What follows belongs to an exercise in optimizing a design on an open flow for small area, a short achievable clock period and few clock cycles; a production flow would make more cautious choices.
At most, simulation tests tie the RTL to the original design; equivalence was not proved.
The series may have gaps, and a smaller design here may also do less where the tests do not look.
For run 2, only the layout was checked, not whether the RTL still works.
The flow treats the clock pin as an ideal source, which a real chip does not have.
No activity file was given, so power comes from the tool's default toggle rates.

--- design.v ---
module Mips_machine (
	input clk,     
	input rst,     
	output [31:0] imem_addr,    
	input  [31:0] imem_rdata,   
	output [31:0] dmem_addr,    
	output [31:0] dmem_wdata,   
	output        dmem_we,      
	input  [31:0] dmem_rdata    
);
wire [31:0] PC_In,PC_Out,InstMem_Out,Reg1;  
wire RegDst,MemToReg,MemWrite,ALUSrcA,RegWrite,IRWrite,PCWrite,BeQ,BnE;
wire[1:0] ALUop,PCSrc,ALUSrcB;
wire [4:0] mux1_out;
wire [31 : 0]Read_Data_1,Read_Data_2,A,B,mux2_out;
wire [31:0] sign_out;
wire [3:0]ALUci;
wire [31:0] mux3_out,ALU_out,ALU_Result,mux4_out;
wire zero;
  wire [31:0] Ram_Out,Reg2;
PC pc(PC_In,PC_Out,rst,clk,(BeQ&&zero)|(BnE&&~zero)|PCWrite);
assign imem_addr = PC_Out;
assign InstMem_Out = imem_rdata;
RegWe reg1(InstMem_Out,Reg1,rst,clk,IRWrite);
assign dmem_addr = ALU_out;
assign dmem_wdata = B;
assign dmem_we = MemWrite;
assign Ram_Out = dmem_rdata;
SimpleReg reg2(Ram_Out,clk,rst,Reg2);
mux2_1 mux2(mux2_out,MemToReg,Reg2,ALU_out);
mux5b_2to1 mux1(mux1_out,RegDst,Reg1[15:11],Reg1[20:16]);
RegFile RegMem(clk,RegWrite,mux1_out,mux2_out,Reg1[25:21],Read_Data_1,Reg1[20:16],Read_Data_2);
DoubleReg reg3(Read_Data_1,Read_Data_2,clk,rst,A,B);
SignExt sgnext(Reg1[15:0],sign_out);
mux_4to1 mux3(mux3_out,ALUSrcB,B,sign_out,32'b1,sign_out);
mux2_1 mux4(mux4_out,ALUSrcA,A,PC_Out);
ALU ALU1(ALUci,mux4_out,mux3_out,zero,ALU_Result);
SimpleReg reg4(ALU_Result,clk,rst,ALU_out);
mux_4to1 mux5(PC_In,PCSrc,ALU_Result,{PC_Out[31:26],Reg1[25:0]},ALU_out,32'b0);
ALU_control ALUCtrl(Reg1[5:0],ALUop,ALUci);
Control C1(Reg1[31:26],rst,clk,MemWrite,IRWrite,RegDst,MemToReg,RegWrite,ALUSrcA,ALUSrcB,ALUop,BeQ,BnE,PCWrite,PCSrc);
endmodule
module Control(
  input [5:0]op,   
  input rst,  
  input clk,
 output reg MemWrite,IRWrite,RegDst,MemToReg,RegWrite,ALUSrcA,
 output reg [1:0] ALUSrcB,ALUop,
 output reg  BeQ,BnE,PCWrite,
 output reg [1:0] PCSrc
);
reg [3:0] state;
reg [3:0] nextState;
parameter s0= 4'd0;
parameter s1= 4'd1;
parameter s2= 4'd2;
parameter s3= 4'd3;
parameter s4= 4'd4;
parameter s5= 4'd5;
parameter s6= 4'd6;
parameter s7= 4'd7;
parameter s8= 4'd8;
parameter s9= 4'd9;
parameter s10= 4'd10;
parameter s11= 4'd11;
parameter s12= 4'd12;    
always @(posedge clk) begin 
  if(~rst)
    state <= s0;
  else
    state <= nextState;
end
always @(*) begin 
  case (state)
      s0:nextState=s1;
      s1:begin
        if(op==6'b101011 || op==6'b100011)
          nextState=s2;   
        else if(op==6'b000000)
          nextState=s5;   
        else if(op==6'b000101)
          nextState=s7;   
        else if(op==6'b000100)
          nextState=s8;   
        else if(op==6'b001000)
          nextState=s9;   
        else if(op==6'b000010)
          nextState=s11;   
        else
          nextState=s1;   
      end
      s2:begin
        if (op==6'b100011)
          nextState=s12;  
        else
          nextState=s4;  
      end
      s12:nextState=s3;
      s3:nextState=s0;
      s4:nextState=s0;
      s5:nextState=s6;
      s6:nextState=s0;
      s7:nextState=s0;
      s8:nextState=s0;
      s9:nextState=s10;
      s10:nextState=s0;
      s11:nextState=s0;
    default :  nextState=s0; 
  endcase
end
always @(*) begin 
  MemWrite=1'b0;
  IRWrite=1'b0;
  RegDst=1'b0;
  MemToReg=1'b0;
  RegWrite=1'b0;
  ALUSrcA =1'b0;     
  ALUSrcB=2'b00;
  ALUop=2'b00;
  BeQ=1'b0;
  BnE=1'b0;
  PCWrite=1'b0;
  PCSrc=2'b00;
  case (state)
    s0:begin
      IRWrite=1'b1;
      ALUSrcA =1'b0;     
      ALUSrcB=2'b01;
      ALUop=2'b00;
      PCSrc=2'b00;
      PCWrite=1'b1;
    end
    s1:begin
      ALUSrcA =1'b0;     
      ALUSrcB=2'b11;
      ALUop=2'b00;
    end
    s2,s12:begin
      ALUSrcA =1'b1;     
      ALUSrcB=2'b10;
      ALUop=2'b00;
    end
    s3:begin
      ALUSrcA =1'b1;     
      ALUSrcB=2'b10;
      RegDst=1'b0;
      MemToReg=1'b1;
      RegWrite=1'b1;
    end
    s4:begin
      ALUSrcA =1'b1;     
      ALUSrcB=2'b10;
      MemWrite=1'b1;
    end
    s5:begin
      ALUSrcA =1'b1;     
      ALUSrcB=2'b00;
      ALUop=2'b10;
    end
    s6:begin
      ALUSrcA =1'b1;     
      ALUSrcB=2'b00;
      ALUop=2'b10;
      RegDst=1'b1;
      MemToReg=1'b0;
      RegWrite=1'b1;
    end
    s7:begin
      ALUSrcA =1'b1;     
      ALUSrcB=2'b00;
      ALUop=2'b01;
      PCSrc=2'b01;
      BnE=1'b1;
    end
    s8:begin
      ALUSrcA =1'b1;     
      ALUSrcB=2'b00;
      ALUop=2'b01;
      PCSrc=2'b01;
      BeQ=1'b1;
    end
    s9:begin
      ALUSrcA =1'b1;     
      ALUSrcB=2'b10;
      ALUop=2'b00;
    end
    s10:begin
      ALUSrcA =1'b1;     
      ALUSrcB=2'b10;
      ALUop=2'b00;
      RegDst=1'b0;
      MemToReg=1'b0;
      RegWrite=1'b1;
    end
    s11:begin
      PCSrc=2'b10;
      PCWrite=1'b1;
    end
    default : begin
      IRWrite=1'b1;
      ALUSrcA =1'b0;     
      ALUSrcB=2'b01;
      ALUop=2'b00;
      PCSrc=2'b00;
      PCWrite=1'b1;
    end
  endcase
end
endmodule  
module ALU
  (
    input [3:0]ALUOp,
    input [31:0]inA,inB,
    output reg Zero, 
    output reg [31:0]Result
  );
  always @ (ALUOp,inA,inB) begin
	case (ALUOp)
      	4'b0000: Result = inA&inB;
      	4'b0001: Result = inA|inB;
        4'b0010: Result = inA+inB;
      	4'b0110: 
      			 Result = inA-inB;
      	4'b0111: begin
          		if(inA<inB)
                  Result = 32'b1;
          		else
                  Result = 32'b0;	
                end
      	default: Result = 32'b0;
    endcase
    if(Result==0)
        Zero=1;
     else
       Zero=0;
  end
endmodule
module ALU_control(input [5:0]funct,
                   input [1:0]ALUOp,
                   output [3:0]ALUci);
  assign ALUci[3]=1'b0;
  assign ALUci[2]=~ALUOp[1]&ALUOp[0] | ALUOp[1]&~ALUOp[0]&funct[5]&~funct[4]&~funct[3]&~funct[2]&funct[1]&~funct[0] | ALUOp[1]&~ALUOp[0]&funct[5]&~funct[4]&funct[3]&~funct[2]&funct[1]&~funct[0];
  assign ALUci[1]=~ALUOp[1]&~ALUOp[0] | ~ALUOp[1]&ALUOp[0] | ALUOp[1]&~ALUOp[0]&funct[5]&~funct[4]&~funct[3]&~funct[2]&~funct[1]&~funct[0] | ALUOp[1]&~ALUOp[0]&funct[5]&~funct[4]&~funct[3]&~funct[2]&funct[1]&~funct[0] | ALUOp[1]&~ALUOp[0]&funct[5]&~funct[4]&funct[3]&~funct[2]&funct[1]&~funct[0];
  assign ALUci[0]=ALUOp[1]&~ALUOp[0]&funct[5]&~funct[4]&~funct[3]&funct[2]&~funct[1]&funct[0] | ALUOp[1]&~ALUOp[0]&funct[5]&~funct[4]&funct[3]&~funct[2]&funct[1]&~funct[0];
endmodule
module RegFile(  
      input                    clk,                                       
      input                    FR_WE,                   
      input          [4:0]     FR_Waddr,                
  	  input          [31:0]     FR_Wdata,                
      input          [4:0]     FR_RAddr_1,              
  	  output         [31:0]     FR_Rdata_1,             
      input          [4:0]     FR_RAddr_2,  
  	  output         [31:0]     FR_Rdata_2  
 );  
  	  reg     [31:0] reg_File [31:0];           
      always @ (posedge clk ) begin   
                if(FR_WE) begin                         
                     reg_File[FR_Waddr] <= FR_Wdata;    
                end   
      end  
  assign FR_Rdata_1 = reg_File[FR_RAddr_1];
  assign FR_Rdata_2 = reg_File[FR_RAddr_2];
 endmodule
module DoubleReg (     
  input [31:0] DataIn1,DataIn2,
  input clk,reset,     
  output reg [31:0] DataOut1,DataOut2
);
  always @ (posedge clk) begin 
    if(reset == 1'b0) begin
      DataOut1 <= 32'b0;
        DataOut2 <= 32'b0;
    end
    else begin
              DataOut1<=DataIn1;
            DataOut2<=DataIn2;
        end
      end 
endmodule
module SimpleReg (     
	input [31:0] DataIn, 
	input clk,reset,     
	output reg [31:0] DataOut
);
  always @ (posedge clk) begin   
        	if(reset == 1'b0) 
			DataOut <= 32'b0;
		else 
			DataOut<=DataIn;
      end 
endmodule
module RegWe (PCNext, PCResult, reset, clk,PCWrite);
    input               reset;                   
    input               clk;                     
    input               PCWrite;                 
    input       [31:0]  PCNext;                  
    output reg  [31:0]  PCResult;                
    always @(posedge clk)
    begin
      if (!reset)PCResult <= 32'h00000000;            
      else if (PCWrite)PCResult <= PCNext;              
    end
endmodule
module PC (PCNext, PCResult, reset, clk,PCEn);
    input               reset;                   
    input               clk;                     
    input               PCEn;                 
    input       [31:0]  PCNext;                  
    output reg  [31:0]  PCResult;                
    always @(posedge clk)
    begin
      if (!reset)PCResult <= 32'h00000000;            
      else if (PCEn)PCResult <= PCNext;              
    end
endmodule
module SignExt(
  input wire [15:0] DataIn,
  output reg [31:0] DataOut);
  always @*
    begin
      if (DataIn[15]==0)
        DataOut[31:16] = 16'b0000000000000000;
      else
        DataOut[31:16] = 16'b1111111111111111;
		DataOut[15:0] = DataIn;
    end
endmodule
module mux_4to1 (Z,Sel,V,W,X,Y);
  parameter WID = 32;
  input wire [WID-1:0] V,W,X,Y;
  input wire [1:0] Sel;
  output wire [WID-1:0] Z;
  assign Z= Sel[0]? (Sel[1]? Y:X) : (Sel[1]? W:V);
endmodule
module mux2_1 (Z,Sel,X,Y);
  parameter WID = 32;
  input wire [WID-1:0] X, Y;
  input wire Sel;
  output wire [WID-1:0] Z;
  assign Z= Sel ? X:Y;
endmodule
module mux5b_2to1 (Z,Sel,X,Y);    
  parameter WID = 5;
  input wire [WID-1:0] X, Y;
  input wire Sel;
  output wire [WID-1:0] Z;
  assign Z= Sel ? X:Y;
endmodule
--- run.sh ---
#!/bin/bash
# synth_recipe.tcl (not shown) runs the flow's synth.tcl, then flattens the netlist and writes it again
# the make line also repeats each setting of config.mk as NAME=value (left out here)
make -C /OpenROAD-flow-scripts/flow DESIGN_CONFIG=/design/flow/config.mk WORK_HOME=/design/flow/orfs CLKGATE_MAP_FILE= SYNTH_SCRIPT=/design/flow/synth_recipe.tcl finish
--- config.mk ---
export PLATFORM = sky130hd
export DESIGN_NAME = Mips_machine
export DESIGN_NICKNAME = Mips_machine
export VERILOG_FILES = /design/flow/design.v
export SDC_FILE = /design/flow/constraint.sdc
export NUM_CORES = 4
export LEC_CHECK = 0
export CAP_MARGIN = 20
export CORE_MARGIN = 2
export CORE_UTILIZATION = 40
export SLEW_MARGIN = 20
--- constraint.sdc ---
create_clock -name core_clock -period 8.0 [get_ports {clk}]
set_input_delay 1.6000 -clock core_clock [delete_from_list [all_inputs] [get_ports {clk}]]
set_output_delay 1.6000 -clock core_clock [all_outputs]
set_load 0.01 [all_outputs]
==> flow_summary.yaml, run 1 <==
sta:
  rsz0062_at_grt: "no"
  layout_setup_ws_ps: 870
  fmax_ghz: 0.140
  fin_crit_ps: 7130
  drv_slew: 0
  setup_tns_ps: 0
worst_setup_path:
  crit_chain: "nor2_4, a22oi_1, ha_1, nor2b_1, or4_1, or4b_1, o21ai_2, xnor2_1, o221ai_2, or3_1, nor4_1, nand4_1, or4b_1, o31a_1, or2_2, o32ai_1"
  cpMostUsedCell: "or4b_1"
  critical_path.startpoint: "mux3.Sel[1]"
  criticalPathCategory: "reg -> reg"
  critPathTopFamily: "simple AND/OR/NAND/NOR gates"
synthesis:
  synth.net_count: 3862
  synth.area.top_cells: "edfxtp_1, mux4_2, dfxtp_1, mux2i_1, ha_1"
  synth_xor_area_share_pct: 0.429
  synth_warnings: 8
  synth_edf_count: 1024
  synthesis.area_mm2: 0.0609
  synth-seq-cells: 1234
  synth_top_family_by_area: "multiplexers"
  syn_inst: 3680
  synth_top_area_share_pct: 50.5
finish:
  drive_above_1_share_pct: 27.0
  areaGrowthSynthToFinish_pct: 13.8
  largest_register_ffs: 1024
  layout_commonest_cell: "edfxtp_1"
  fin_nets: 3972
  regArea_mm2: 0.0350
  n_all_buffers: 242
  clkbuf_count: 155
  area_dominant_class: "flip-flops and latches"
drt:
  drc: 0
  detail_route.first_pass.iterations: 6
  wl_per_cell_um: 32.2
  drt-initial-drc-count: 3774
  ant_nets: 0
  dr_wl_met2_mm: 94.4
  routed_via_density: 6.16
global_route:
  met1_usage_pct: 32.4
  grt_pass1_vias: 36600
  grt_first_pass_wirelength_mm: 273
  grt_antenna_before_repair: 7
  grt_max_degree: 113
placement:
  place_area_mm2: 0.0651
  gp_congestion: 0.981
  hpwl_mm: 119
power:
  pg_seq_uw: 8650
  pg_comb_uw: 8280
  powerDensity_mw_per_mm2: 332
floorplan:
  dieArea_mm2: 0.155
  io_pins: 163
  die_w_um: 394
  floorplan.initialDensity_pct: 40.2
worst_hold_path:
  hold_path_class: "reg -> reg"
clock_network:
  htree_levels: 3
  cts_inserted_buffers: 121
  cts_tree: "done"
  cts_hold_buf: 0
run:
  drv_cap: 0
outcome:
  outcome: "complete, no violations"
Testbench counts for the RTL of run 1, summed over its fixed seeds: cycles 214,821.
run_1/registers.png
Bar = 100 um. Other sequential cells in the stronger grey, the rest of the logic in the fainter grey.
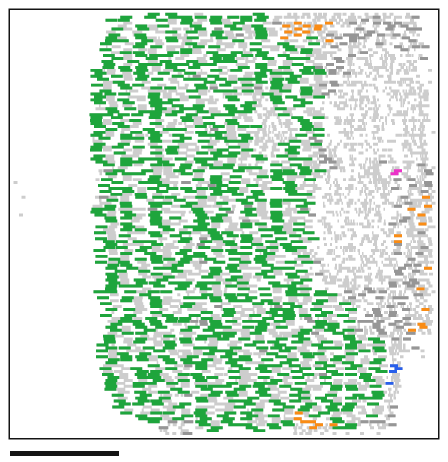
legend:
  orange:
    netlist_name: reg2.DataOut
    placed_flops: 32
  blue:
    netlist_name: C1.state
    placed_flops: 4
    where: south-east
  green:
    netlist_name: RegMem.reg_File
    placed_flops: 1,024
  magenta:
    netlist_name: mux3.Sel
    placed_flops: 2
not coloured: 172

run_1/gate_families.png
Bar = 100 um.
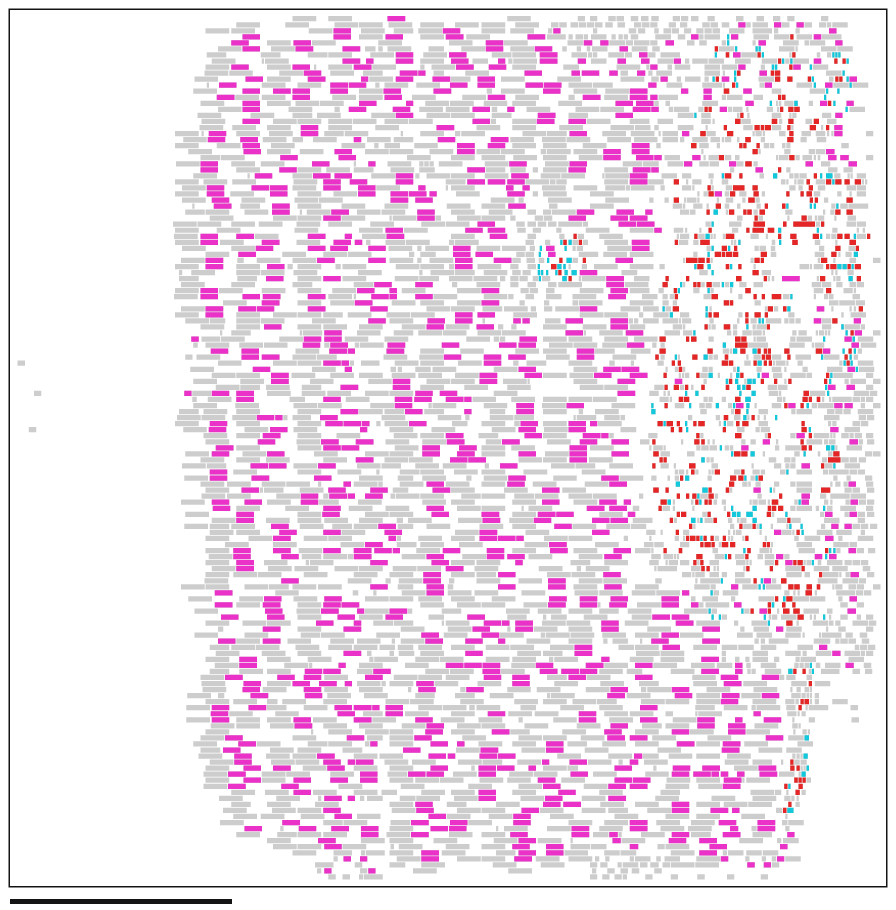
legend:
  cyan:
    family: NAND gates
    cells: 210
    most_used: nand2_1
  red:
    family: inverting AOI/OAI gates
    cells: 375
    most_used: a21oi_1
  magenta:
    family: multiplexers
    cells: 833
    most_used: mux4_2

run_1/final_placement.png
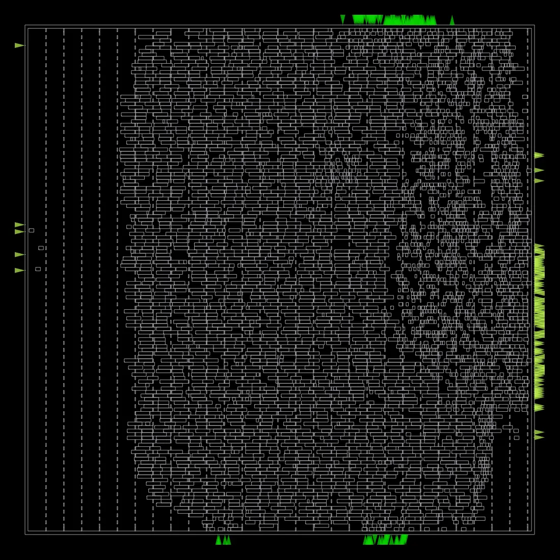
Row Count: 143
Seq cells: 1,234
core area: 0.152 mm^2
num tapcells: 2,030
Filler cells: 13,000

run_1/clock_map.png
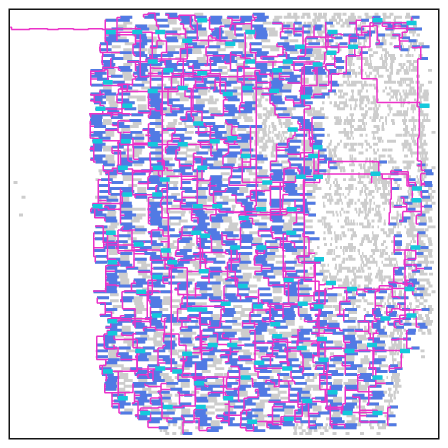
legend:
  magenta:
    item: clock wires
    length: 15,100 um
  cyan:
    item: cells driving clock nets
    count: 121
  blue:
    item: flip-flops
    count: 1,234
routed clock nets: 122
Clk pwr share: 26.4%
worst skew pair latency: 760 ps
skew final: 33.7 ps
Clock Power: 6060 uW

## Run 2: what changed since run 1
==> design.v (replaced) <==
module Mips_machine (
	input clk,     
	input rst,     
	output [31:0] imem_addr,    
	input  [31:0] imem_rdata,   
	output [31:0] dmem_addr,    
	output [31:0] dmem_wdata,   
	output        dmem_we,      
	input  [31:0] dmem_rdata    
);
reg [31:0] pc;
reg [31:0] rf [0:31];
reg        e_wen;     
reg        e_lw;
reg        e_sw;
reg  [4:0] e_rd;
reg [31:0] e_res;     
reg [31:0] e_sd;      
wire [31:0] wb = e_lw ? dmem_rdata : e_res;
assign dmem_addr  = e_res;
assign dmem_wdata = e_sd;
assign dmem_we    = e_sw;
always @(posedge clk)
  if (e_wen) rf[e_rd] <= wb;
wire [31:0] ins = imem_rdata;
wire  [5:0] op  = ins[31:26];
wire  [4:0] rs  = ins[25:21];
wire  [4:0] rt  = ins[20:16];
wire  [4:0] rd  = ins[15:11];
wire  [5:0] fn  = ins[5:0];
wire is_r    = op == 6'h00;
wire is_addi = op == 6'h08;
wire is_lw   = op == 6'h23;
wire is_sw   = op == 6'h2B;
wire is_beq  = op == 6'h04;
wire is_bne  = op == 6'h05;
wire is_j    = op == 6'h02;
wire [31:0] va = (e_wen && e_rd == rs) ? wb : rf[rs];
wire [31:0] vb = (e_wen && e_rd == rt) ? wb : rf[rt];
wire f_sub = is_r & fn[1];
wire f_and = is_r & ~fn[1] & fn[2] & ~fn[0];
wire f_or  = is_r & ~fn[1] & fn[2] & fn[0];
wire f_slt = is_r & fn[1] & fn[3];
wire [31:0] opb = is_r ? vb : {{16{ins[15]}}, ins[15:0]};
wire [32:0] sum = {1'b0, va} + {1'b0, f_sub ? ~opb : opb} + {32'd0, f_sub};
reg  [31:0] res;
always @(*) begin
  if (f_and)      res = va & vb;
  else if (f_or)  res = va | vb;
  else if (f_slt) res = {31'd0, ~sum[32]};
  else            res = sum[31:0];
end
wire eq    = va == vb;
wire taken = (is_beq & eq) | (is_bne & ~eq);
wire [31:0] pc1  = pc + 32'd1;
wire [31:0] btgt = pc1 + {{16{ins[15]}}, ins[15:0]};
wire [31:0] jtgt = {pc1[31:26], ins[25:0]};
assign imem_addr = pc;
always @(posedge clk) begin
  if (!rst) begin
    pc    <= 32'd0;
    e_wen <= 1'b0;
    e_lw  <= 1'b0;
    e_sw  <= 1'b0;
  end else begin
    pc    <= taken ? btgt : is_j ? jtgt : pc1;
    e_wen <= is_r | is_addi | is_lw;
    e_lw  <= is_lw;
    e_sw  <= is_sw;
  end
  e_rd  <= is_r ? rd : rt;
  e_res <= res;
  e_sd  <= vb;
end
endmodule
--- a/config.mk
+++ b/config.mk
@@ -5,7 +5,9 @@
 export SDC_FILE = /design/flow/constraint.sdc
 export NUM_CORES = 4
 export LEC_CHECK = 0
+export ABC_CLOCK_PERIOD_IN_PS = 3500
 export CAP_MARGIN = 20
 export CORE_MARGIN = 2
 export CORE_UTILIZATION = 40
+export SETUP_SLACK_MARGIN = 4.5
 export SLEW_MARGIN = 20
run_2/drive_strength.png
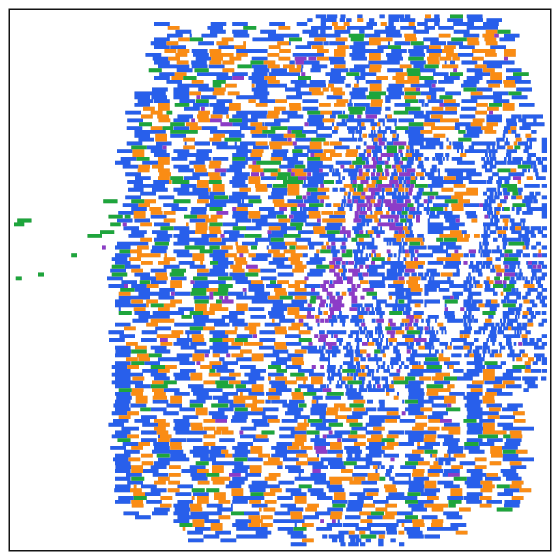
legend:
  orange:
    size: drive 2
    cells: 846
  green:
    size: drive 6 and up
    cells: 279
  blue:
    size: drive 1 or less
    cells: 2,336
  purple:
    size: drive 3 to 4
    cells: 286
area delta synth->final: 22.0%
Worst Slack Setup Final: 2300 ps

==> run 2 against run 1 <==
Combinational power is 66% lower. Total power down 32%. Register-to-register slack gained 1900 ps. Clock skew grew 6.2 ps. Sequential cell count is 106 lower. Setup slack better by 1400 ps. Largest cell class unchanged. Core utilization rose by 3.4 points. Via count decreased by 3.6%. Clock-buffer cell count fell by 17. Sequential share of layout area is 3.2 points lower. Synthesized cell count shrank 11%. Still clean. Cell count decreased by 4.9%.
==> flow_summary.yaml, run 2 <==
finish:
  drive_above_1_share_pct: 37.7
  layout_commonest_cell: "edfxtp_1"
  clkbuf_count: 138
  area_dominant_class: "flip-flops and latches"
  seq_cell_count: 1128
floorplan:
  rows: 138
  tap_cells: 1890
  core_area_mm2: 0.141
  io_pins: 163
  dieArea_mm2: 0.145
synthesis:
  synth-seq-cells: 1128
  synthesis.area_mm2: 0.0569
  synth_edf_count: 1024
  synth_top_family_by_area: "multiplexers"
  synth.net_count: 3483
  syn_inst: 3280
worst_hold_path:
  hold_path_class: "reg -> reg"
drt:
  routed_via_density: 6.25
  drt-initial-drc-count: 4636
global_route:
  grt_antenna_before_repair: 3
  grt_first_pass_wirelength_mm: 261
outcome:
  outcome: "complete, no violations"
power:
  powerDensity_mw_per_mm2: 224
  pg_seq_uw: 7220
run:
  drv_cap: 0
sta:
  drv_slew: 0
  fin_crit_ps: 5700
  setup_tns_ps: 0
placement:
  place_area_mm2: 0.0616
clock_network:
  cts_inserted_buffers: 112
run_2/gate_families.png
Bar = 100 um.
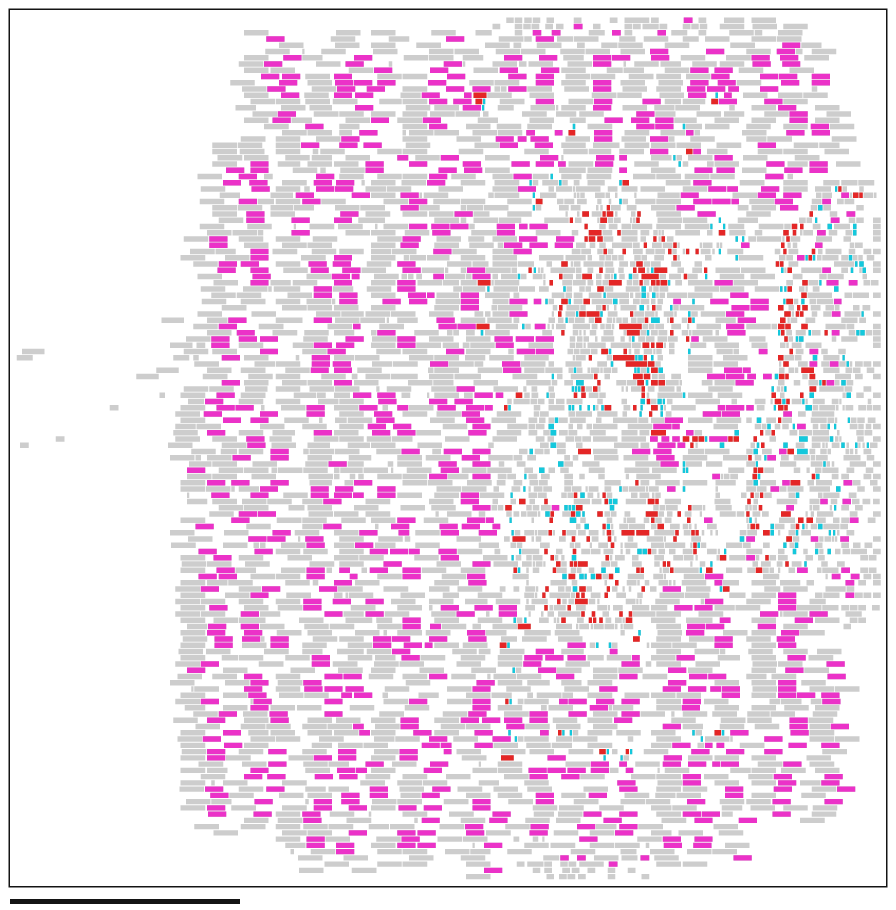
legend:
  cyan:
    family: NAND gates
    cells: 233
    most_used: nand2_1
  red:
    family: inverting AOI/OAI gates
    cells: 276
    most_used: a21oi_1
  magenta:
    family: multiplexers
    cells: 767
    most_used: mux4_2
    where: widely spread

run_2/final_placement.png
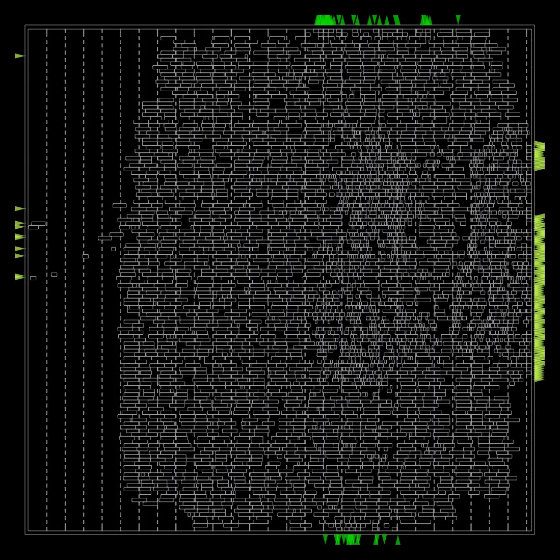

## Run 3: what changed since run 2
==> design.v (replaced) <==
module Mips_machine (
	input clk,     
	input rst,     
	output [31:0] imem_addr,    
	input  [31:0] imem_rdata,   
	output [31:0] dmem_addr,    
	output [31:0] dmem_wdata,   
	output        dmem_we,      
	input  [31:0] dmem_rdata    
);
reg [31:0] pc;
reg [31:0] rf [0:31];
reg        e_wen;     
reg        e_lw;
reg        e_sw;
reg        e_imm;     
reg  [2:0] e_fn;      
reg  [4:0] e_rd;
reg [31:0] e_a;
reg [31:0] e_b;       
reg [15:0] e_i;
wire [31:0] opb = e_imm ? {{16{e_i[15]}}, e_i} : e_b;
wire [32:0] diff = {1'b0, e_a} - {1'b0, opb};
reg  [31:0] alu;
always @(*) begin
  case (e_fn)
    3'd1:    alu = diff[31:0];
    3'd2:    alu = e_a & opb;
    3'd3:    alu = e_a | opb;
    3'd4:    alu = {31'd0, diff[32]};
    default: alu = e_a + opb;
  endcase
end
wire [31:0] wb = e_lw ? dmem_rdata : alu;
assign dmem_addr  = alu;
assign dmem_wdata = e_b;
assign dmem_we    = e_sw;
always @(posedge clk)
  if (e_wen) rf[e_rd] <= wb;
wire [31:0] ins = imem_rdata;
wire  [5:0] op  = ins[31:26];
wire  [4:0] rs  = ins[25:21];
wire  [4:0] rt  = ins[20:16];
wire  [4:0] rd  = ins[15:11];
wire  [5:0] fn  = ins[5:0];
wire is_r    = op == 6'h00;
wire is_addi = op == 6'h08;
wire is_lw   = op == 6'h23;
wire is_sw   = op == 6'h2B;
wire is_beq  = op == 6'h04;
wire is_bne  = op == 6'h05;
wire is_j    = op == 6'h02;
wire [31:0] va = (e_wen && e_rd == rs) ? wb : rf[rs];
wire [31:0] vb = (e_wen && e_rd == rt) ? wb : rf[rt];
wire eq    = va == vb;
wire taken = (is_beq & eq) | (is_bne & ~eq);
wire [31:0] pc1  = pc + 32'd1;
wire [31:0] btgt = pc1 + {{16{ins[15]}}, ins[15:0]};
wire [31:0] jtgt = {pc1[31:26], ins[25:0]};
assign imem_addr = pc;
reg [2:0] fsel;
always @(*) begin
  fsel = 3'd0;
  if (is_r) begin
    if (fn[1]) fsel = fn[3] ? 3'd4 : 3'd1;
    else if (fn[2]) fsel = fn[0] ? 3'd3 : 3'd2;
  end
end
always @(posedge clk) begin
  if (!rst) begin
    pc    <= 32'd0;
    e_wen <= 1'b0;
    e_lw  <= 1'b0;
    e_sw  <= 1'b0;
  end else begin
    pc    <= taken ? btgt : is_j ? jtgt : pc1;
    e_wen <= is_r | is_addi | is_lw;
    e_lw  <= is_lw;
    e_sw  <= is_sw;
  end
  e_imm <= ~is_r;
  e_fn  <= fsel;
  e_rd  <= is_r ? rd : rt;
  e_a   <= va;
  e_b   <= vb;
  e_i   <= ins[15:0];
end
endmodule
--- a/config.mk
+++ b/config.mk
@@ -5,9 +5,7 @@
 export SDC_FILE = /design/flow/constraint.sdc
 export NUM_CORES = 4
 export LEC_CHECK = 0
-export ABC_CLOCK_PERIOD_IN_PS = 3500
 export CAP_MARGIN = 20
 export CORE_MARGIN = 2
 export CORE_UTILIZATION = 40
-export SETUP_SLACK_MARGIN = 4.5
 export SLEW_MARGIN = 20
run_3/final_placement.png
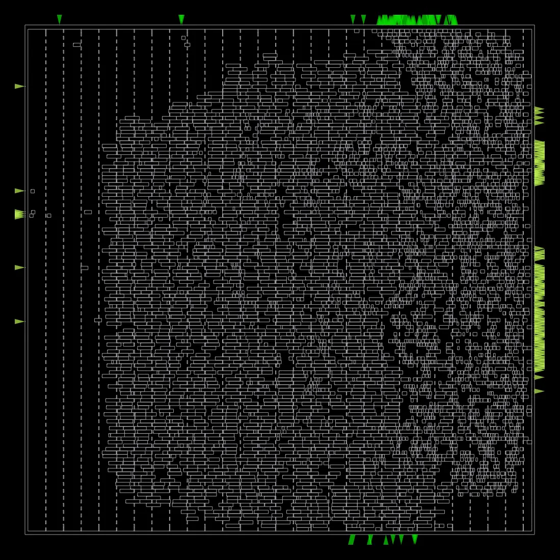
register share of the cell area: 47.1%
Layout Cells excl Fill: 6,566
num tapcells: 2,044
Seq cells: 1,148
Row Count: 144

==> run 3 against run 2 <==
Sequential share of layout area down 0.19 points. Via count grew 19%. Combinational power rose by 5%. Clock skew decreased by 1.1 ps. Total power grew 1.7%. Die area rose by 8.9%. Sequential cell count grew 20. First-iteration DRC count grew 13%. Critical path type is now reg -> out. Critical endpoint is now dmem_addr[29].
==> flow_summary.yaml, run 3 <==
synthesis:
  syn_inst: 4244
  synth-seq-cells: 1148
  synth.net_count: 4460
  synth_top_family_by_area: "multiplexers"
  synthesis.area_mm2: 0.0620
sta:
  setup_tns_ps: 0
  layout_setup_ws_ps: 346
  finalSetupViolCount: 0
  drv_slew: 0
  fin_crit_ps: 7650
floorplan:
  dieArea_mm2: 0.158
  io_pins: 163
  core_area_mm2: 0.154
finish:
  clkbuf_count: 136
  area_dominant_class: "flip-flops and latches"
  drive_above_1_share_pct: 22.6
  layout_commonest_cell: "edfxtp_1"
  areaGrowthSynthToFinish_pct: 13.8
global_route:
  use_met3_pct: 5.01
  grt_first_pass_wirelength_mm: 302
  grt_antenna_before_repair: 7
power:
  pg_seq_uw: 7170
  powerDensity_mw_per_mm2: 224
outcome:
  outcome: "complete, no violations"
clock_network:
  cts_inserted_buffers: 119
worst_hold_path:
  hold_path_class: "reg -> reg"
drt:
  routed_via_density: 6.40
  drt-initial-drc-count: 5248
placement:
  place_area_mm2: 0.0665
run:
  drv_cap: 0
Testbench counts for the RTL of run 3, summed over its fixed seeds: cycles 55,603.
run_3/clock_map.png
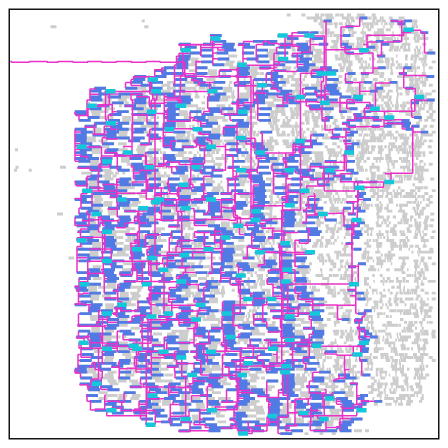
legend:
  cyan:
    item: cells driving clock nets
    count: 119
  magenta:
    item: clock wires
    length: 14,600 um
  blue:
    item: flip-flops
    count: 1,148
routed clock nets: 120
Clock Power: 5710 uW
skew final: 38.7 ps
Clk pwr share: 36.1%

run_3/registers.png
Bar = 100 um. Other sequential cells in the stronger grey, the rest of the logic in the fainter grey.
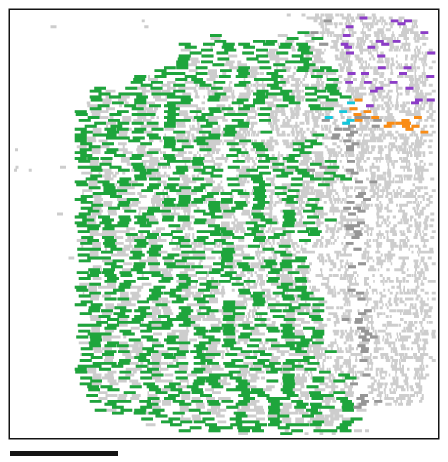

## Run 4: files that changed since run 3, shown whole
==> design.v <==
module Mips_machine (
	input clk,     
	input rst,     
	output [31:0] imem_addr,    
	input  [31:0] imem_rdata,   
	output [31:0] dmem_addr,    
	output [31:0] dmem_wdata,   
	output        dmem_we,      
	input  [31:0] dmem_rdata    
);
reg [31:0] rf [0:31];
reg [31:0] pc;
reg        r_valid;
reg [31:0] ir;
reg        r_pred;    
reg [31:0] r_alt;     
reg        x_wen;     
reg        x_lw;
reg        x_sw;
reg        x_br;      
reg        x_bne;
reg        x_pred;
reg [31:0] x_alt;
reg        x_imm;     
reg        x_add;
reg        x_sub;
reg        x_and;
reg        x_or;
reg        x_slt;
reg        x_fa;      
reg        x_fb;      
reg  [4:0] x_rd;
reg [31:0] x_a;
reg [31:0] x_b;
reg [15:0] x_i;
reg        m_wen;
reg        m_lw;
reg        m_sw;
reg        m_slt;     
reg        m_lt;
reg  [4:0] m_rd;
reg [31:0] m_res;     
reg [31:0] m_sd;      
wire [31:0] alu = m_slt ? {31'd0, m_lt} : m_res;
wire [31:0] wb  = m_lw ? dmem_rdata : alu;
assign dmem_addr  = m_res;
assign dmem_wdata = m_sd;
assign dmem_we    = m_sw;
always @(posedge clk)
  if (m_wen) rf[m_rd] <= wb;
wire [31:0] a = x_fa ? alu : x_a;
wire [31:0] b = x_fb ? alu : x_b;
wire [31:0] s_imm = a + {{16{x_i[15]}}, x_i};
wire [31:0] s_add = a + b;
wire [32:0] s_sub = {1'b0, a} - {1'b0, b};
wire [31:0] res = ({32{x_imm}} & s_imm)
                | ({32{x_add}} & s_add)
                | ({32{x_sub}} & s_sub[31:0])
                | ({32{x_and}} & (a & b))
                | ({32{x_or}}  & (a | b));
wire eq      = a == b;
wire mispred = x_br & ((x_bne ^ eq) != x_pred);
wire  [5:0] op  = ir[31:26];
wire  [4:0] rs  = ir[25:21];
wire  [4:0] rt  = ir[20:16];
wire  [4:0] rd  = ir[15:11];
wire  [5:0] fn  = ir[5:0];
wire is_r    = op == 6'h00;
wire is_addi = op == 6'h08;
wire is_lw   = op == 6'h23;
wire is_sw   = op == 6'h2B;
wire is_br   = op[5:1] == 5'b00010;
wire uses_rt = is_r | is_sw | is_br;
wire [31:0] hs = 32'd1 << rs;
wire [31:0] ht = 32'd1 << rt;
reg  [31:0] ra, rb;
integer k;
always @(*) begin
  ra = 32'd0;
  rb = 32'd0;
  for (k = 0; k < 32; k = k + 1) begin
    ra = ra | ({32{hs[k]}} & rf[k]);
    rb = rb | ({32{ht[k]}} & rf[k]);
  end
end
wire [31:0] va = (m_wen && m_rd == rs) ? wb : ra;
wire [31:0] vb = (m_wen && m_rd == rt) ? wb : rb;
wire stall = r_valid & x_lw & ((x_rd == rs) | (uses_rt & (x_rd == rt)));
wire r_go  = r_valid & ~stall & ~mispred;
wire [4:0] r_rd = is_r ? rd : rt;
wire [31:0] ins  = imem_rdata;
wire  [5:0] fop  = ins[31:26];
wire f_j    = fop == 6'h02;
wire f_br   = fop[5:1] == 5'b00010;               
wire f_pred = f_br & (fop[0] ^ (ins[25:21] == ins[20:16]));
wire [31:0] pc1  = pc + 32'd1;
wire [31:0] btgt = pc1 + {{16{ins[15]}}, ins[15:0]};
wire [31:0] jtgt = {pc1[31:26], ins[25:0]};
assign imem_addr = pc;
always @(posedge clk) begin
  if (!rst) begin
    pc      <= 32'd0;
    r_valid <= 1'b0;
    x_wen   <= 1'b0;
    x_lw    <= 1'b0;
    x_sw    <= 1'b0;
    x_br    <= 1'b0;
    m_wen   <= 1'b0;
    m_lw    <= 1'b0;
    m_sw    <= 1'b0;
  end else begin
    pc      <= mispred ? x_alt : stall ? pc : f_pred ? btgt : f_j ? jtgt : pc1;
    r_valid <= mispred ? 1'b0 : stall ? r_valid : 1'b1;
    x_wen   <= r_go & (is_r | is_addi | is_lw);
    x_lw    <= r_go & is_lw;
    x_sw    <= r_go & is_sw;
    x_br    <= r_go & is_br;
    m_wen   <= x_wen;
    m_lw    <= x_lw;
    m_sw    <= x_sw;
  end
  if (!stall) begin
    ir     <= ins;
    r_pred <= f_pred;
    r_alt  <= f_pred ? pc1 : btgt;
  end
  x_bne  <= op[0];
  x_pred <= r_pred;
  x_alt  <= r_alt;
  x_imm  <= ~is_r;
  x_add  <= is_r & ~fn[1] & ~fn[2];
  x_sub  <= is_r & fn[1];
  x_and  <= is_r & ~fn[1] & fn[2] & ~fn[0];
  x_or   <= is_r & ~fn[1] & fn[2] & fn[0];
  x_slt  <= is_r & fn[1] & fn[3];
  x_fa   <= x_wen & (x_rd == rs);
  x_fb   <= x_wen & (x_rd == rt);
  x_rd   <= r_rd;
  x_a    <= va;
  x_b    <= vb;
  x_i    <= ir[15:0];
  m_slt  <= x_slt;
  m_lt   <= s_sub[32];
  m_rd   <= x_rd;
  m_res  <= res;
  m_sd   <= b;
end
endmodule
==> config.mk <==
export PLATFORM = sky130hd
export DESIGN_NAME = Mips_machine
export DESIGN_NICKNAME = Mips_machine
export VERILOG_FILES = /design/flow/design.v
export SDC_FILE = /design/flow/constraint.sdc
export NUM_CORES = 4
export LEC_CHECK = 0
export ABC_CLOCK_PERIOD_IN_PS = 3500
export CAP_MARGIN = 20
export CORE_MARGIN = 2
export CORE_UTILIZATION = 40
export SETUP_SLACK_MARGIN = 4.5
export SLEW_MARGIN = 20
run_4/registers.png
Bar = 100 um. Other sequential cells in the stronger grey, the rest of the logic in the fainter grey.
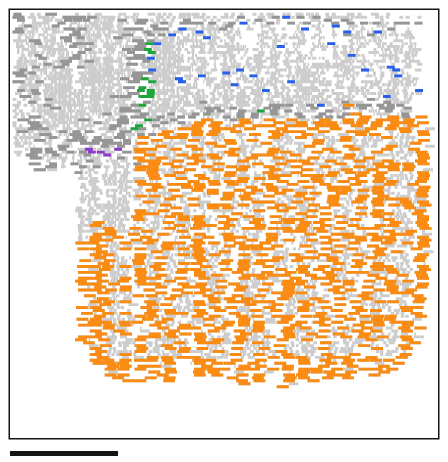
legend:
  blue:
    netlist_name: m_res
    placed_flops: 32
  orange:
    netlist_name: rf
    placed_flops: 1,024
  purple:
    netlist_name: x_rd
    placed_flops: 5
  green:
    netlist_name: x_i
    placed_flops: 16
not coloured: 250
P_seq: 8620 uW
register share of the cell area: 49.4%
FF+latch area: 0.0375 mm^2
Util after Layout: 49.4%

run_4/drive_strength.png
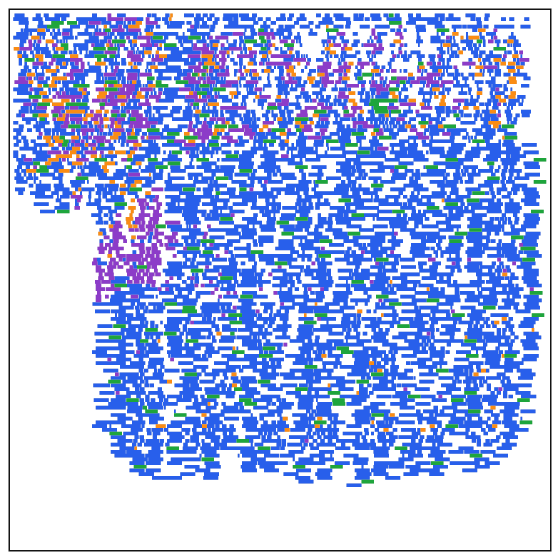
legend:
  purple:
    size: drive 3 to 4
    cells: 614
  green:
    size: drive 6 and up
    cells: 236
  orange:
    size: drive 2
    cells: 279
  blue:
    size: drive 1 or less
    cells: 4,168
Finished Cell Area: 0.0760 mm^2
area delta synth->final: 22.9%

==> run 4 against run 3 <==
Sequential cell count up 179. Die area is 0.33% lower. First-iteration DRC count up 130%. Critical path type is now reg -> reg. Sequential power is about 20% higher. Non-clock buffer count up 218. Hold slack lost 330 ps. Cell area grew 7.6%. Wire length is 39% higher. Cell count rose by 12%. Combinational power up 33%. Clock power grew about 10%. Highest routed layer unchanged.
==> flow_summary.yaml, run 4 <==
sta:
  skew_ps: 39.3
  hold_slack_ps: 334
  drv_slew: 0
  fin_crit_ps: 3950
  setup_tns_ps: 0
  fmax_ghz: 0.253
  layout_setup_ws_ps: 4050
  finalSetupViolCount: 0
finish:
  fill_cells: 13200
  finalNonFillerCells: 7352
  drive_above_1_share_pct: 21.3
  multi_input_area_share_pct: 33.9
  seq_cell_count: 1327
  layout_commonest_cell: "edfxtp_1"
  area_dominant_class: "flip-flops and latches"
  clkbuf_count: 184
  nMultiInputCombCells: 3016
synthesis:
  yosysTopAreaCell: "edfxtp_1"
  synthesis.area_mm2: 0.0618
  synth.net_count: 5057
  syn_inst: 4828
  synth_top_family_by_area: "compound AO/OA/AOI/OAI gates"
  synth-seq-cells: 1327
floorplan:
  dieArea_mm2: 0.158
  io_pins: 163
  tap_cells: 2044
  rows: 144
  core_area_mm2: 0.154
power:
  clk-power_uw: 6300
  p_clk_share_pct: 33.5
  p_int_uw: 13200
  p_sw_share_pct: 29.7
  powerDensity_mw_per_mm2: 248
run:
  drv_cap: 0
placement:
  pre_cts_slack_ps: 2350
  dp.cells: 6858
  portBuffers: 162
  place_area_mm2: 0.0667
drt:
  routed_via_density: 7.38
  drc: 0
  drt-initial-drc-count: 11800
clock_network:
  cts-root-buf: "clkbuf_16"
  cts_inserted_buffers: 138
  clockBufferDepth: 3
global_route:
  grt-busiest-layer: "met2"
  grt_antenna_before_repair: 6
  grt_first_pass_wirelength_mm: 401
  use_met3_pct: 16.5
worst_setup_path:
  slowest_delay_ps: 530
outcome:
  outcome: "complete, no violations"
worst_hold_path:
  hold_path_class: "reg -> reg"
Testbench counts for the RTL of run 4, summed over its fixed seeds: cycles 58,559.
run_4/gate_families.png
Bar = 100 um.
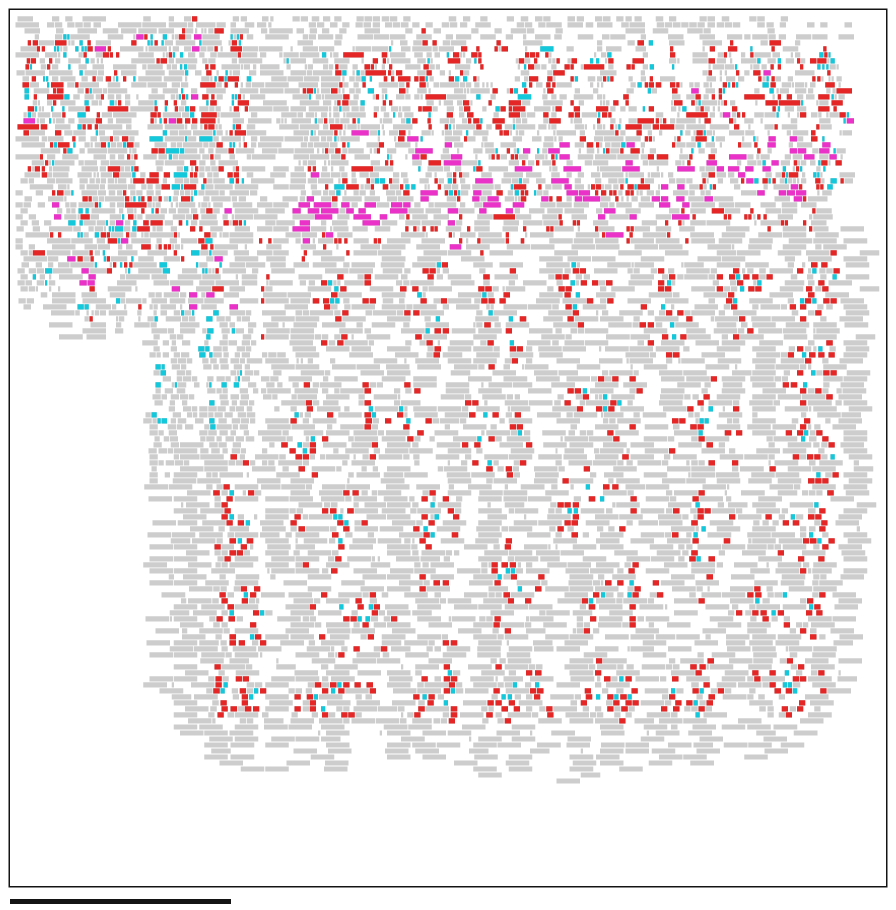

## Run 5: what changed since run 4
--- a/design.v
+++ b/design.v
@@ -13,7 +13,6 @@
 reg        r_valid;
 reg [31:0] ir;
 reg        r_pred;    
-reg [31:0] r_alt;     
 reg        x_wen;     
 reg        x_lw;
 reg        x_sw;
@@ -27,29 +26,27 @@
 reg        x_and;
 reg        x_or;
 reg        x_slt;
-reg        x_fa;      
-reg        x_fb;      
 reg  [4:0] x_rd;
 reg [31:0] x_a;
 reg [31:0] x_b;
+reg [31:0] x_fa;
+reg [31:0] x_fb;
 reg [15:0] x_i;
 reg        m_wen;
 reg        m_lw;
 reg        m_sw;
-reg        m_slt;     
-reg        m_lt;
 reg  [4:0] m_rd;
 reg [31:0] m_res;     
 reg [31:0] m_sd;      
-wire [31:0] alu = m_slt ? {31'd0, m_lt} : m_res;
+wire [31:0] alu = m_res;
 wire [31:0] wb  = m_lw ? dmem_rdata : alu;
 assign dmem_addr  = m_res;
 assign dmem_wdata = m_sd;
 assign dmem_we    = m_sw;
 always @(posedge clk)
   if (m_wen) rf[m_rd] <= wb;
-wire [31:0] a = x_fa ? alu : x_a;
-wire [31:0] b = x_fb ? alu : x_b;
+wire [31:0] a = x_a | x_fa;
+wire [31:0] b = x_b | x_fb;
 wire [31:0] s_imm = a + {{16{x_i[15]}}, x_i};
 wire [31:0] s_add = a + b;
 wire [32:0] s_sub = {1'b0, a} - {1'b0, b};
@@ -57,7 +54,8 @@
                 | ({32{x_add}} & s_add)
                 | ({32{x_sub}} & s_sub[31:0])
                 | ({32{x_and}} & (a & b))
-                | ({32{x_or}}  & (a | b));
+                | ({32{x_or}}  & (a | b))
+                | {31'd0, x_slt & s_sub[32]};
 wire eq      = a == b;
 wire mispred = x_br & ((x_bne ^ eq) != x_pred);
 wire  [5:0] op  = ir[31:26];
@@ -88,13 +86,18 @@
 wire stall = r_valid & x_lw & ((x_rd == rs) | (uses_rt & (x_rd == rt)));
 wire r_go  = r_valid & ~stall & ~mispred;
 wire [4:0] r_rd = is_r ? rd : rt;
+wire r_fa = x_wen & (x_rd == rs);
+wire r_fb = x_wen & (x_rd == rt);
+wire [15:0] boff = r_pred ? ~ir[15:0] : ir[15:0];
+wire [32:0] asum = {pc, 1'b1} + {{16{boff[15]}}, boff, r_pred};
 wire [31:0] ins  = imem_rdata;
 wire  [5:0] fop  = ins[31:26];
 wire f_j    = fop == 6'h02;
 wire f_br   = fop[5:1] == 5'b00010;               
 wire f_pred = f_br & (fop[0] ^ (ins[25:21] == ins[20:16]));
 wire [31:0] pc1  = pc + 32'd1;
-wire [31:0] btgt = pc1 + {{16{ins[15]}}, ins[15:0]};
+wire [32:0] bsum = {pc, 1'b1} + {{16{ins[15]}}, ins[15:0], 1'b1};
+wire [31:0] btgt = bsum[32:1];
 wire [31:0] jtgt = {pc1[31:26], ins[25:0]};
 assign imem_addr = pc;
 always @(posedge clk) begin
@@ -122,25 +125,22 @@
   if (!stall) begin
     ir     <= ins;
     r_pred <= f_pred;
-    r_alt  <= f_pred ? pc1 : btgt;
   end
   x_bne  <= op[0];
   x_pred <= r_pred;
-  x_alt  <= r_alt;
+  x_alt  <= asum[32:1];
   x_imm  <= ~is_r;
   x_add  <= is_r & ~fn[1] & ~fn[2];
-  x_sub  <= is_r & fn[1];
+  x_sub  <= is_r & fn[1] & ~fn[3];
   x_and  <= is_r & ~fn[1] & fn[2] & ~fn[0];
   x_or   <= is_r & ~fn[1] & fn[2] & fn[0];
   x_slt  <= is_r & fn[1] & fn[3];
-  x_fa   <= x_wen & (x_rd == rs);
-  x_fb   <= x_wen & (x_rd == rt);
+  x_fa   <= {32{r_fa}} & res;
+  x_fb   <= {32{r_fb}} & res;
   x_rd   <= r_rd;
-  x_a    <= va;
-  x_b    <= vb;
+  x_a    <= {32{~r_fa}} & va;
+  x_b    <= {32{~r_fb}} & vb;
   x_i    <= ir[15:0];
-  m_slt  <= x_slt;
-  m_lt   <= s_sub[32];
   m_rd   <= x_rd;
   m_res  <= res;
   m_sd   <= b;
--- a/config.mk
+++ b/config.mk
@@ -5,9 +5,9 @@
 export SDC_FILE = /design/flow/constraint.sdc
 export NUM_CORES = 4
 export LEC_CHECK = 0
-export ABC_CLOCK_PERIOD_IN_PS = 3500
 export CAP_MARGIN = 20
 export CORE_MARGIN = 2
-export CORE_UTILIZATION = 40
+export CORE_UTILIZATION = 35
+export PLACE_DENSITY = 0.5
 export SETUP_SLACK_MARGIN = 4.5
 export SLEW_MARGIN = 20
run_5/gate_families.png
Bar = 100 um.
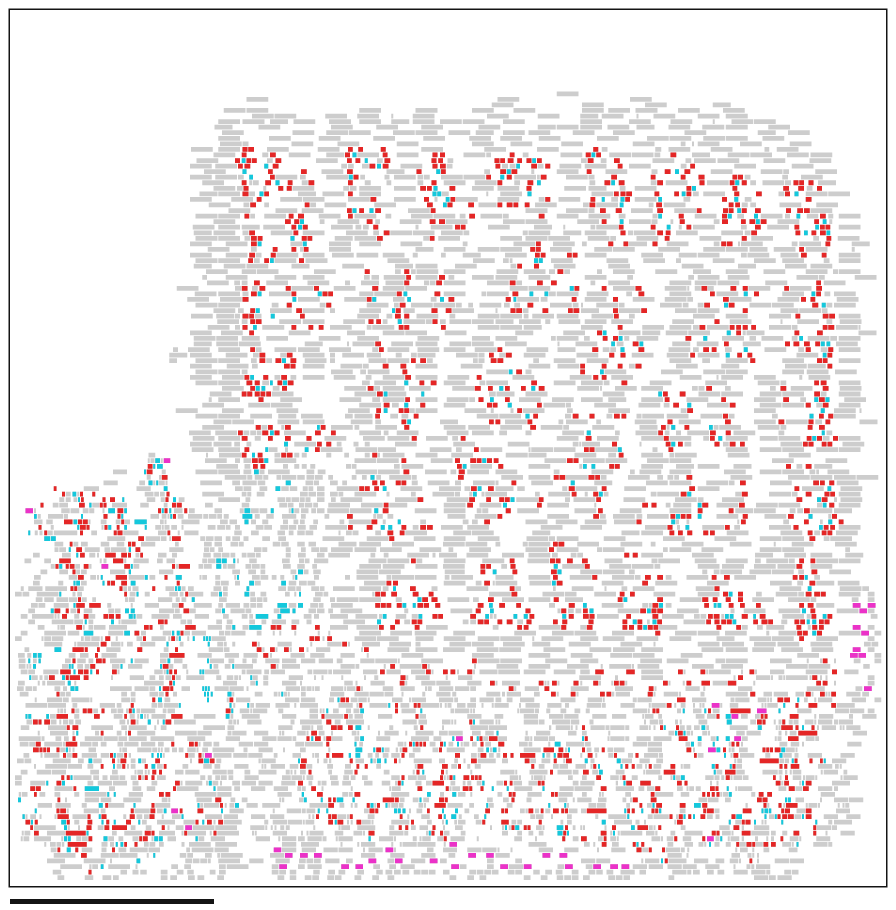
legend:
  magenta:
    family: multiplexers
    cells: 45
    most_used: mux2_2
  cyan:
    family: NAND gates
    cells: 531
    most_used: nand4_1
    where: widely spread
  red:
    family: inverting AOI/OAI gates
    cells: 1,355
    most_used: a22oi_1
    where: widely spread

run_5/registers.png
Bar = 100 um. Other sequential cells in the stronger grey, the rest of the logic in the fainter grey.
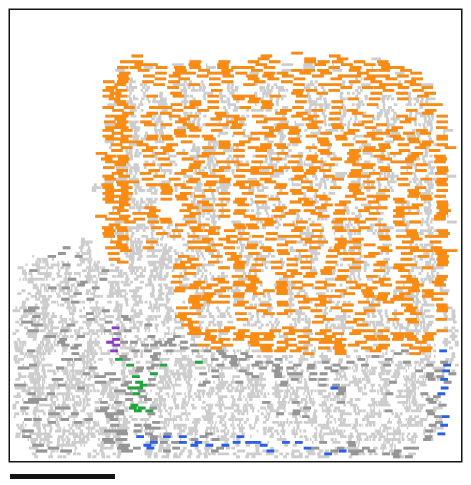
legend:
  purple:
    netlist_name: x_rd
    placed_flops: 5
    where: south-west
  blue:
    netlist_name: m_res
    placed_flops: 32
    where: a band across the bottom
  orange:
    netlist_name: rf
    placed_flops: 1,024
  green:
    netlist_name: x_i
    placed_flops: 16
not coloured: 278
register share of the cell area: 49.5%
P_seq: 8580 uW

==> run 5 against run 4 <==
Critical endpoint is now x_a[9]. Sequential cell count rose by 28. Clock power is 12% higher. Critical path type unchanged. Core utilization down 6.8 points. Largest power group unchanged.
==> flow_summary.yaml, run 5 <==
outcome:
  outcome: "complete, no violations"
floorplan:
  rows: 155
  dieArea_mm2: 0.184
  core_area_mm2: 0.179
  io_pins: 163
  tap_cells: 2355
finish:
  finalNonFillerCells: 7944
  area_dominant_class: "flip-flops and latches"
  areaGrowthSynthToFinish_pct: 20.9
  utilization_pct: 42.7
  clkbuf_count: 182
  multi_input_area_share_pct: 33.9
  final_area_mm2: 0.0763
  layout_commonest_cell: "edfxtp_1"
placement:
  place_area_mm2: 0.0688
  pre_cts_slack_ps: 3050
  dp.cells: 7562
  portBuffers: 162
drt:
  routed_via_density: 6.85
  drc: 0
  drt-initial-drc-count: 11200
power:
  p_int_uw: 13700
  p_sw_share_pct: 29.6
  p_clk_share_pct: 36.4
  clk-power_uw: 7070
sta:
  layout_setup_ws_ps: 4410
  skew_ps: 36.5
  finalSetupViolCount: 0
  setup_tns_ps: 0
  drv_slew: 0
worst_hold_path:
  hold_path_class: "reg -> reg"
synthesis:
  synthesis.area_mm2: 0.0631
  synth_top_family_by_area: "compound AO/OA/AOI/OAI gates"
  yosysTopAreaCell: "edfxtp_1"
  synth.net_count: 5441
  synth-seq-cells: 1355
  syn_inst: 5181
global_route:
  grt-busiest-layer: "met2"
  grt_antenna_before_repair: 11
  use_met3_pct: 10.5
clock_network:
  cts_inserted_buffers: 148
worst_setup_path:
  slowest_delay_ps: 940
Testbench counts for the RTL of run 5, summed over its fixed seeds: cycles 58,559.
run_5/final_placement.png
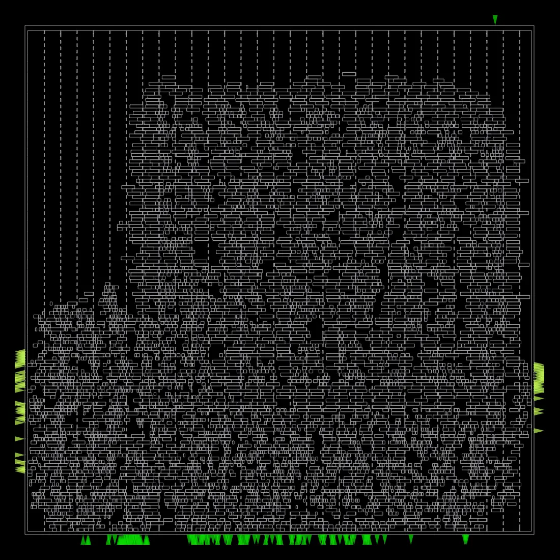

## Run 6: what changed since run 5
--- a/config.mk
+++ b/config.mk
@@ -8,6 +8,8 @@
 export CAP_MARGIN = 20
 export CORE_MARGIN = 2
 export CORE_UTILIZATION = 35
+export CTS_CLUSTER_DIAMETER = 80
+export CTS_CLUSTER_SIZE = 30
 export PLACE_DENSITY = 0.5
 export SETUP_SLACK_MARGIN = 4.5
 export SLEW_MARGIN = 20
run_6/final_placement.png
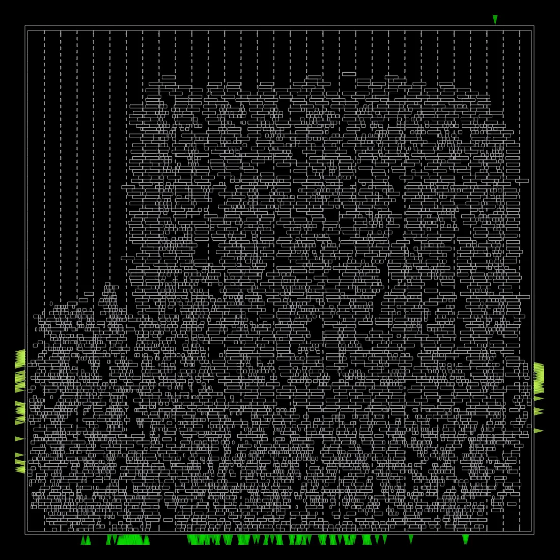
Util after Layout: 41.6%
core area: 0.179 mm^2
num tapcells: 2,355
Layout Cells excl Fill: 7,832
Seq cells: 1,355

==> run 6 against run 5 <==
Still clean on timing, DRC and antenna. Setup slack worse by 63 ps. Sequential cell count is the same. Sequential power about the same. Cell area shrank 2.5%. Register-to-register slack worse by 60 ps. Core utilization shrank 1.1 points. Clock power down 29%. Critical path type unchanged. Critical endpoint is now x_a[18]. Largest power group unchanged.
==> flow_summary.yaml, run 6 <==
placement:
  pre_cts_slack_ps: 3050
  place_area_mm2: 0.0688
  portBuffers: 162
floorplan:
  rows: 155
  io_pins: 163
worst_setup_path:
  slowest_delay_ps: 670
  reg2reg_slack_ps: 4350
  rr_endpoint: "x_a[18]"
  critPathTopFamily: "simple AND/OR/NAND/NOR gates"
sta:
  layout_setup_ws_ps: 4350
  skew_ps: 62.5
  setup_tns_ps: 0
  drv_slew: 0
worst_hold_path:
  hold_path_class: "reg -> reg"
synthesis:
  synthesis.area_mm2: 0.0631
  syn_inst: 5181
  synth_top_family_by_area: "compound AO/OA/AOI/OAI gates"
  yosysTopAreaCell: "edfxtp_1"
  synth.net_count: 5441
power:
  clk-power_uw: 5040
  pg_seq_uw: 8570
  p_sw_share_pct: 32.0
  p_clk_share_pct: 29.0
clock_network:
  clock_latency_ps: 780
  clockBufferDepth: 3
  cts_tree: "done"
  cts_inserted_buffers: 81
finish:
  area_dominant_class: "flip-flops and latches"
  final_area_mm2: 0.0744
  clkbuf_count: 87
  areaGrowthSynthToFinish_pct: 17.9
  seq_area_share_pct: 50.7
global_route:
  grt-busiest-layer: "met2"
  use_met3_pct: 9.62
  grt_antenna_before_repair: 8
drt:
  drt-initial-drc-count: 11100
  drc: 0
  routed_via_density: 6.91
outcome:
  outcome: "complete, no violations"
run_6/gate_families.png
Bar = 100 um.
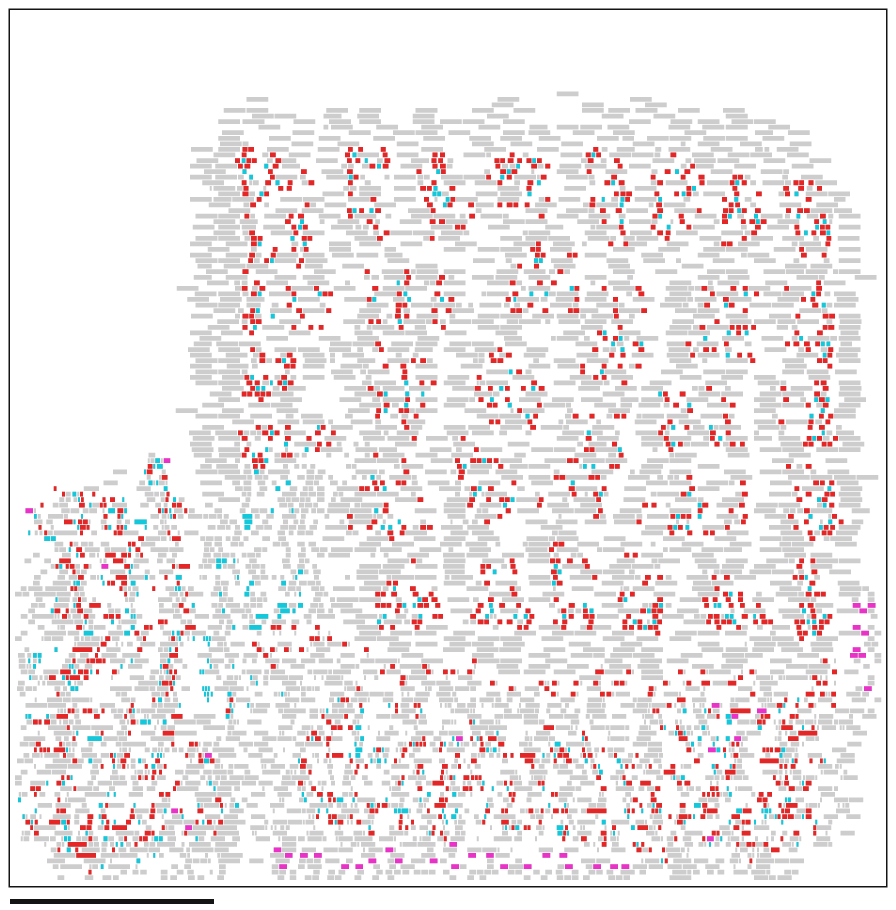
legend:
  red:
    family: inverting AOI/OAI gates
    cells: 1,355
    most_used: a22oi_1
    where: widely spread
  cyan:
    family: NAND gates
    cells: 531
    most_used: nand4_1
    where: widely spread
  magenta:
    family: multiplexers
    cells: 45
    most_used: mux2_2
commonest non-fill, non-tap cell in the layout: edfxtp_1
fraction of area in multi-input gates: 34.8%

run_6/clock_map.png
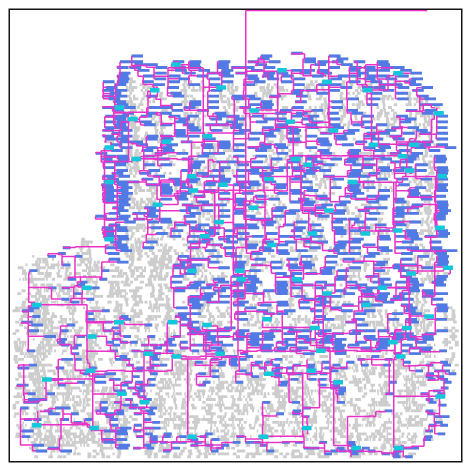

## Run 7: what changed since run 6
--- a/design.v
+++ b/design.v
@@ -13,6 +13,8 @@
 reg        r_valid;
 reg [31:0] ir;
 reg        r_pred;    
+reg [31:0] r_hs;      
+reg [31:0] r_ht;      
 reg        x_wen;     
 reg        x_lw;
 reg        x_sw;
@@ -69,8 +71,8 @@
 wire is_sw   = op == 6'h2B;
 wire is_br   = op[5:1] == 5'b00010;
 wire uses_rt = is_r | is_sw | is_br;
-wire [31:0] hs = 32'd1 << rs;
-wire [31:0] ht = 32'd1 << rt;
+wire [31:0] hs = r_hs;
+wire [31:0] ht = r_ht;
 reg  [31:0] ra, rb;
 integer k;
 always @(*) begin
@@ -122,6 +124,8 @@
     m_lw    <= x_lw;
     m_sw    <= x_sw;
   end
+  r_hs   <= 32'd1 << (stall ? rs : ins[25:21]);
+  r_ht   <= 32'd1 << (stall ? rt : ins[20:16]);
   if (!stall) begin
     ir     <= ins;
     r_pred <= f_pred;
--- a/config.mk
+++ b/config.mk
@@ -8,8 +8,6 @@
 export CAP_MARGIN = 20
 export CORE_MARGIN = 2
 export CORE_UTILIZATION = 35
-export CTS_CLUSTER_DIAMETER = 80
-export CTS_CLUSTER_SIZE = 30
 export PLACE_DENSITY = 0.5
 export SETUP_SLACK_MARGIN = 4.5
 export SLEW_MARGIN = 20
run_7/clock_map.png
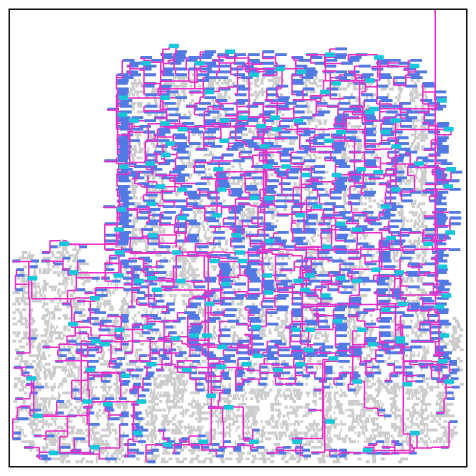
legend:
  blue:
    item: flip-flops
    count: 1,419
  magenta:
    item: clock wires
    length: 19,000 um
  cyan:
    item: cells driving clock nets
    count: 155
routed clock nets: 156
flops lie: widely spread
Clock Power: 7360 uW
worst skew pair latency: 850 ps
Clk pwr share: 36.9%

==> run 7 against run 6 <==
Largest power group unchanged. Highest routed layer unchanged. Critical path depth fell by 7. Setup slack improved by 210 ps. Critical path type is now reg -> out. Sequential cell count rose by 64. Wire length fell by 0.86%. Fmax rose by 6.0%. Via count fell by 1.6%. Cell area rose by 2.5%.
==> flow_summary.yaml, run 7 <==
outcome:
  outcome: "complete, no violations"
drt:
  drt-initial-drc-count: 11000
  drc: 0
  routed_via_density: 6.63
sta:
  layout_setup_ws_ps: 4550
  drv_slew: 0
  skew_ps: 57.5
placement:
  portBuffers: 162
clock_network:
  clockBufferDepth: 3
  cts_tree: "done"
power:
  pg_seq_uw: 8930
  p_sw_share_pct: 29.3
global_route:
  grt-busiest-layer: "met2"
  grt_antenna_before_repair: 9
finish:
  area_dominant_class: "flip-flops and latches"
  layout_commonest_cell: "edfxtp_1"
  seq_area_share_pct: 51.3
  finalNonFillerCells: 8039
  clkbuf_count: 186
  areaGrowthSynthToFinish_pct: 18.6
worst_setup_path:
  reg2reg_slack_ps: 4590
  rr_endpoint: "rf[11][0]"
floorplan:
  core_area_mm2: 0.183
  io_pins: 163
  rows: 157
synthesis:
  synthesis.area_mm2: 0.0643
  synth.net_count: 5501
  synth_top_family_by_area: "compound AO/OA/AOI/OAI gates"
worst_hold_path:
  hold_path_class: "reg -> reg"
Testbench counts for the RTL of run 7, summed over its fixed seeds: cycles 58,559.
run_7/final_placement.png
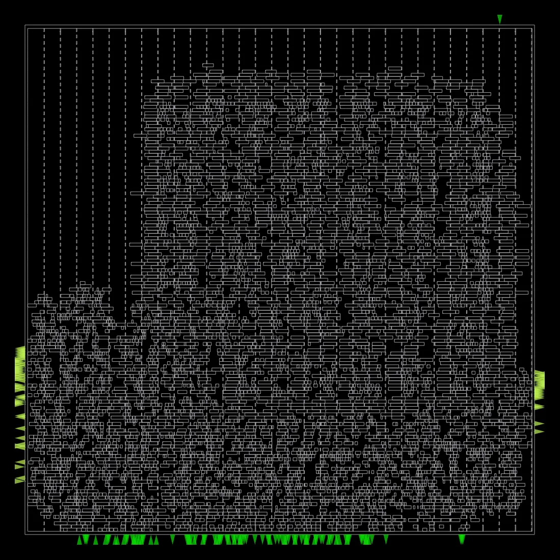
Util after Layout: 41.7%
num tapcells: 2,464
Filler cells: 17,100

run_7/registers.png
Bar = 100 um. Other sequential cells in the stronger grey, the rest of the logic in the fainter grey.
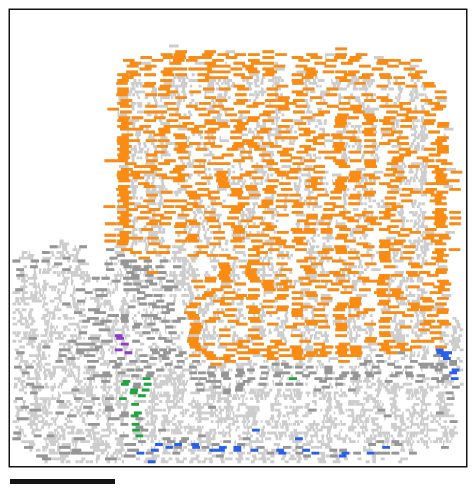

## Run 8: what changed since run 7
--- a/config.mk
+++ b/config.mk
@@ -8,6 +8,8 @@
 export CAP_MARGIN = 20
 export CORE_MARGIN = 2
 export CORE_UTILIZATION = 35
+export CTS_CLUSTER_DIAMETER = 80
+export CTS_CLUSTER_SIZE = 25
 export PLACE_DENSITY = 0.5
 export SETUP_SLACK_MARGIN = 4.5
 export SLEW_MARGIN = 20
run_8/registers.png
Bar = 100 um. Other sequential cells in the stronger grey, the rest of the logic in the fainter grey.
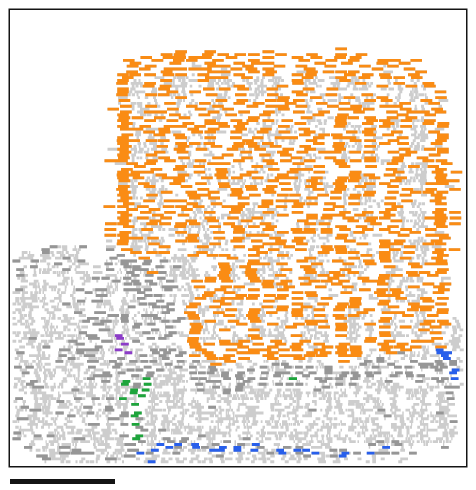
legend:
  green:
    netlist_name: x_i
    placed_flops: 16
    where: south-west
  blue:
    netlist_name: m_res
    placed_flops: 32
    where: a band across the bottom
  purple:
    netlist_name: x_rd
    placed_flops: 5
    where: south-west
  orange:
    netlist_name: rf
    placed_flops: 1,024
not coloured: 342
register share of the cell area: 52.6%
Util after Layout: 40.7%
FF+latch area: 0.0391 mm^2

==> run 8 against run 7 <==
Global-route usage down 0.19 points. Core utilization down 1.0 points. Clock-buffer cell count down 83. Sequential power about the same. Critical path type is now reg -> reg. Combinational power up 1%. Setup slack worse by 44 ps. Die area unchanged. Via count down 0.48%. Still clean on timing, DRC and antenna. Non-clock buffer count up 6. Cell area down 2.5%. Critical path depth up 2.
==> flow_summary.yaml, run 8 <==
worst_hold_path:
  hold_path_class: "reg -> reg"
floorplan:
  io_pins: 163
  dieArea_mm2: 0.187
  tap_cells: 2464
  die_h_um: 433
power:
  pg_seq_uw: 8920
  p_sw_share_pct: 31.3
  clk-power_uw: 5340
sta:
  layout_setup_ws_ps: 4510
  worst_pin_slew_ps: 1310
  drv_slew: 0
finish:
  area_dominant_class: "flip-flops and latches"
  areaGrowthSynthToFinish_pct: 15.7
  multi_input_area_share_pct: 34.0
  final-nonclk-buf-share_pct: 4.19
  layout_commonest_cell: "edfxtp_1"
  clkbuf_count: 103
worst_setup_path:
  crit_chain: "nand3_1, nor2_4, buf_4"
  rr_endpoint: "rf[11][10]"
  reg2reg_slack_ps: 4510
outcome:
  outcome: "complete, no violations"
drt:
  routed_via_density: 6.69
  drt-initial-drc-count: 10800
  drc: 0
synthesis:
  synth.net_count: 5501
  synth_warnings: 1
  synth_top_family_by_area: "compound AO/OA/AOI/OAI gates"
  synthesis.area_mm2: 0.0643
clock_network:
  cts_tree: "done"
  clock_latency_ps: 780
  clockBufferDepth: 3
  cts.sinks: 1419
  cts_inserted_buffers: 88
placement:
  portBuffers: 162
run_8/final_placement.png
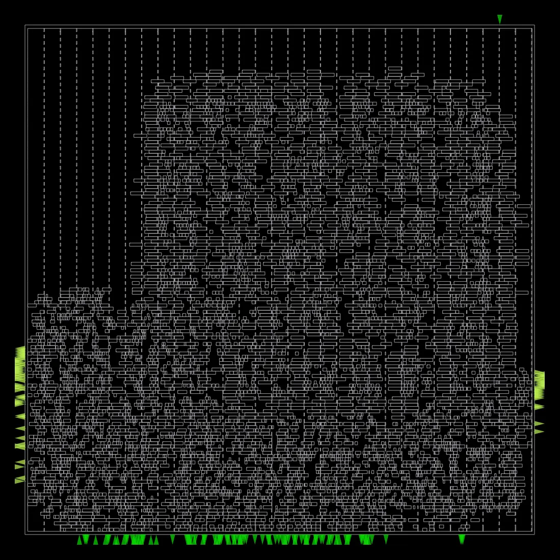
core area: 0.183 mm^2
Layout Cells excl Fill: 7,924
Seq cells: 1,419
Row Count: 157
Filler cells: 17,200

run_8/gate_families.png
Bar = 100 um.
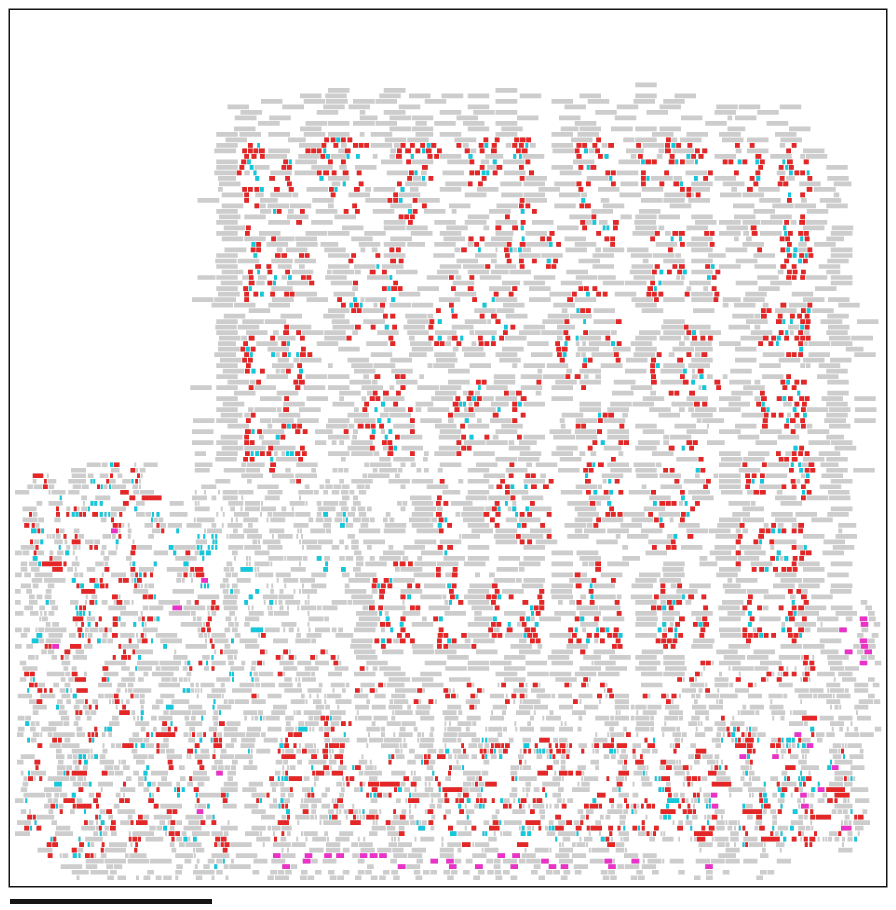

## Run 9: what changed since run 8
==> flow/run.sh (new file) <==
#!/bin/bash
# The standard layout, with every input and output port buffered by a
# sky130_fd_sc_hd__buf_2 instead of the buffer the resizer picks by default.
set -euo pipefail
export BUFFER_PORTS_ARGS="-buffer_cell sky130_fd_sc_hd__buf_2"
bash standard.sh finish > standard.log 2>&1
==> standard.sh (new file) <==
#!/bin/bash
# synth_recipe.tcl (not shown) runs the flow's synth.tcl, then flattens the netlist and writes it again
# the make line also repeats each setting of config.mk as NAME=value (left out here)
make -C /OpenROAD-flow-scripts/flow DESIGN_CONFIG=/design/flow/config.mk WORK_HOME=/design/flow/orfs CLKGATE_MAP_FILE= SYNTH_SCRIPT=/design/flow/synth_recipe.tcl "${@:-finish}"
removed: run.sh
run_9/gate_families.png
Bar = 100 um.
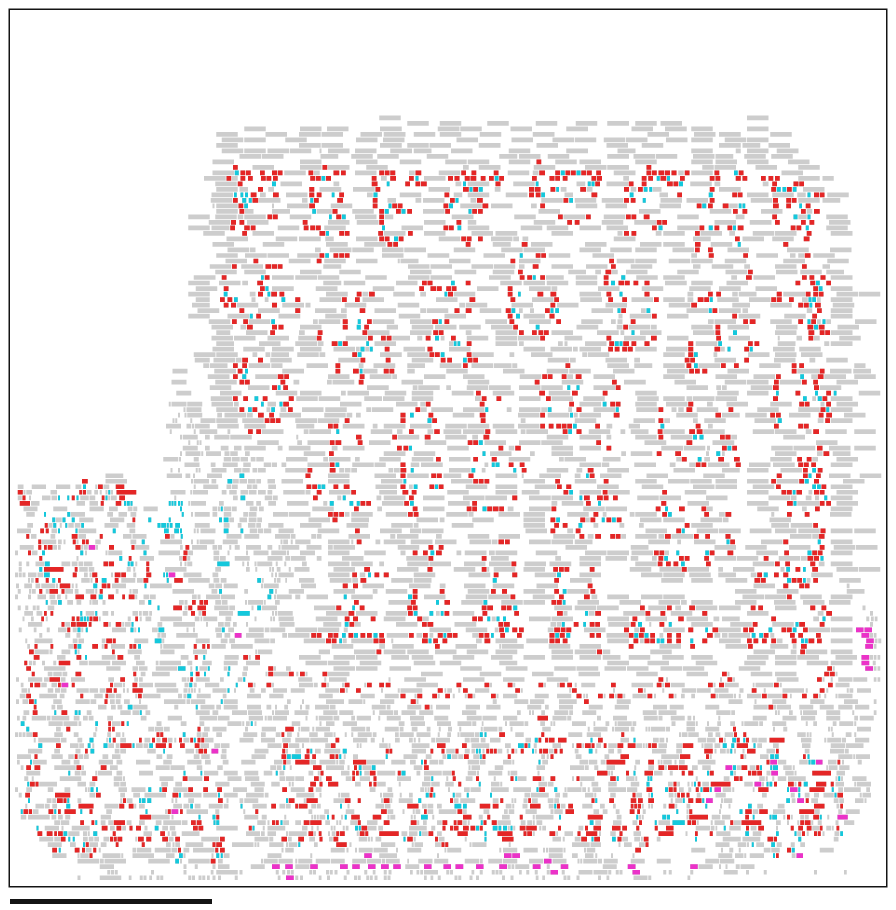
legend:
  red:
    family: inverting AOI/OAI gates
    cells: 1,477
    most_used: a22oi_1
    where: widely spread
  cyan:
    family: NAND gates
    cells: 552
    most_used: nand3_1
    where: widely spread
  magenta:
    family: multiplexers
    cells: 49
    most_used: mux2_2

run_9/clock_map.png
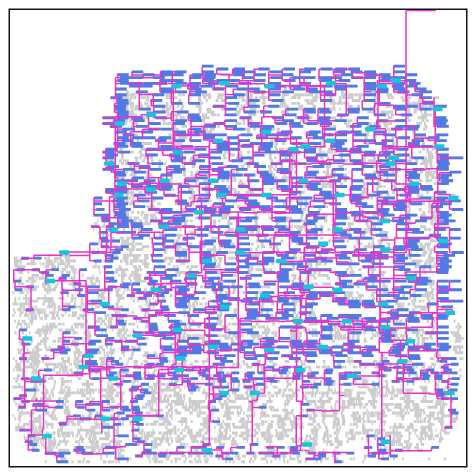
legend:
  cyan:
    item: cells driving clock nets
    count: 83
  magenta:
    item: clock wires
    length: 17,000 um
  blue:
    item: flip-flops
    count: 1,419
flops lie: widely spread

==> run 9 against run 8 <==
Cell count shrank 0.40%. Die area is the same. First-iteration DRC count grew 3.2%. Largest power group unchanged. Critical path type unchanged. Sequential power is essentially flat. Via count grew 0.51%. Area after synthesis is the same. Highest routed layer unchanged. Hold slack gained 2.2 ps. Critical endpoint is now rf[15][6]. Combinational power shrank 5%. Critical path depth is the same.
==> flow_summary.yaml, run 9 <==
power:
  p_int_uw: 12000
  pwr-share-seq_pct: 51.1
  power.static_leakage_uw: 0.0249
  pg_seq_uw: 8920
  clk-power_uw: 5010
  p_comb_share_pct: 20.2
finish:
  areaGrowthSynthToFinish_pct: 13.3
  multi_input_area_share_pct: 34.4
  area_dominant_class: "flip-flops and latches"
  seq_cell_count: 1419
  seq_area_share_pct: 53.6
  final-nonclk-buf-share_pct: 2.97
  layout_commonest_cell: "edfxtp_1"
  regArea_mm2: 0.0391
  utilization_pct: 39.9
  finalNonFillerCells: 7892
  clkbuf_count: 97
  fill_cells: 17300
global_route:
  use_met3_pct: 10.2
floorplan:
  tap_cells: 2464
  io_pins: 163
  die_h_um: 433
  dieArea_mm2: 0.187
  core_area_mm2: 0.183
  rows: 157
outcome:
  outcome: "complete, no violations"
worst_setup_path:
  reg2reg_slack_ps: 4500
  crit_chain: "nand3_1, nor2_4, buf_4"
  rr_endpoint: "rf[15][6]"
drt:
  routed_via_density: 6.75
  drt-initial-drc-count: 11200
  ant_nets: 0
  drc: 0
sta:
  layout_setup_ws_ps: 4500
  hold_viol_final: 0
  worst_pin_slew_ps: 1310
  drv_slew: 0
clock_network:
  clockBufferDepth: 3
  path_clk_slew_ps: 100
  clock_latency_ps: 800
  cts_tree: "done"
  cts_inserted_buffers: 83
  cts.sinks: 1419
synthesis:
  synth_edf_count: 1057
  synth_warnings: 1
  synth.net_count: 5501
  synth_top_family_by_area: "compound AO/OA/AOI/OAI gates"
  synthesis.area_mm2: 0.0643
placement:
  place_area_mm2: 0.0687
worst_hold_path:
  hold_path_class: "reg -> reg"
run_9/registers.png
Bar = 100 um. Other sequential cells in the stronger grey, the rest of the logic in the fainter grey.
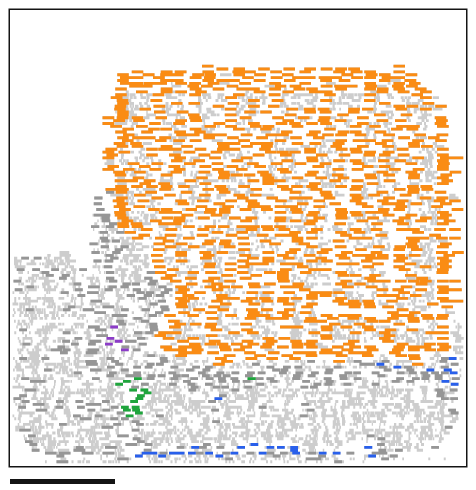

## Run 10: what changed since run 9
--- a/config.mk
+++ b/config.mk
@@ -7,9 +7,9 @@
 export LEC_CHECK = 0
 export CAP_MARGIN = 20
 export CORE_MARGIN = 2
-export CORE_UTILIZATION = 35
+export CORE_UTILIZATION = 45
 export CTS_CLUSTER_DIAMETER = 80
 export CTS_CLUSTER_SIZE = 25
-export PLACE_DENSITY = 0.5
+export PLACE_DENSITY = 0.65
 export SETUP_SLACK_MARGIN = 4.5
 export SLEW_MARGIN = 20
run_10/registers.png
Bar = 100 um. Other sequential cells in the stronger grey, the rest of the logic in the fainter grey.
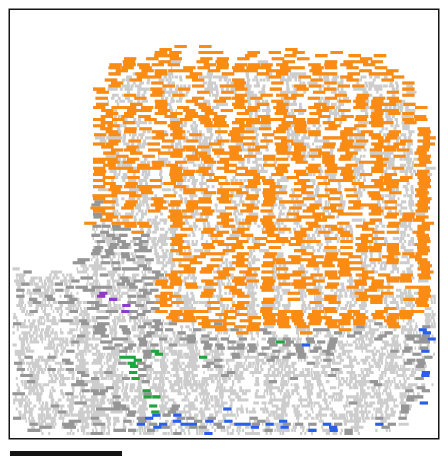
legend:
  green:
    netlist_name: x_i
    placed_flops: 16
  purple:
    netlist_name: x_rd
    placed_flops: 5
  orange:
    netlist_name: rf
    placed_flops: 1,024
  blue:
    netlist_name: m_res
    placed_flops: 32
    where: a band across the bottom
not coloured: 342

run_10/clock_map.png
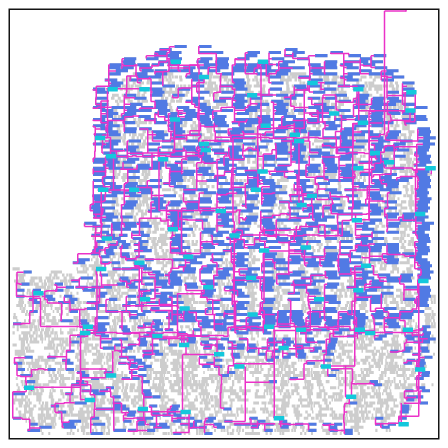
Clock Power: 4440 uW
Clk pwr share: 26.4%
worst skew pair latency: 740 ps
skew final: 35.7 ps

==> run 10 against run 9 <==
Core utilization is 11 points higher. Still clean on timing, DRC and antenna. Wire length is 8.8% lower. Sequential share of layout area is 1.0 points higher. Area after synthesis stayed put.
==> flow_summary.yaml, run 10 <==
finish:
  areaGrowthSynthToFinish_pct: 11.2
  utilization_pct: 50.5
  layout_commonest_cell: "edfxtp_1"
  fill_cells: 12200
  multi_input_area_share_pct: 34.8
  seq_cell_count: 1419
  final-nonclk-buf-share_pct: 3.03
  finalNonFillerCells: 7302
floorplan:
  dieArea_mm2: 0.146
  core_area_mm2: 0.142
  tap_cells: 1890
  rows: 138
synthesis:
  synth_edf_count: 1057
  synthesis.area_mm2: 0.0643
  synth_warnings: 1
  synth_top_family_by_area: "compound AO/OA/AOI/OAI gates"
sta:
  drv_slew: 0
  layout_setup_ws_ps: 4530
drt:
  ant_nets: 0
  routed_via_density: 7.38
  drt-initial-drc-count: 11600
power:
  p_comb_share_pct: 20.6
  pg_seq_uw: 8920
  p_int_uw: 11700
  pwr-share-seq_pct: 53.0
worst_setup_path:
  crit_chain: "nand3b_1, nor2_4, buf_4"
  rr_endpoint: "rf[26][4]"
clock_network:
  clockBufferDepth: 3
  cts_inserted_buffers: 74
  path_clk_slew_ps: 100
global_route:
  use_met3_pct: 15.5
outcome:
  outcome: "complete, no violations"
run_10/drive_strength.png
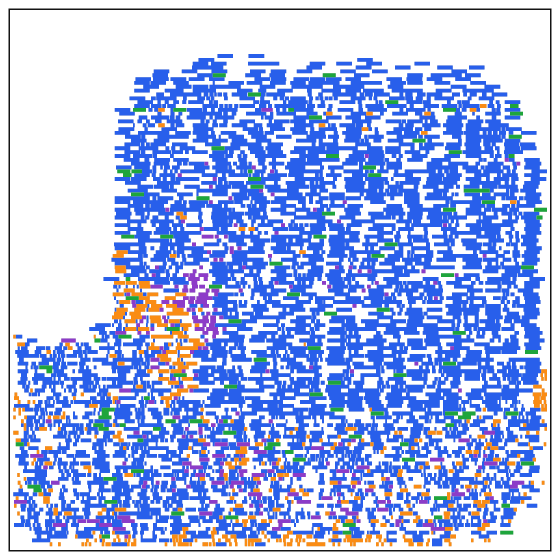

## Run 11: what changed since run 10
--- a/config.mk
+++ b/config.mk
@@ -7,9 +7,9 @@
 export LEC_CHECK = 0
 export CAP_MARGIN = 20
 export CORE_MARGIN = 2
-export CORE_UTILIZATION = 45
+export CORE_UTILIZATION = 55
 export CTS_CLUSTER_DIAMETER = 80
 export CTS_CLUSTER_SIZE = 25
-export PLACE_DENSITY = 0.65
+export PLACE_DENSITY = 0.75
 export SETUP_SLACK_MARGIN = 4.5
 export SLEW_MARGIN = 20
run_11/drive_strength.png
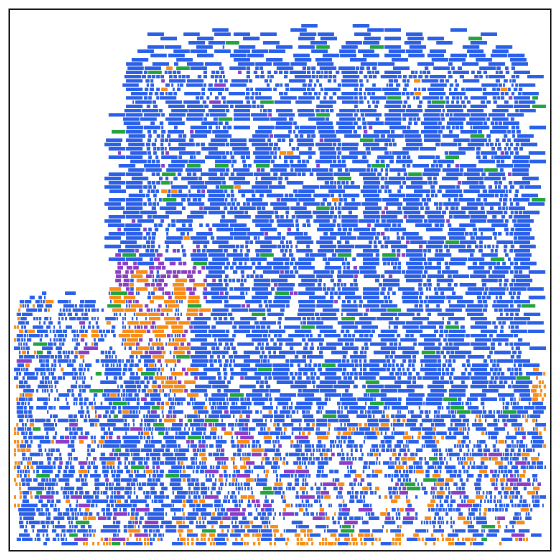
legend:
  purple:
    size: drive 3 to 4
    cells: 268
  orange:
    size: drive 2
    cells: 470
  green:
    size: drive 6 and up
    cells: 94
  blue:
    size: drive 1 or less
    cells: 4,554
Finished Cell Area: 0.0708 mm^2
Worst Slack Setup Final: 4520 ps
area delta synth->final: 10.1%
Signal buffers: 333

run_11/registers.png
Bar = 100 um. Other sequential cells in the stronger grey, the rest of the logic in the fainter grey.
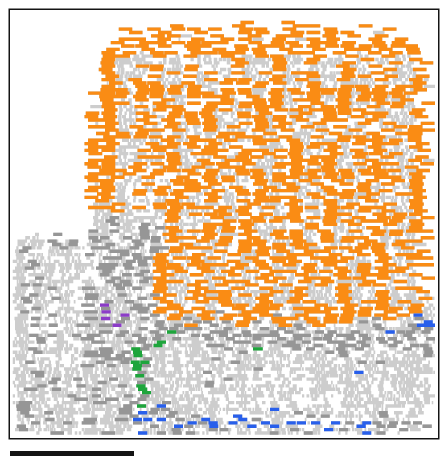
legend:
  green:
    netlist_name: x_i
    placed_flops: 16
  purple:
    netlist_name: x_rd
    placed_flops: 5
  blue:
    netlist_name: m_res
    placed_flops: 32
    where: a band across the bottom
  orange:
    netlist_name: rf
    placed_flops: 1,024
P_seq: 8900 uW
register share of the cell area: 55.2%
Util after Layout: 61.0%

==> run 11 against run 10 <==
Critical path depth is 9 higher. Clock power is 4.5% lower. Fmax is 0.24% lower. Via count is 1.4% higher. Clock-buffer cell count is 4 lower. Largest cell class unchanged. Sequential power hardly changed.
==> flow_summary.yaml, run 11 <==
outcome:
  outcome: "complete, no violations"
worst_setup_path:
  cpMostUsedCell: "a21o_1"
  criticalPathCategory: "in -> reg"
  crit_chain: "buf_8, ha_4, a21o_1, a21o_1, a21oi_4, o221ai_1, or4_4, o2111ai_4, a2111oi_2, nor3b_2, xor2_1, a21oi_1"
  rr_endpoint: "x_fb[23]"
  reg2reg_slack_ps: 4520
sta:
  skew_ps: 43.4
  drv_slew: 0
power:
  p_sw_share_pct: 29.9
  pwr-share-seq_pct: 53.6
  p_clk_share_pct: 25.6
  p_int_uw: 11600
  p_comb_share_pct: 20.8
  clk-power_uw: 4240
floorplan:
  tap_cells: 1524
  dieArea_mm2: 0.120
finish:
  final-nonclk-buf-share_pct: 3.02
  seq_cell_count: 1419
  finalNonFillerCells: 6930
  multi_input_area_share_pct: 35.1
  clk_share_pct: 3.06
  layout_commonest_cell: "edfxtp_1"
  fill_cells: 8996
drt:
  ant_nets: 0
  routed_via_density: 7.89
  drt-initial-drc-count: 13000
synthesis:
  synth_top_family_by_area: "compound AO/OA/AOI/OAI gates"
  synth_warnings: 1
  synth-seq-cells: 1419
  synthesis.area_mm2: 0.0643
  synth_edf_count: 1057
clock_network:
  clock_latency_ps: 720
  cts.sinks: 1419
  path_clk_slew_ps: 90
global_route:
  use_met3_pct: 20.4
run_11/clock_map.png
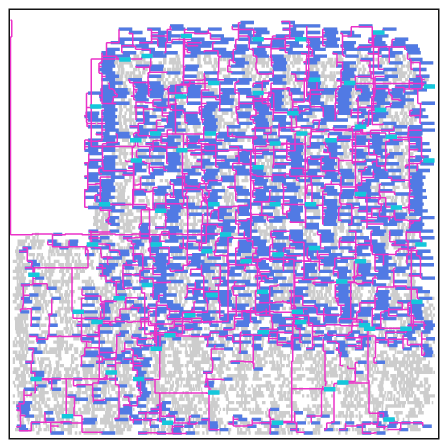

## Run 12: what changed since run 11
--- a/config.mk
+++ b/config.mk
@@ -7,9 +7,9 @@
 export LEC_CHECK = 0
 export CAP_MARGIN = 20
 export CORE_MARGIN = 2
-export CORE_UTILIZATION = 55
+export CORE_UTILIZATION = 50
 export CTS_CLUSTER_DIAMETER = 80
 export CTS_CLUSTER_SIZE = 25
-export PLACE_DENSITY = 0.75
+export PLACE_DENSITY = 0.7
 export SETUP_SLACK_MARGIN = 4.5
 export SLEW_MARGIN = 20
run_12/clock_map.png
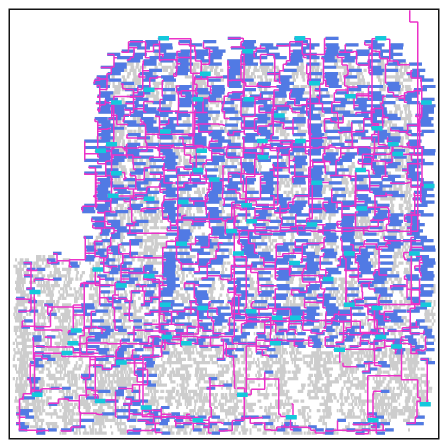
legend:
  magenta:
    item: clock wires
    length: 15,000 um
  blue:
    item: flip-flops
    count: 1,419
  cyan:
    item: cells driving clock nets
    count: 73
routed clock nets: 74
worst skew pair latency: 750 ps
Clk pwr share: 26.0%
Clock Power: 4360 uW
skew final: 45.3 ps

run_12/drive_strength.png
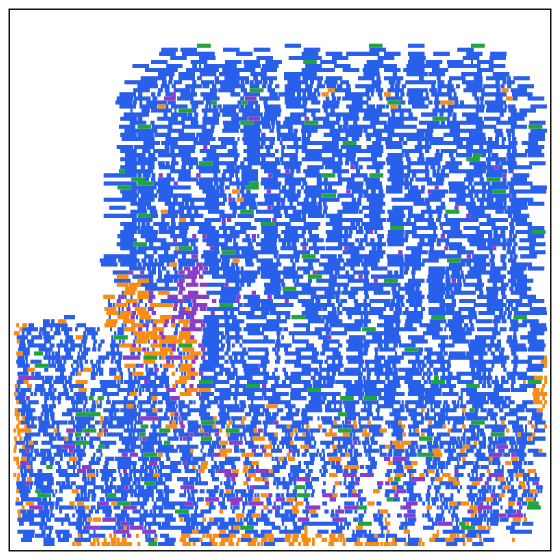
legend:
  blue:
    size: drive 1 or less
    cells: 4,536
  purple:
    size: drive 3 to 4
    cells: 258
  green:
    size: drive 6 and up
    cells: 105
  orange:
    size: drive 2
    cells: 489
area delta synth->final: 10.6%
Worst Slack Setup Final: 4570 ps
Finished Cell Area: 0.0711 mm^2
Signal buffers: 330

==> run 12 against run 11 <==
Critical endpoint is now x_fa[0]. Area after synthesis did not move. Clock power is 3% higher. Synthesized cell count unchanged. Global-route usage is 2.9 points lower. Sequential power is essentially flat.
==> flow_summary.yaml, run 12 <==
outcome:
  outcome: "complete, no violations"
placement:
  pre_cts_slack_ps: 3590
  gp_congestion: 0.957
worst_setup_path:
  rr_endpoint: "x_fa[0]"
  critical_path.startpoint: "x_a[9]"
  crit_required_ps: 8620
  crit_chain: "or2_2, ha_1, nor2b_1, o211ai_1, a211oi_2, nor4_2, a22oi_2, a311oi_2, o31ai_2, a211o_1, nand4_1, and2_1"
  reg2reg_slack_ps: 4570
  cp-end-kind: "flop"
  crit_arrival_ps: 4060
  critPathTopFamily: "compound AO/OA/AOI/OAI gates"
  criticalPathCategory: "reg -> reg"
clock_network:
  cts.sinks: 1419
  cts_hold_buf: 0
  path_clk_slew_ps: 100
drt:
  detail_route.first_pass.iterations: 13
  drc: 0
  drt-initial-drc-count: 12500
  routed_via_density: 7.70
  ant_nets: 0
finish:
  seq_cell_count: 1419
  final-nonclk-buf-share_pct: 3.01
  inverters: 160
  multi_input_area_share_pct: 35.0
  layout_commonest_cell: "edfxtp_1"
  utilization_pct: 55.7
  fill_cells: 10400
  regArea_mm2: 0.0391
  clk_share_pct: 3.18
  finalNonFillerCells: 7064
  seq_area_share_pct: 54.9
synthesis:
  synth_warnings: 1
  synth_top_area_share_pct: 49.3
  synthesis.area_mm2: 0.0643
  synth-seq-cells: 1419
  synth_edf_count: 1057
  synth.lib_cells_used.distinct: 95
  synth_top_family_by_area: "compound AO/OA/AOI/OAI gates"
floorplan:
  dieArea_mm2: 0.132
  tap_cells: 1662
sta:
  drv_slew: 0
  hold_viol_final: 0
power:
  p_comb_share_pct: 20.9
  p_sw_share_pct: 30.7
  pg_seq_uw: 8900
  p_int_uw: 11600
  power.static_leakage_uw: 0.0245
  pwr-share-seq_pct: 53.1
global_route:
  grt_first_pass_wirelength_mm: 372
  grt_antenna_before_repair: 18
  use_met3_pct: 17.6
run_12/gate_families.png
Bar = 100 um.
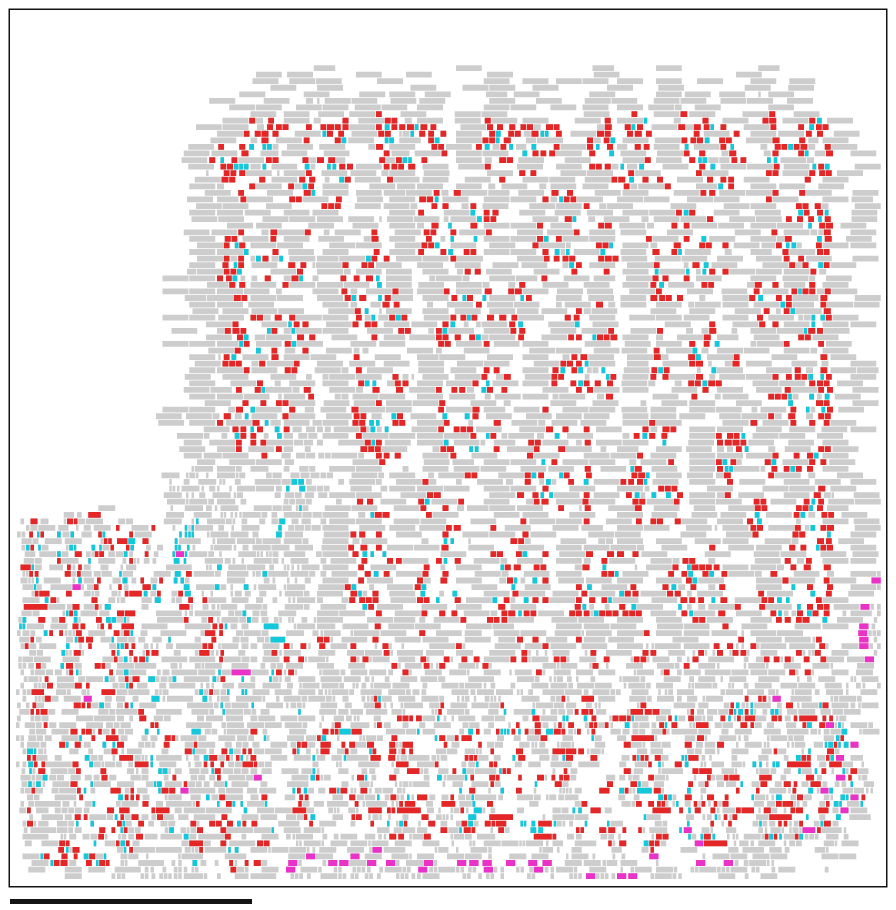

## Run 13: what changed since run 12
==> flow/run.sh (replaced) <==
#!/bin/bash
# The standard layout, with two changes:
# - every input and output port is buffered by a sky130_fd_sc_hd__buf_2
#   instead of the buffer the resizer picks by default;
# - after clock tree synthesis and its timing repair, a second timing repair
#   pass runs (flow/post_cts.tcl).
set -euo pipefail
export BUFFER_PORTS_ARGS="-buffer_cell sky130_fd_sc_hd__buf_2"
export POST_CTS_TCL="$(pwd)/flow/post_cts.tcl"
bash standard.sh finish > standard.log 2>&1
==> flow/post_cts.tcl (new file) <==
# A second setup/hold repair pass after the one cts.tcl runs, then
# legalize again.
log_cmd estimate_parasitics -placement
repair_timing_helper
set result [catch { detailed_placement } msg]
if { $result != 0 } {
  error "Detailed placement failed after the second repair: $msg"
}
check_placement -verbose
--- a/config.mk
+++ b/config.mk
@@ -7,9 +7,9 @@
 export LEC_CHECK = 0
 export CAP_MARGIN = 20
 export CORE_MARGIN = 2
-export CORE_UTILIZATION = 50
+export CORE_UTILIZATION = 35
 export CTS_CLUSTER_DIAMETER = 80
 export CTS_CLUSTER_SIZE = 25
-export PLACE_DENSITY = 0.7
+export PLACE_DENSITY = 0.5
 export SETUP_SLACK_MARGIN = 4.5
 export SLEW_MARGIN = 20
run_13/gate_families.png
Bar = 100 um.
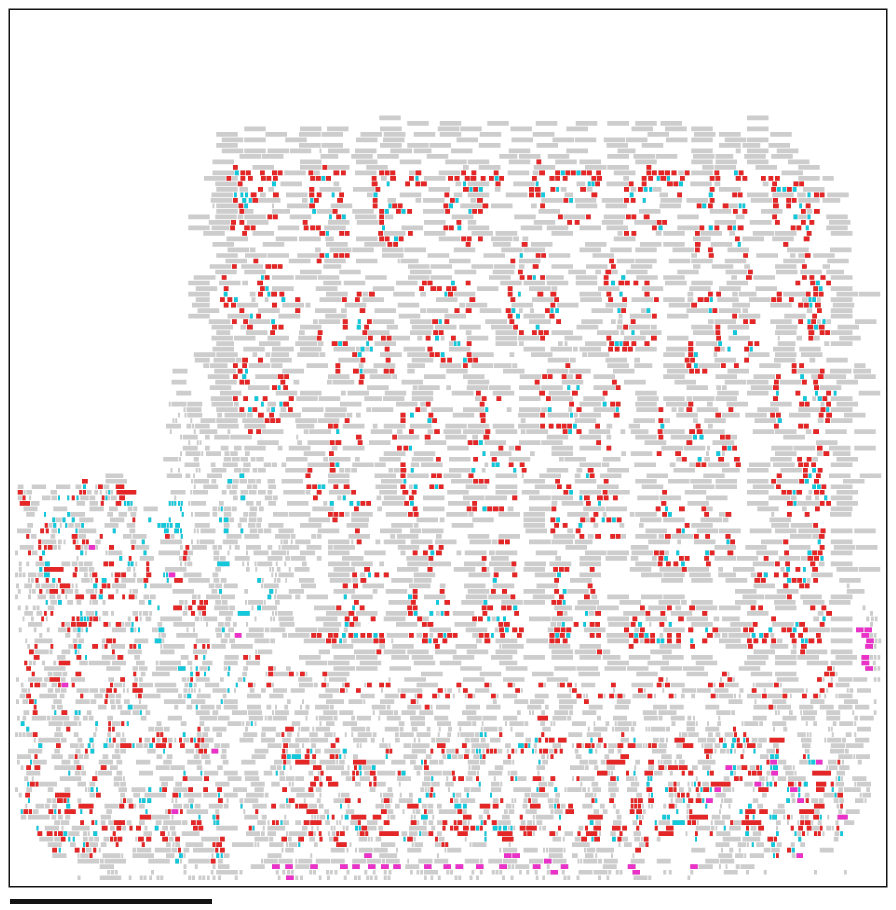
Layout Cells excl Fill: 7,892
fraction of area in multi-input gates: 34.4%

run_13/clock_map.png
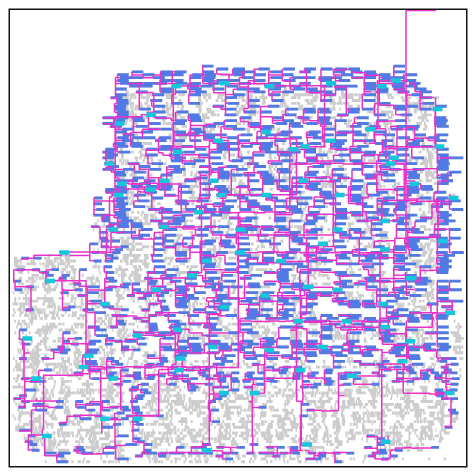
legend:
  magenta:
    item: clock wires
    length: 17,000 um
  blue:
    item: flip-flops
    count: 1,419
  cyan:
    item: cells driving clock nets
    count: 83
routed clock nets: 84
Clk pwr share: 28.7%
Clock Power: 5010 uW
skew final: 63.8 ps
worst skew pair latency: 800 ps

==> run 13 against run 12 <==
Via count fell by 2.3%. Sequential cell count unchanged. Combinational power is essentially flat.
==> flow_summary.yaml, run 13 <==
outcome:
  outcome: "complete, no violations"
finish:
  seq_cell_count: 1419
  seq_area_share_pct: 53.6
  areaGrowthSynthToFinish_pct: 13.3
  regArea_mm2: 0.0391
  final-nonclk-buf-share_pct: 2.97
  largest_register_ffs: 1024
  utilization_pct: 39.9
  n_all_buffers: 337
  multi_input_area_mm2: 0.0251
  fill_cells: 17300
  final_area_mm2: 0.0729
  clk_share_pct: 3.90
  inverters: 160
drt:
  ant_nets: 0
  drc: 0
  detail_route.first_pass.iterations: 10
  drt-initial-drc-count: 10700
  routed_via_density: 6.74
synthesis:
  synthesis.area_mm2: 0.0643
  synth_top_family_by_area: "compound AO/OA/AOI/OAI gates"
  yosys.area_share.simple_pct: 9.36
  synth-seq-cells: 1419
  synth_edf_count: 1057
  synth.lib_cells_used.distinct: 95
  synth_top_area_share_pct: 49.3
  synthAdderAreaFrac_pct: 3.82
  synth_warnings: 1
global_route:
  use_met3_pct: 10.2
  grt_first_pass_wirelength_mm: 410
  use_met2_pct: 45.9
  grt_pass1_vias: 50500
  grt_antenna_before_repair: 16
sta:
  fmax_ghz: 0.285
  drv_slew: 0
  min_period_over_period_pct: 43.9
  hold_viol_final: 0
  layout_setup_ws_ps: 4490
worst_setup_path:
  rr_endpoint: "rf[15][6]"
  crit_chain: "nand3_1, nor2_4, buf_4"
  critPathTopFamily: "simple AND/OR/NAND/NOR gates"
  cp-end-kind: "flop"
  criticalPathCategory: "reg -> reg"
  critical_path.startpoint: "m_wen"
  crit_arrival_ps: 3900
  crit_required_ps: 8390
clock_network:
  path_clk_slew_ps: 100
  cts.sinks: 1419
power:
  p_sw_share_pct: 31.4
  pg_seq_uw: 8920
  p_comb_share_pct: 20.2
  p_int_uw: 12000
  pwr-share-seq_pct: 51.1
  power.static_leakage_uw: 0.0249
placement:
  pre_cts_slack_ps: 3570
  gp_congestion: 0.939
floorplan:
  dieArea_mm2: 0.187
  tap_cells: 2464
  die_w_um: 433

==> screenshots <==
Clock distribution.
picture 1
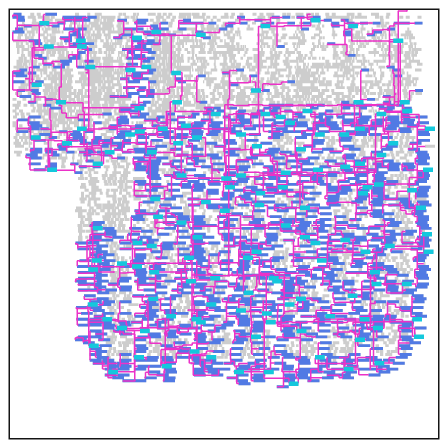
picture 2
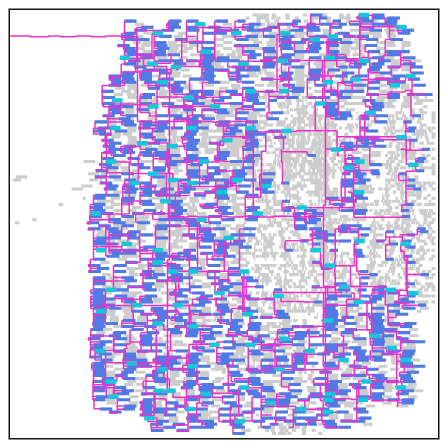
picture 3
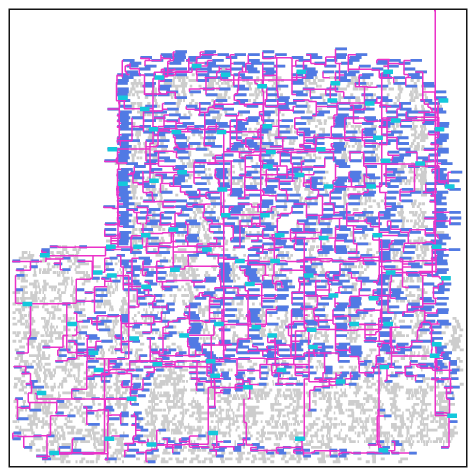
Picture 1 comes from run 4.
Picture 3 comes from run 8.
Picture 2 comes from run 2.


==> notes/layouts.md <==
Pictures saved along the way, in no particular order.

Where the registers sit.
Bar = 100 um. Other sequential cells in the stronger grey, the rest of the logic in the fainter grey.
image #1
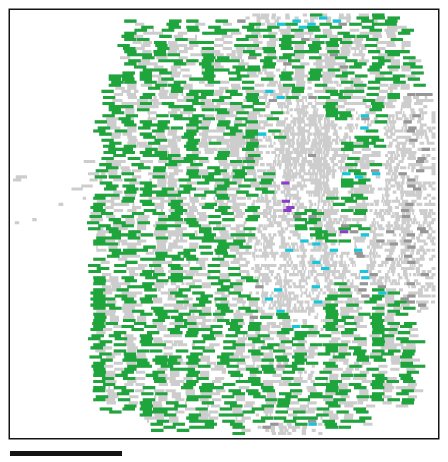
image #2
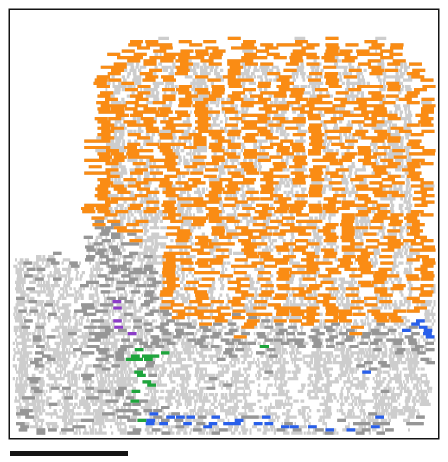
Run 2 is image #1.
Run 12 is image #2.

Key to image #1:
legend:
  purple:
    netlist_name: e_rd
    placed_flops: 5
  cyan:
    netlist_name: e_res
    placed_flops: 32
  green:
    netlist_name: rf
    placed_flops: 1,024
not coloured: 67

## afterwards: timing with drivers on the ports
Ports are ideal in the flow. The routed layouts listed here were re-timed in OpenROAD. Step 1 (the two cells are an assumption about what drives the block):
set clk [get_ports {clk}]
set_driving_cell -lib_cell sky130_fd_sc_hd__clkbuf_16 $clk
set_driving_cell -lib_cell sky130_fd_sc_hd__buf_2 [delete_from_list [all_inputs] $clk]
Step 2 moves the port delays by t, midway between the first and last clock arrival at a register: inputs arrive t later, outputs are due t later. That takes back most of the time a late clock gives input paths. a / b / c = ideal ports / drivers / drivers and shift; a / b = the first two.
| run | t, ns | slack for setup (ns) | worst hold slack (ns) | slew at the worst register clock pin (ns) | worst slew at a driven data input, ns |
|---|---|---|---|---|---|
| run 1 | 0.828 | 0.870 / 0.870 / 0.870 | 0.488 / 0.488 / 0.488 | 0.07 / 0.07 | 0.07 |
| run 2 | 0.818 | 2.301 / 2.002 / 1.184 | 0.700 / 0.700 / 0.700 | 0.07 / 0.07 | 0.44 |
| run 3 | 0.821 | 0.346 / 0.263 / 0.663 | 0.660 / 0.660 / 0.660 | 0.07 / 0.07 | 0.09 |
| run 4 | 0.880 | 4.046 / 4.046 / 3.432 | 0.334 / 0.334 / 0.334 | 0.07 / 0.07 | 0.13 |
| run 5 | 0.908 | 4.408 / 4.408 / 3.700 | 0.400 / 0.400 / 0.400 | 0.07 / 0.07 | 0.06 |
| run 6 | 0.842 | 4.346 / 4.346 / 3.602 | 0.407 / 0.407 / 0.407 | 0.12 / 0.12 | 0.07 |
| run 7 | 0.914 | 4.552 / 4.453 / 3.767 | 0.396 / 0.396 / 0.396 | 0.07 / 0.07 | 0.06 |
| run 8 | 0.860 | 4.509 / 4.480 / 3.808 | 0.408 / 0.408 / 0.408 | 0.11 / 0.11 | 0.06 |
| run 9 | 0.861 | 4.497 / 4.497 / 3.831 | 0.410 / 0.410 / 0.410 | 0.11 / 0.11 | 0.07 |
| run 10 | 0.802 | 4.531 / 4.531 / 3.828 | 0.401 / 0.401 / 0.401 | 0.12 / 0.12 | 0.10 |
| run 11 | 0.766 | 4.523 / 4.519 / 3.753 | 0.396 / 0.396 / 0.396 | 0.11 / 0.11 | 0.10 |
| run 12 | 0.814 | 4.568 / 4.568 / 3.832 | 0.397 / 0.397 / 0.397 | 0.11 / 0.11 | 0.10 |
| run 13 | 0.859 | 4.488 / 4.488 / 3.839 | 0.411 / 0.411 / 0.411 | 0.11 / 0.11 | 0.07 |
After both steps setup and hold are still met in every run listed. For run 2, which loses most, drivers alone change the setup slack by -0.299 ns; drivers and shift together by -1.117 ns.
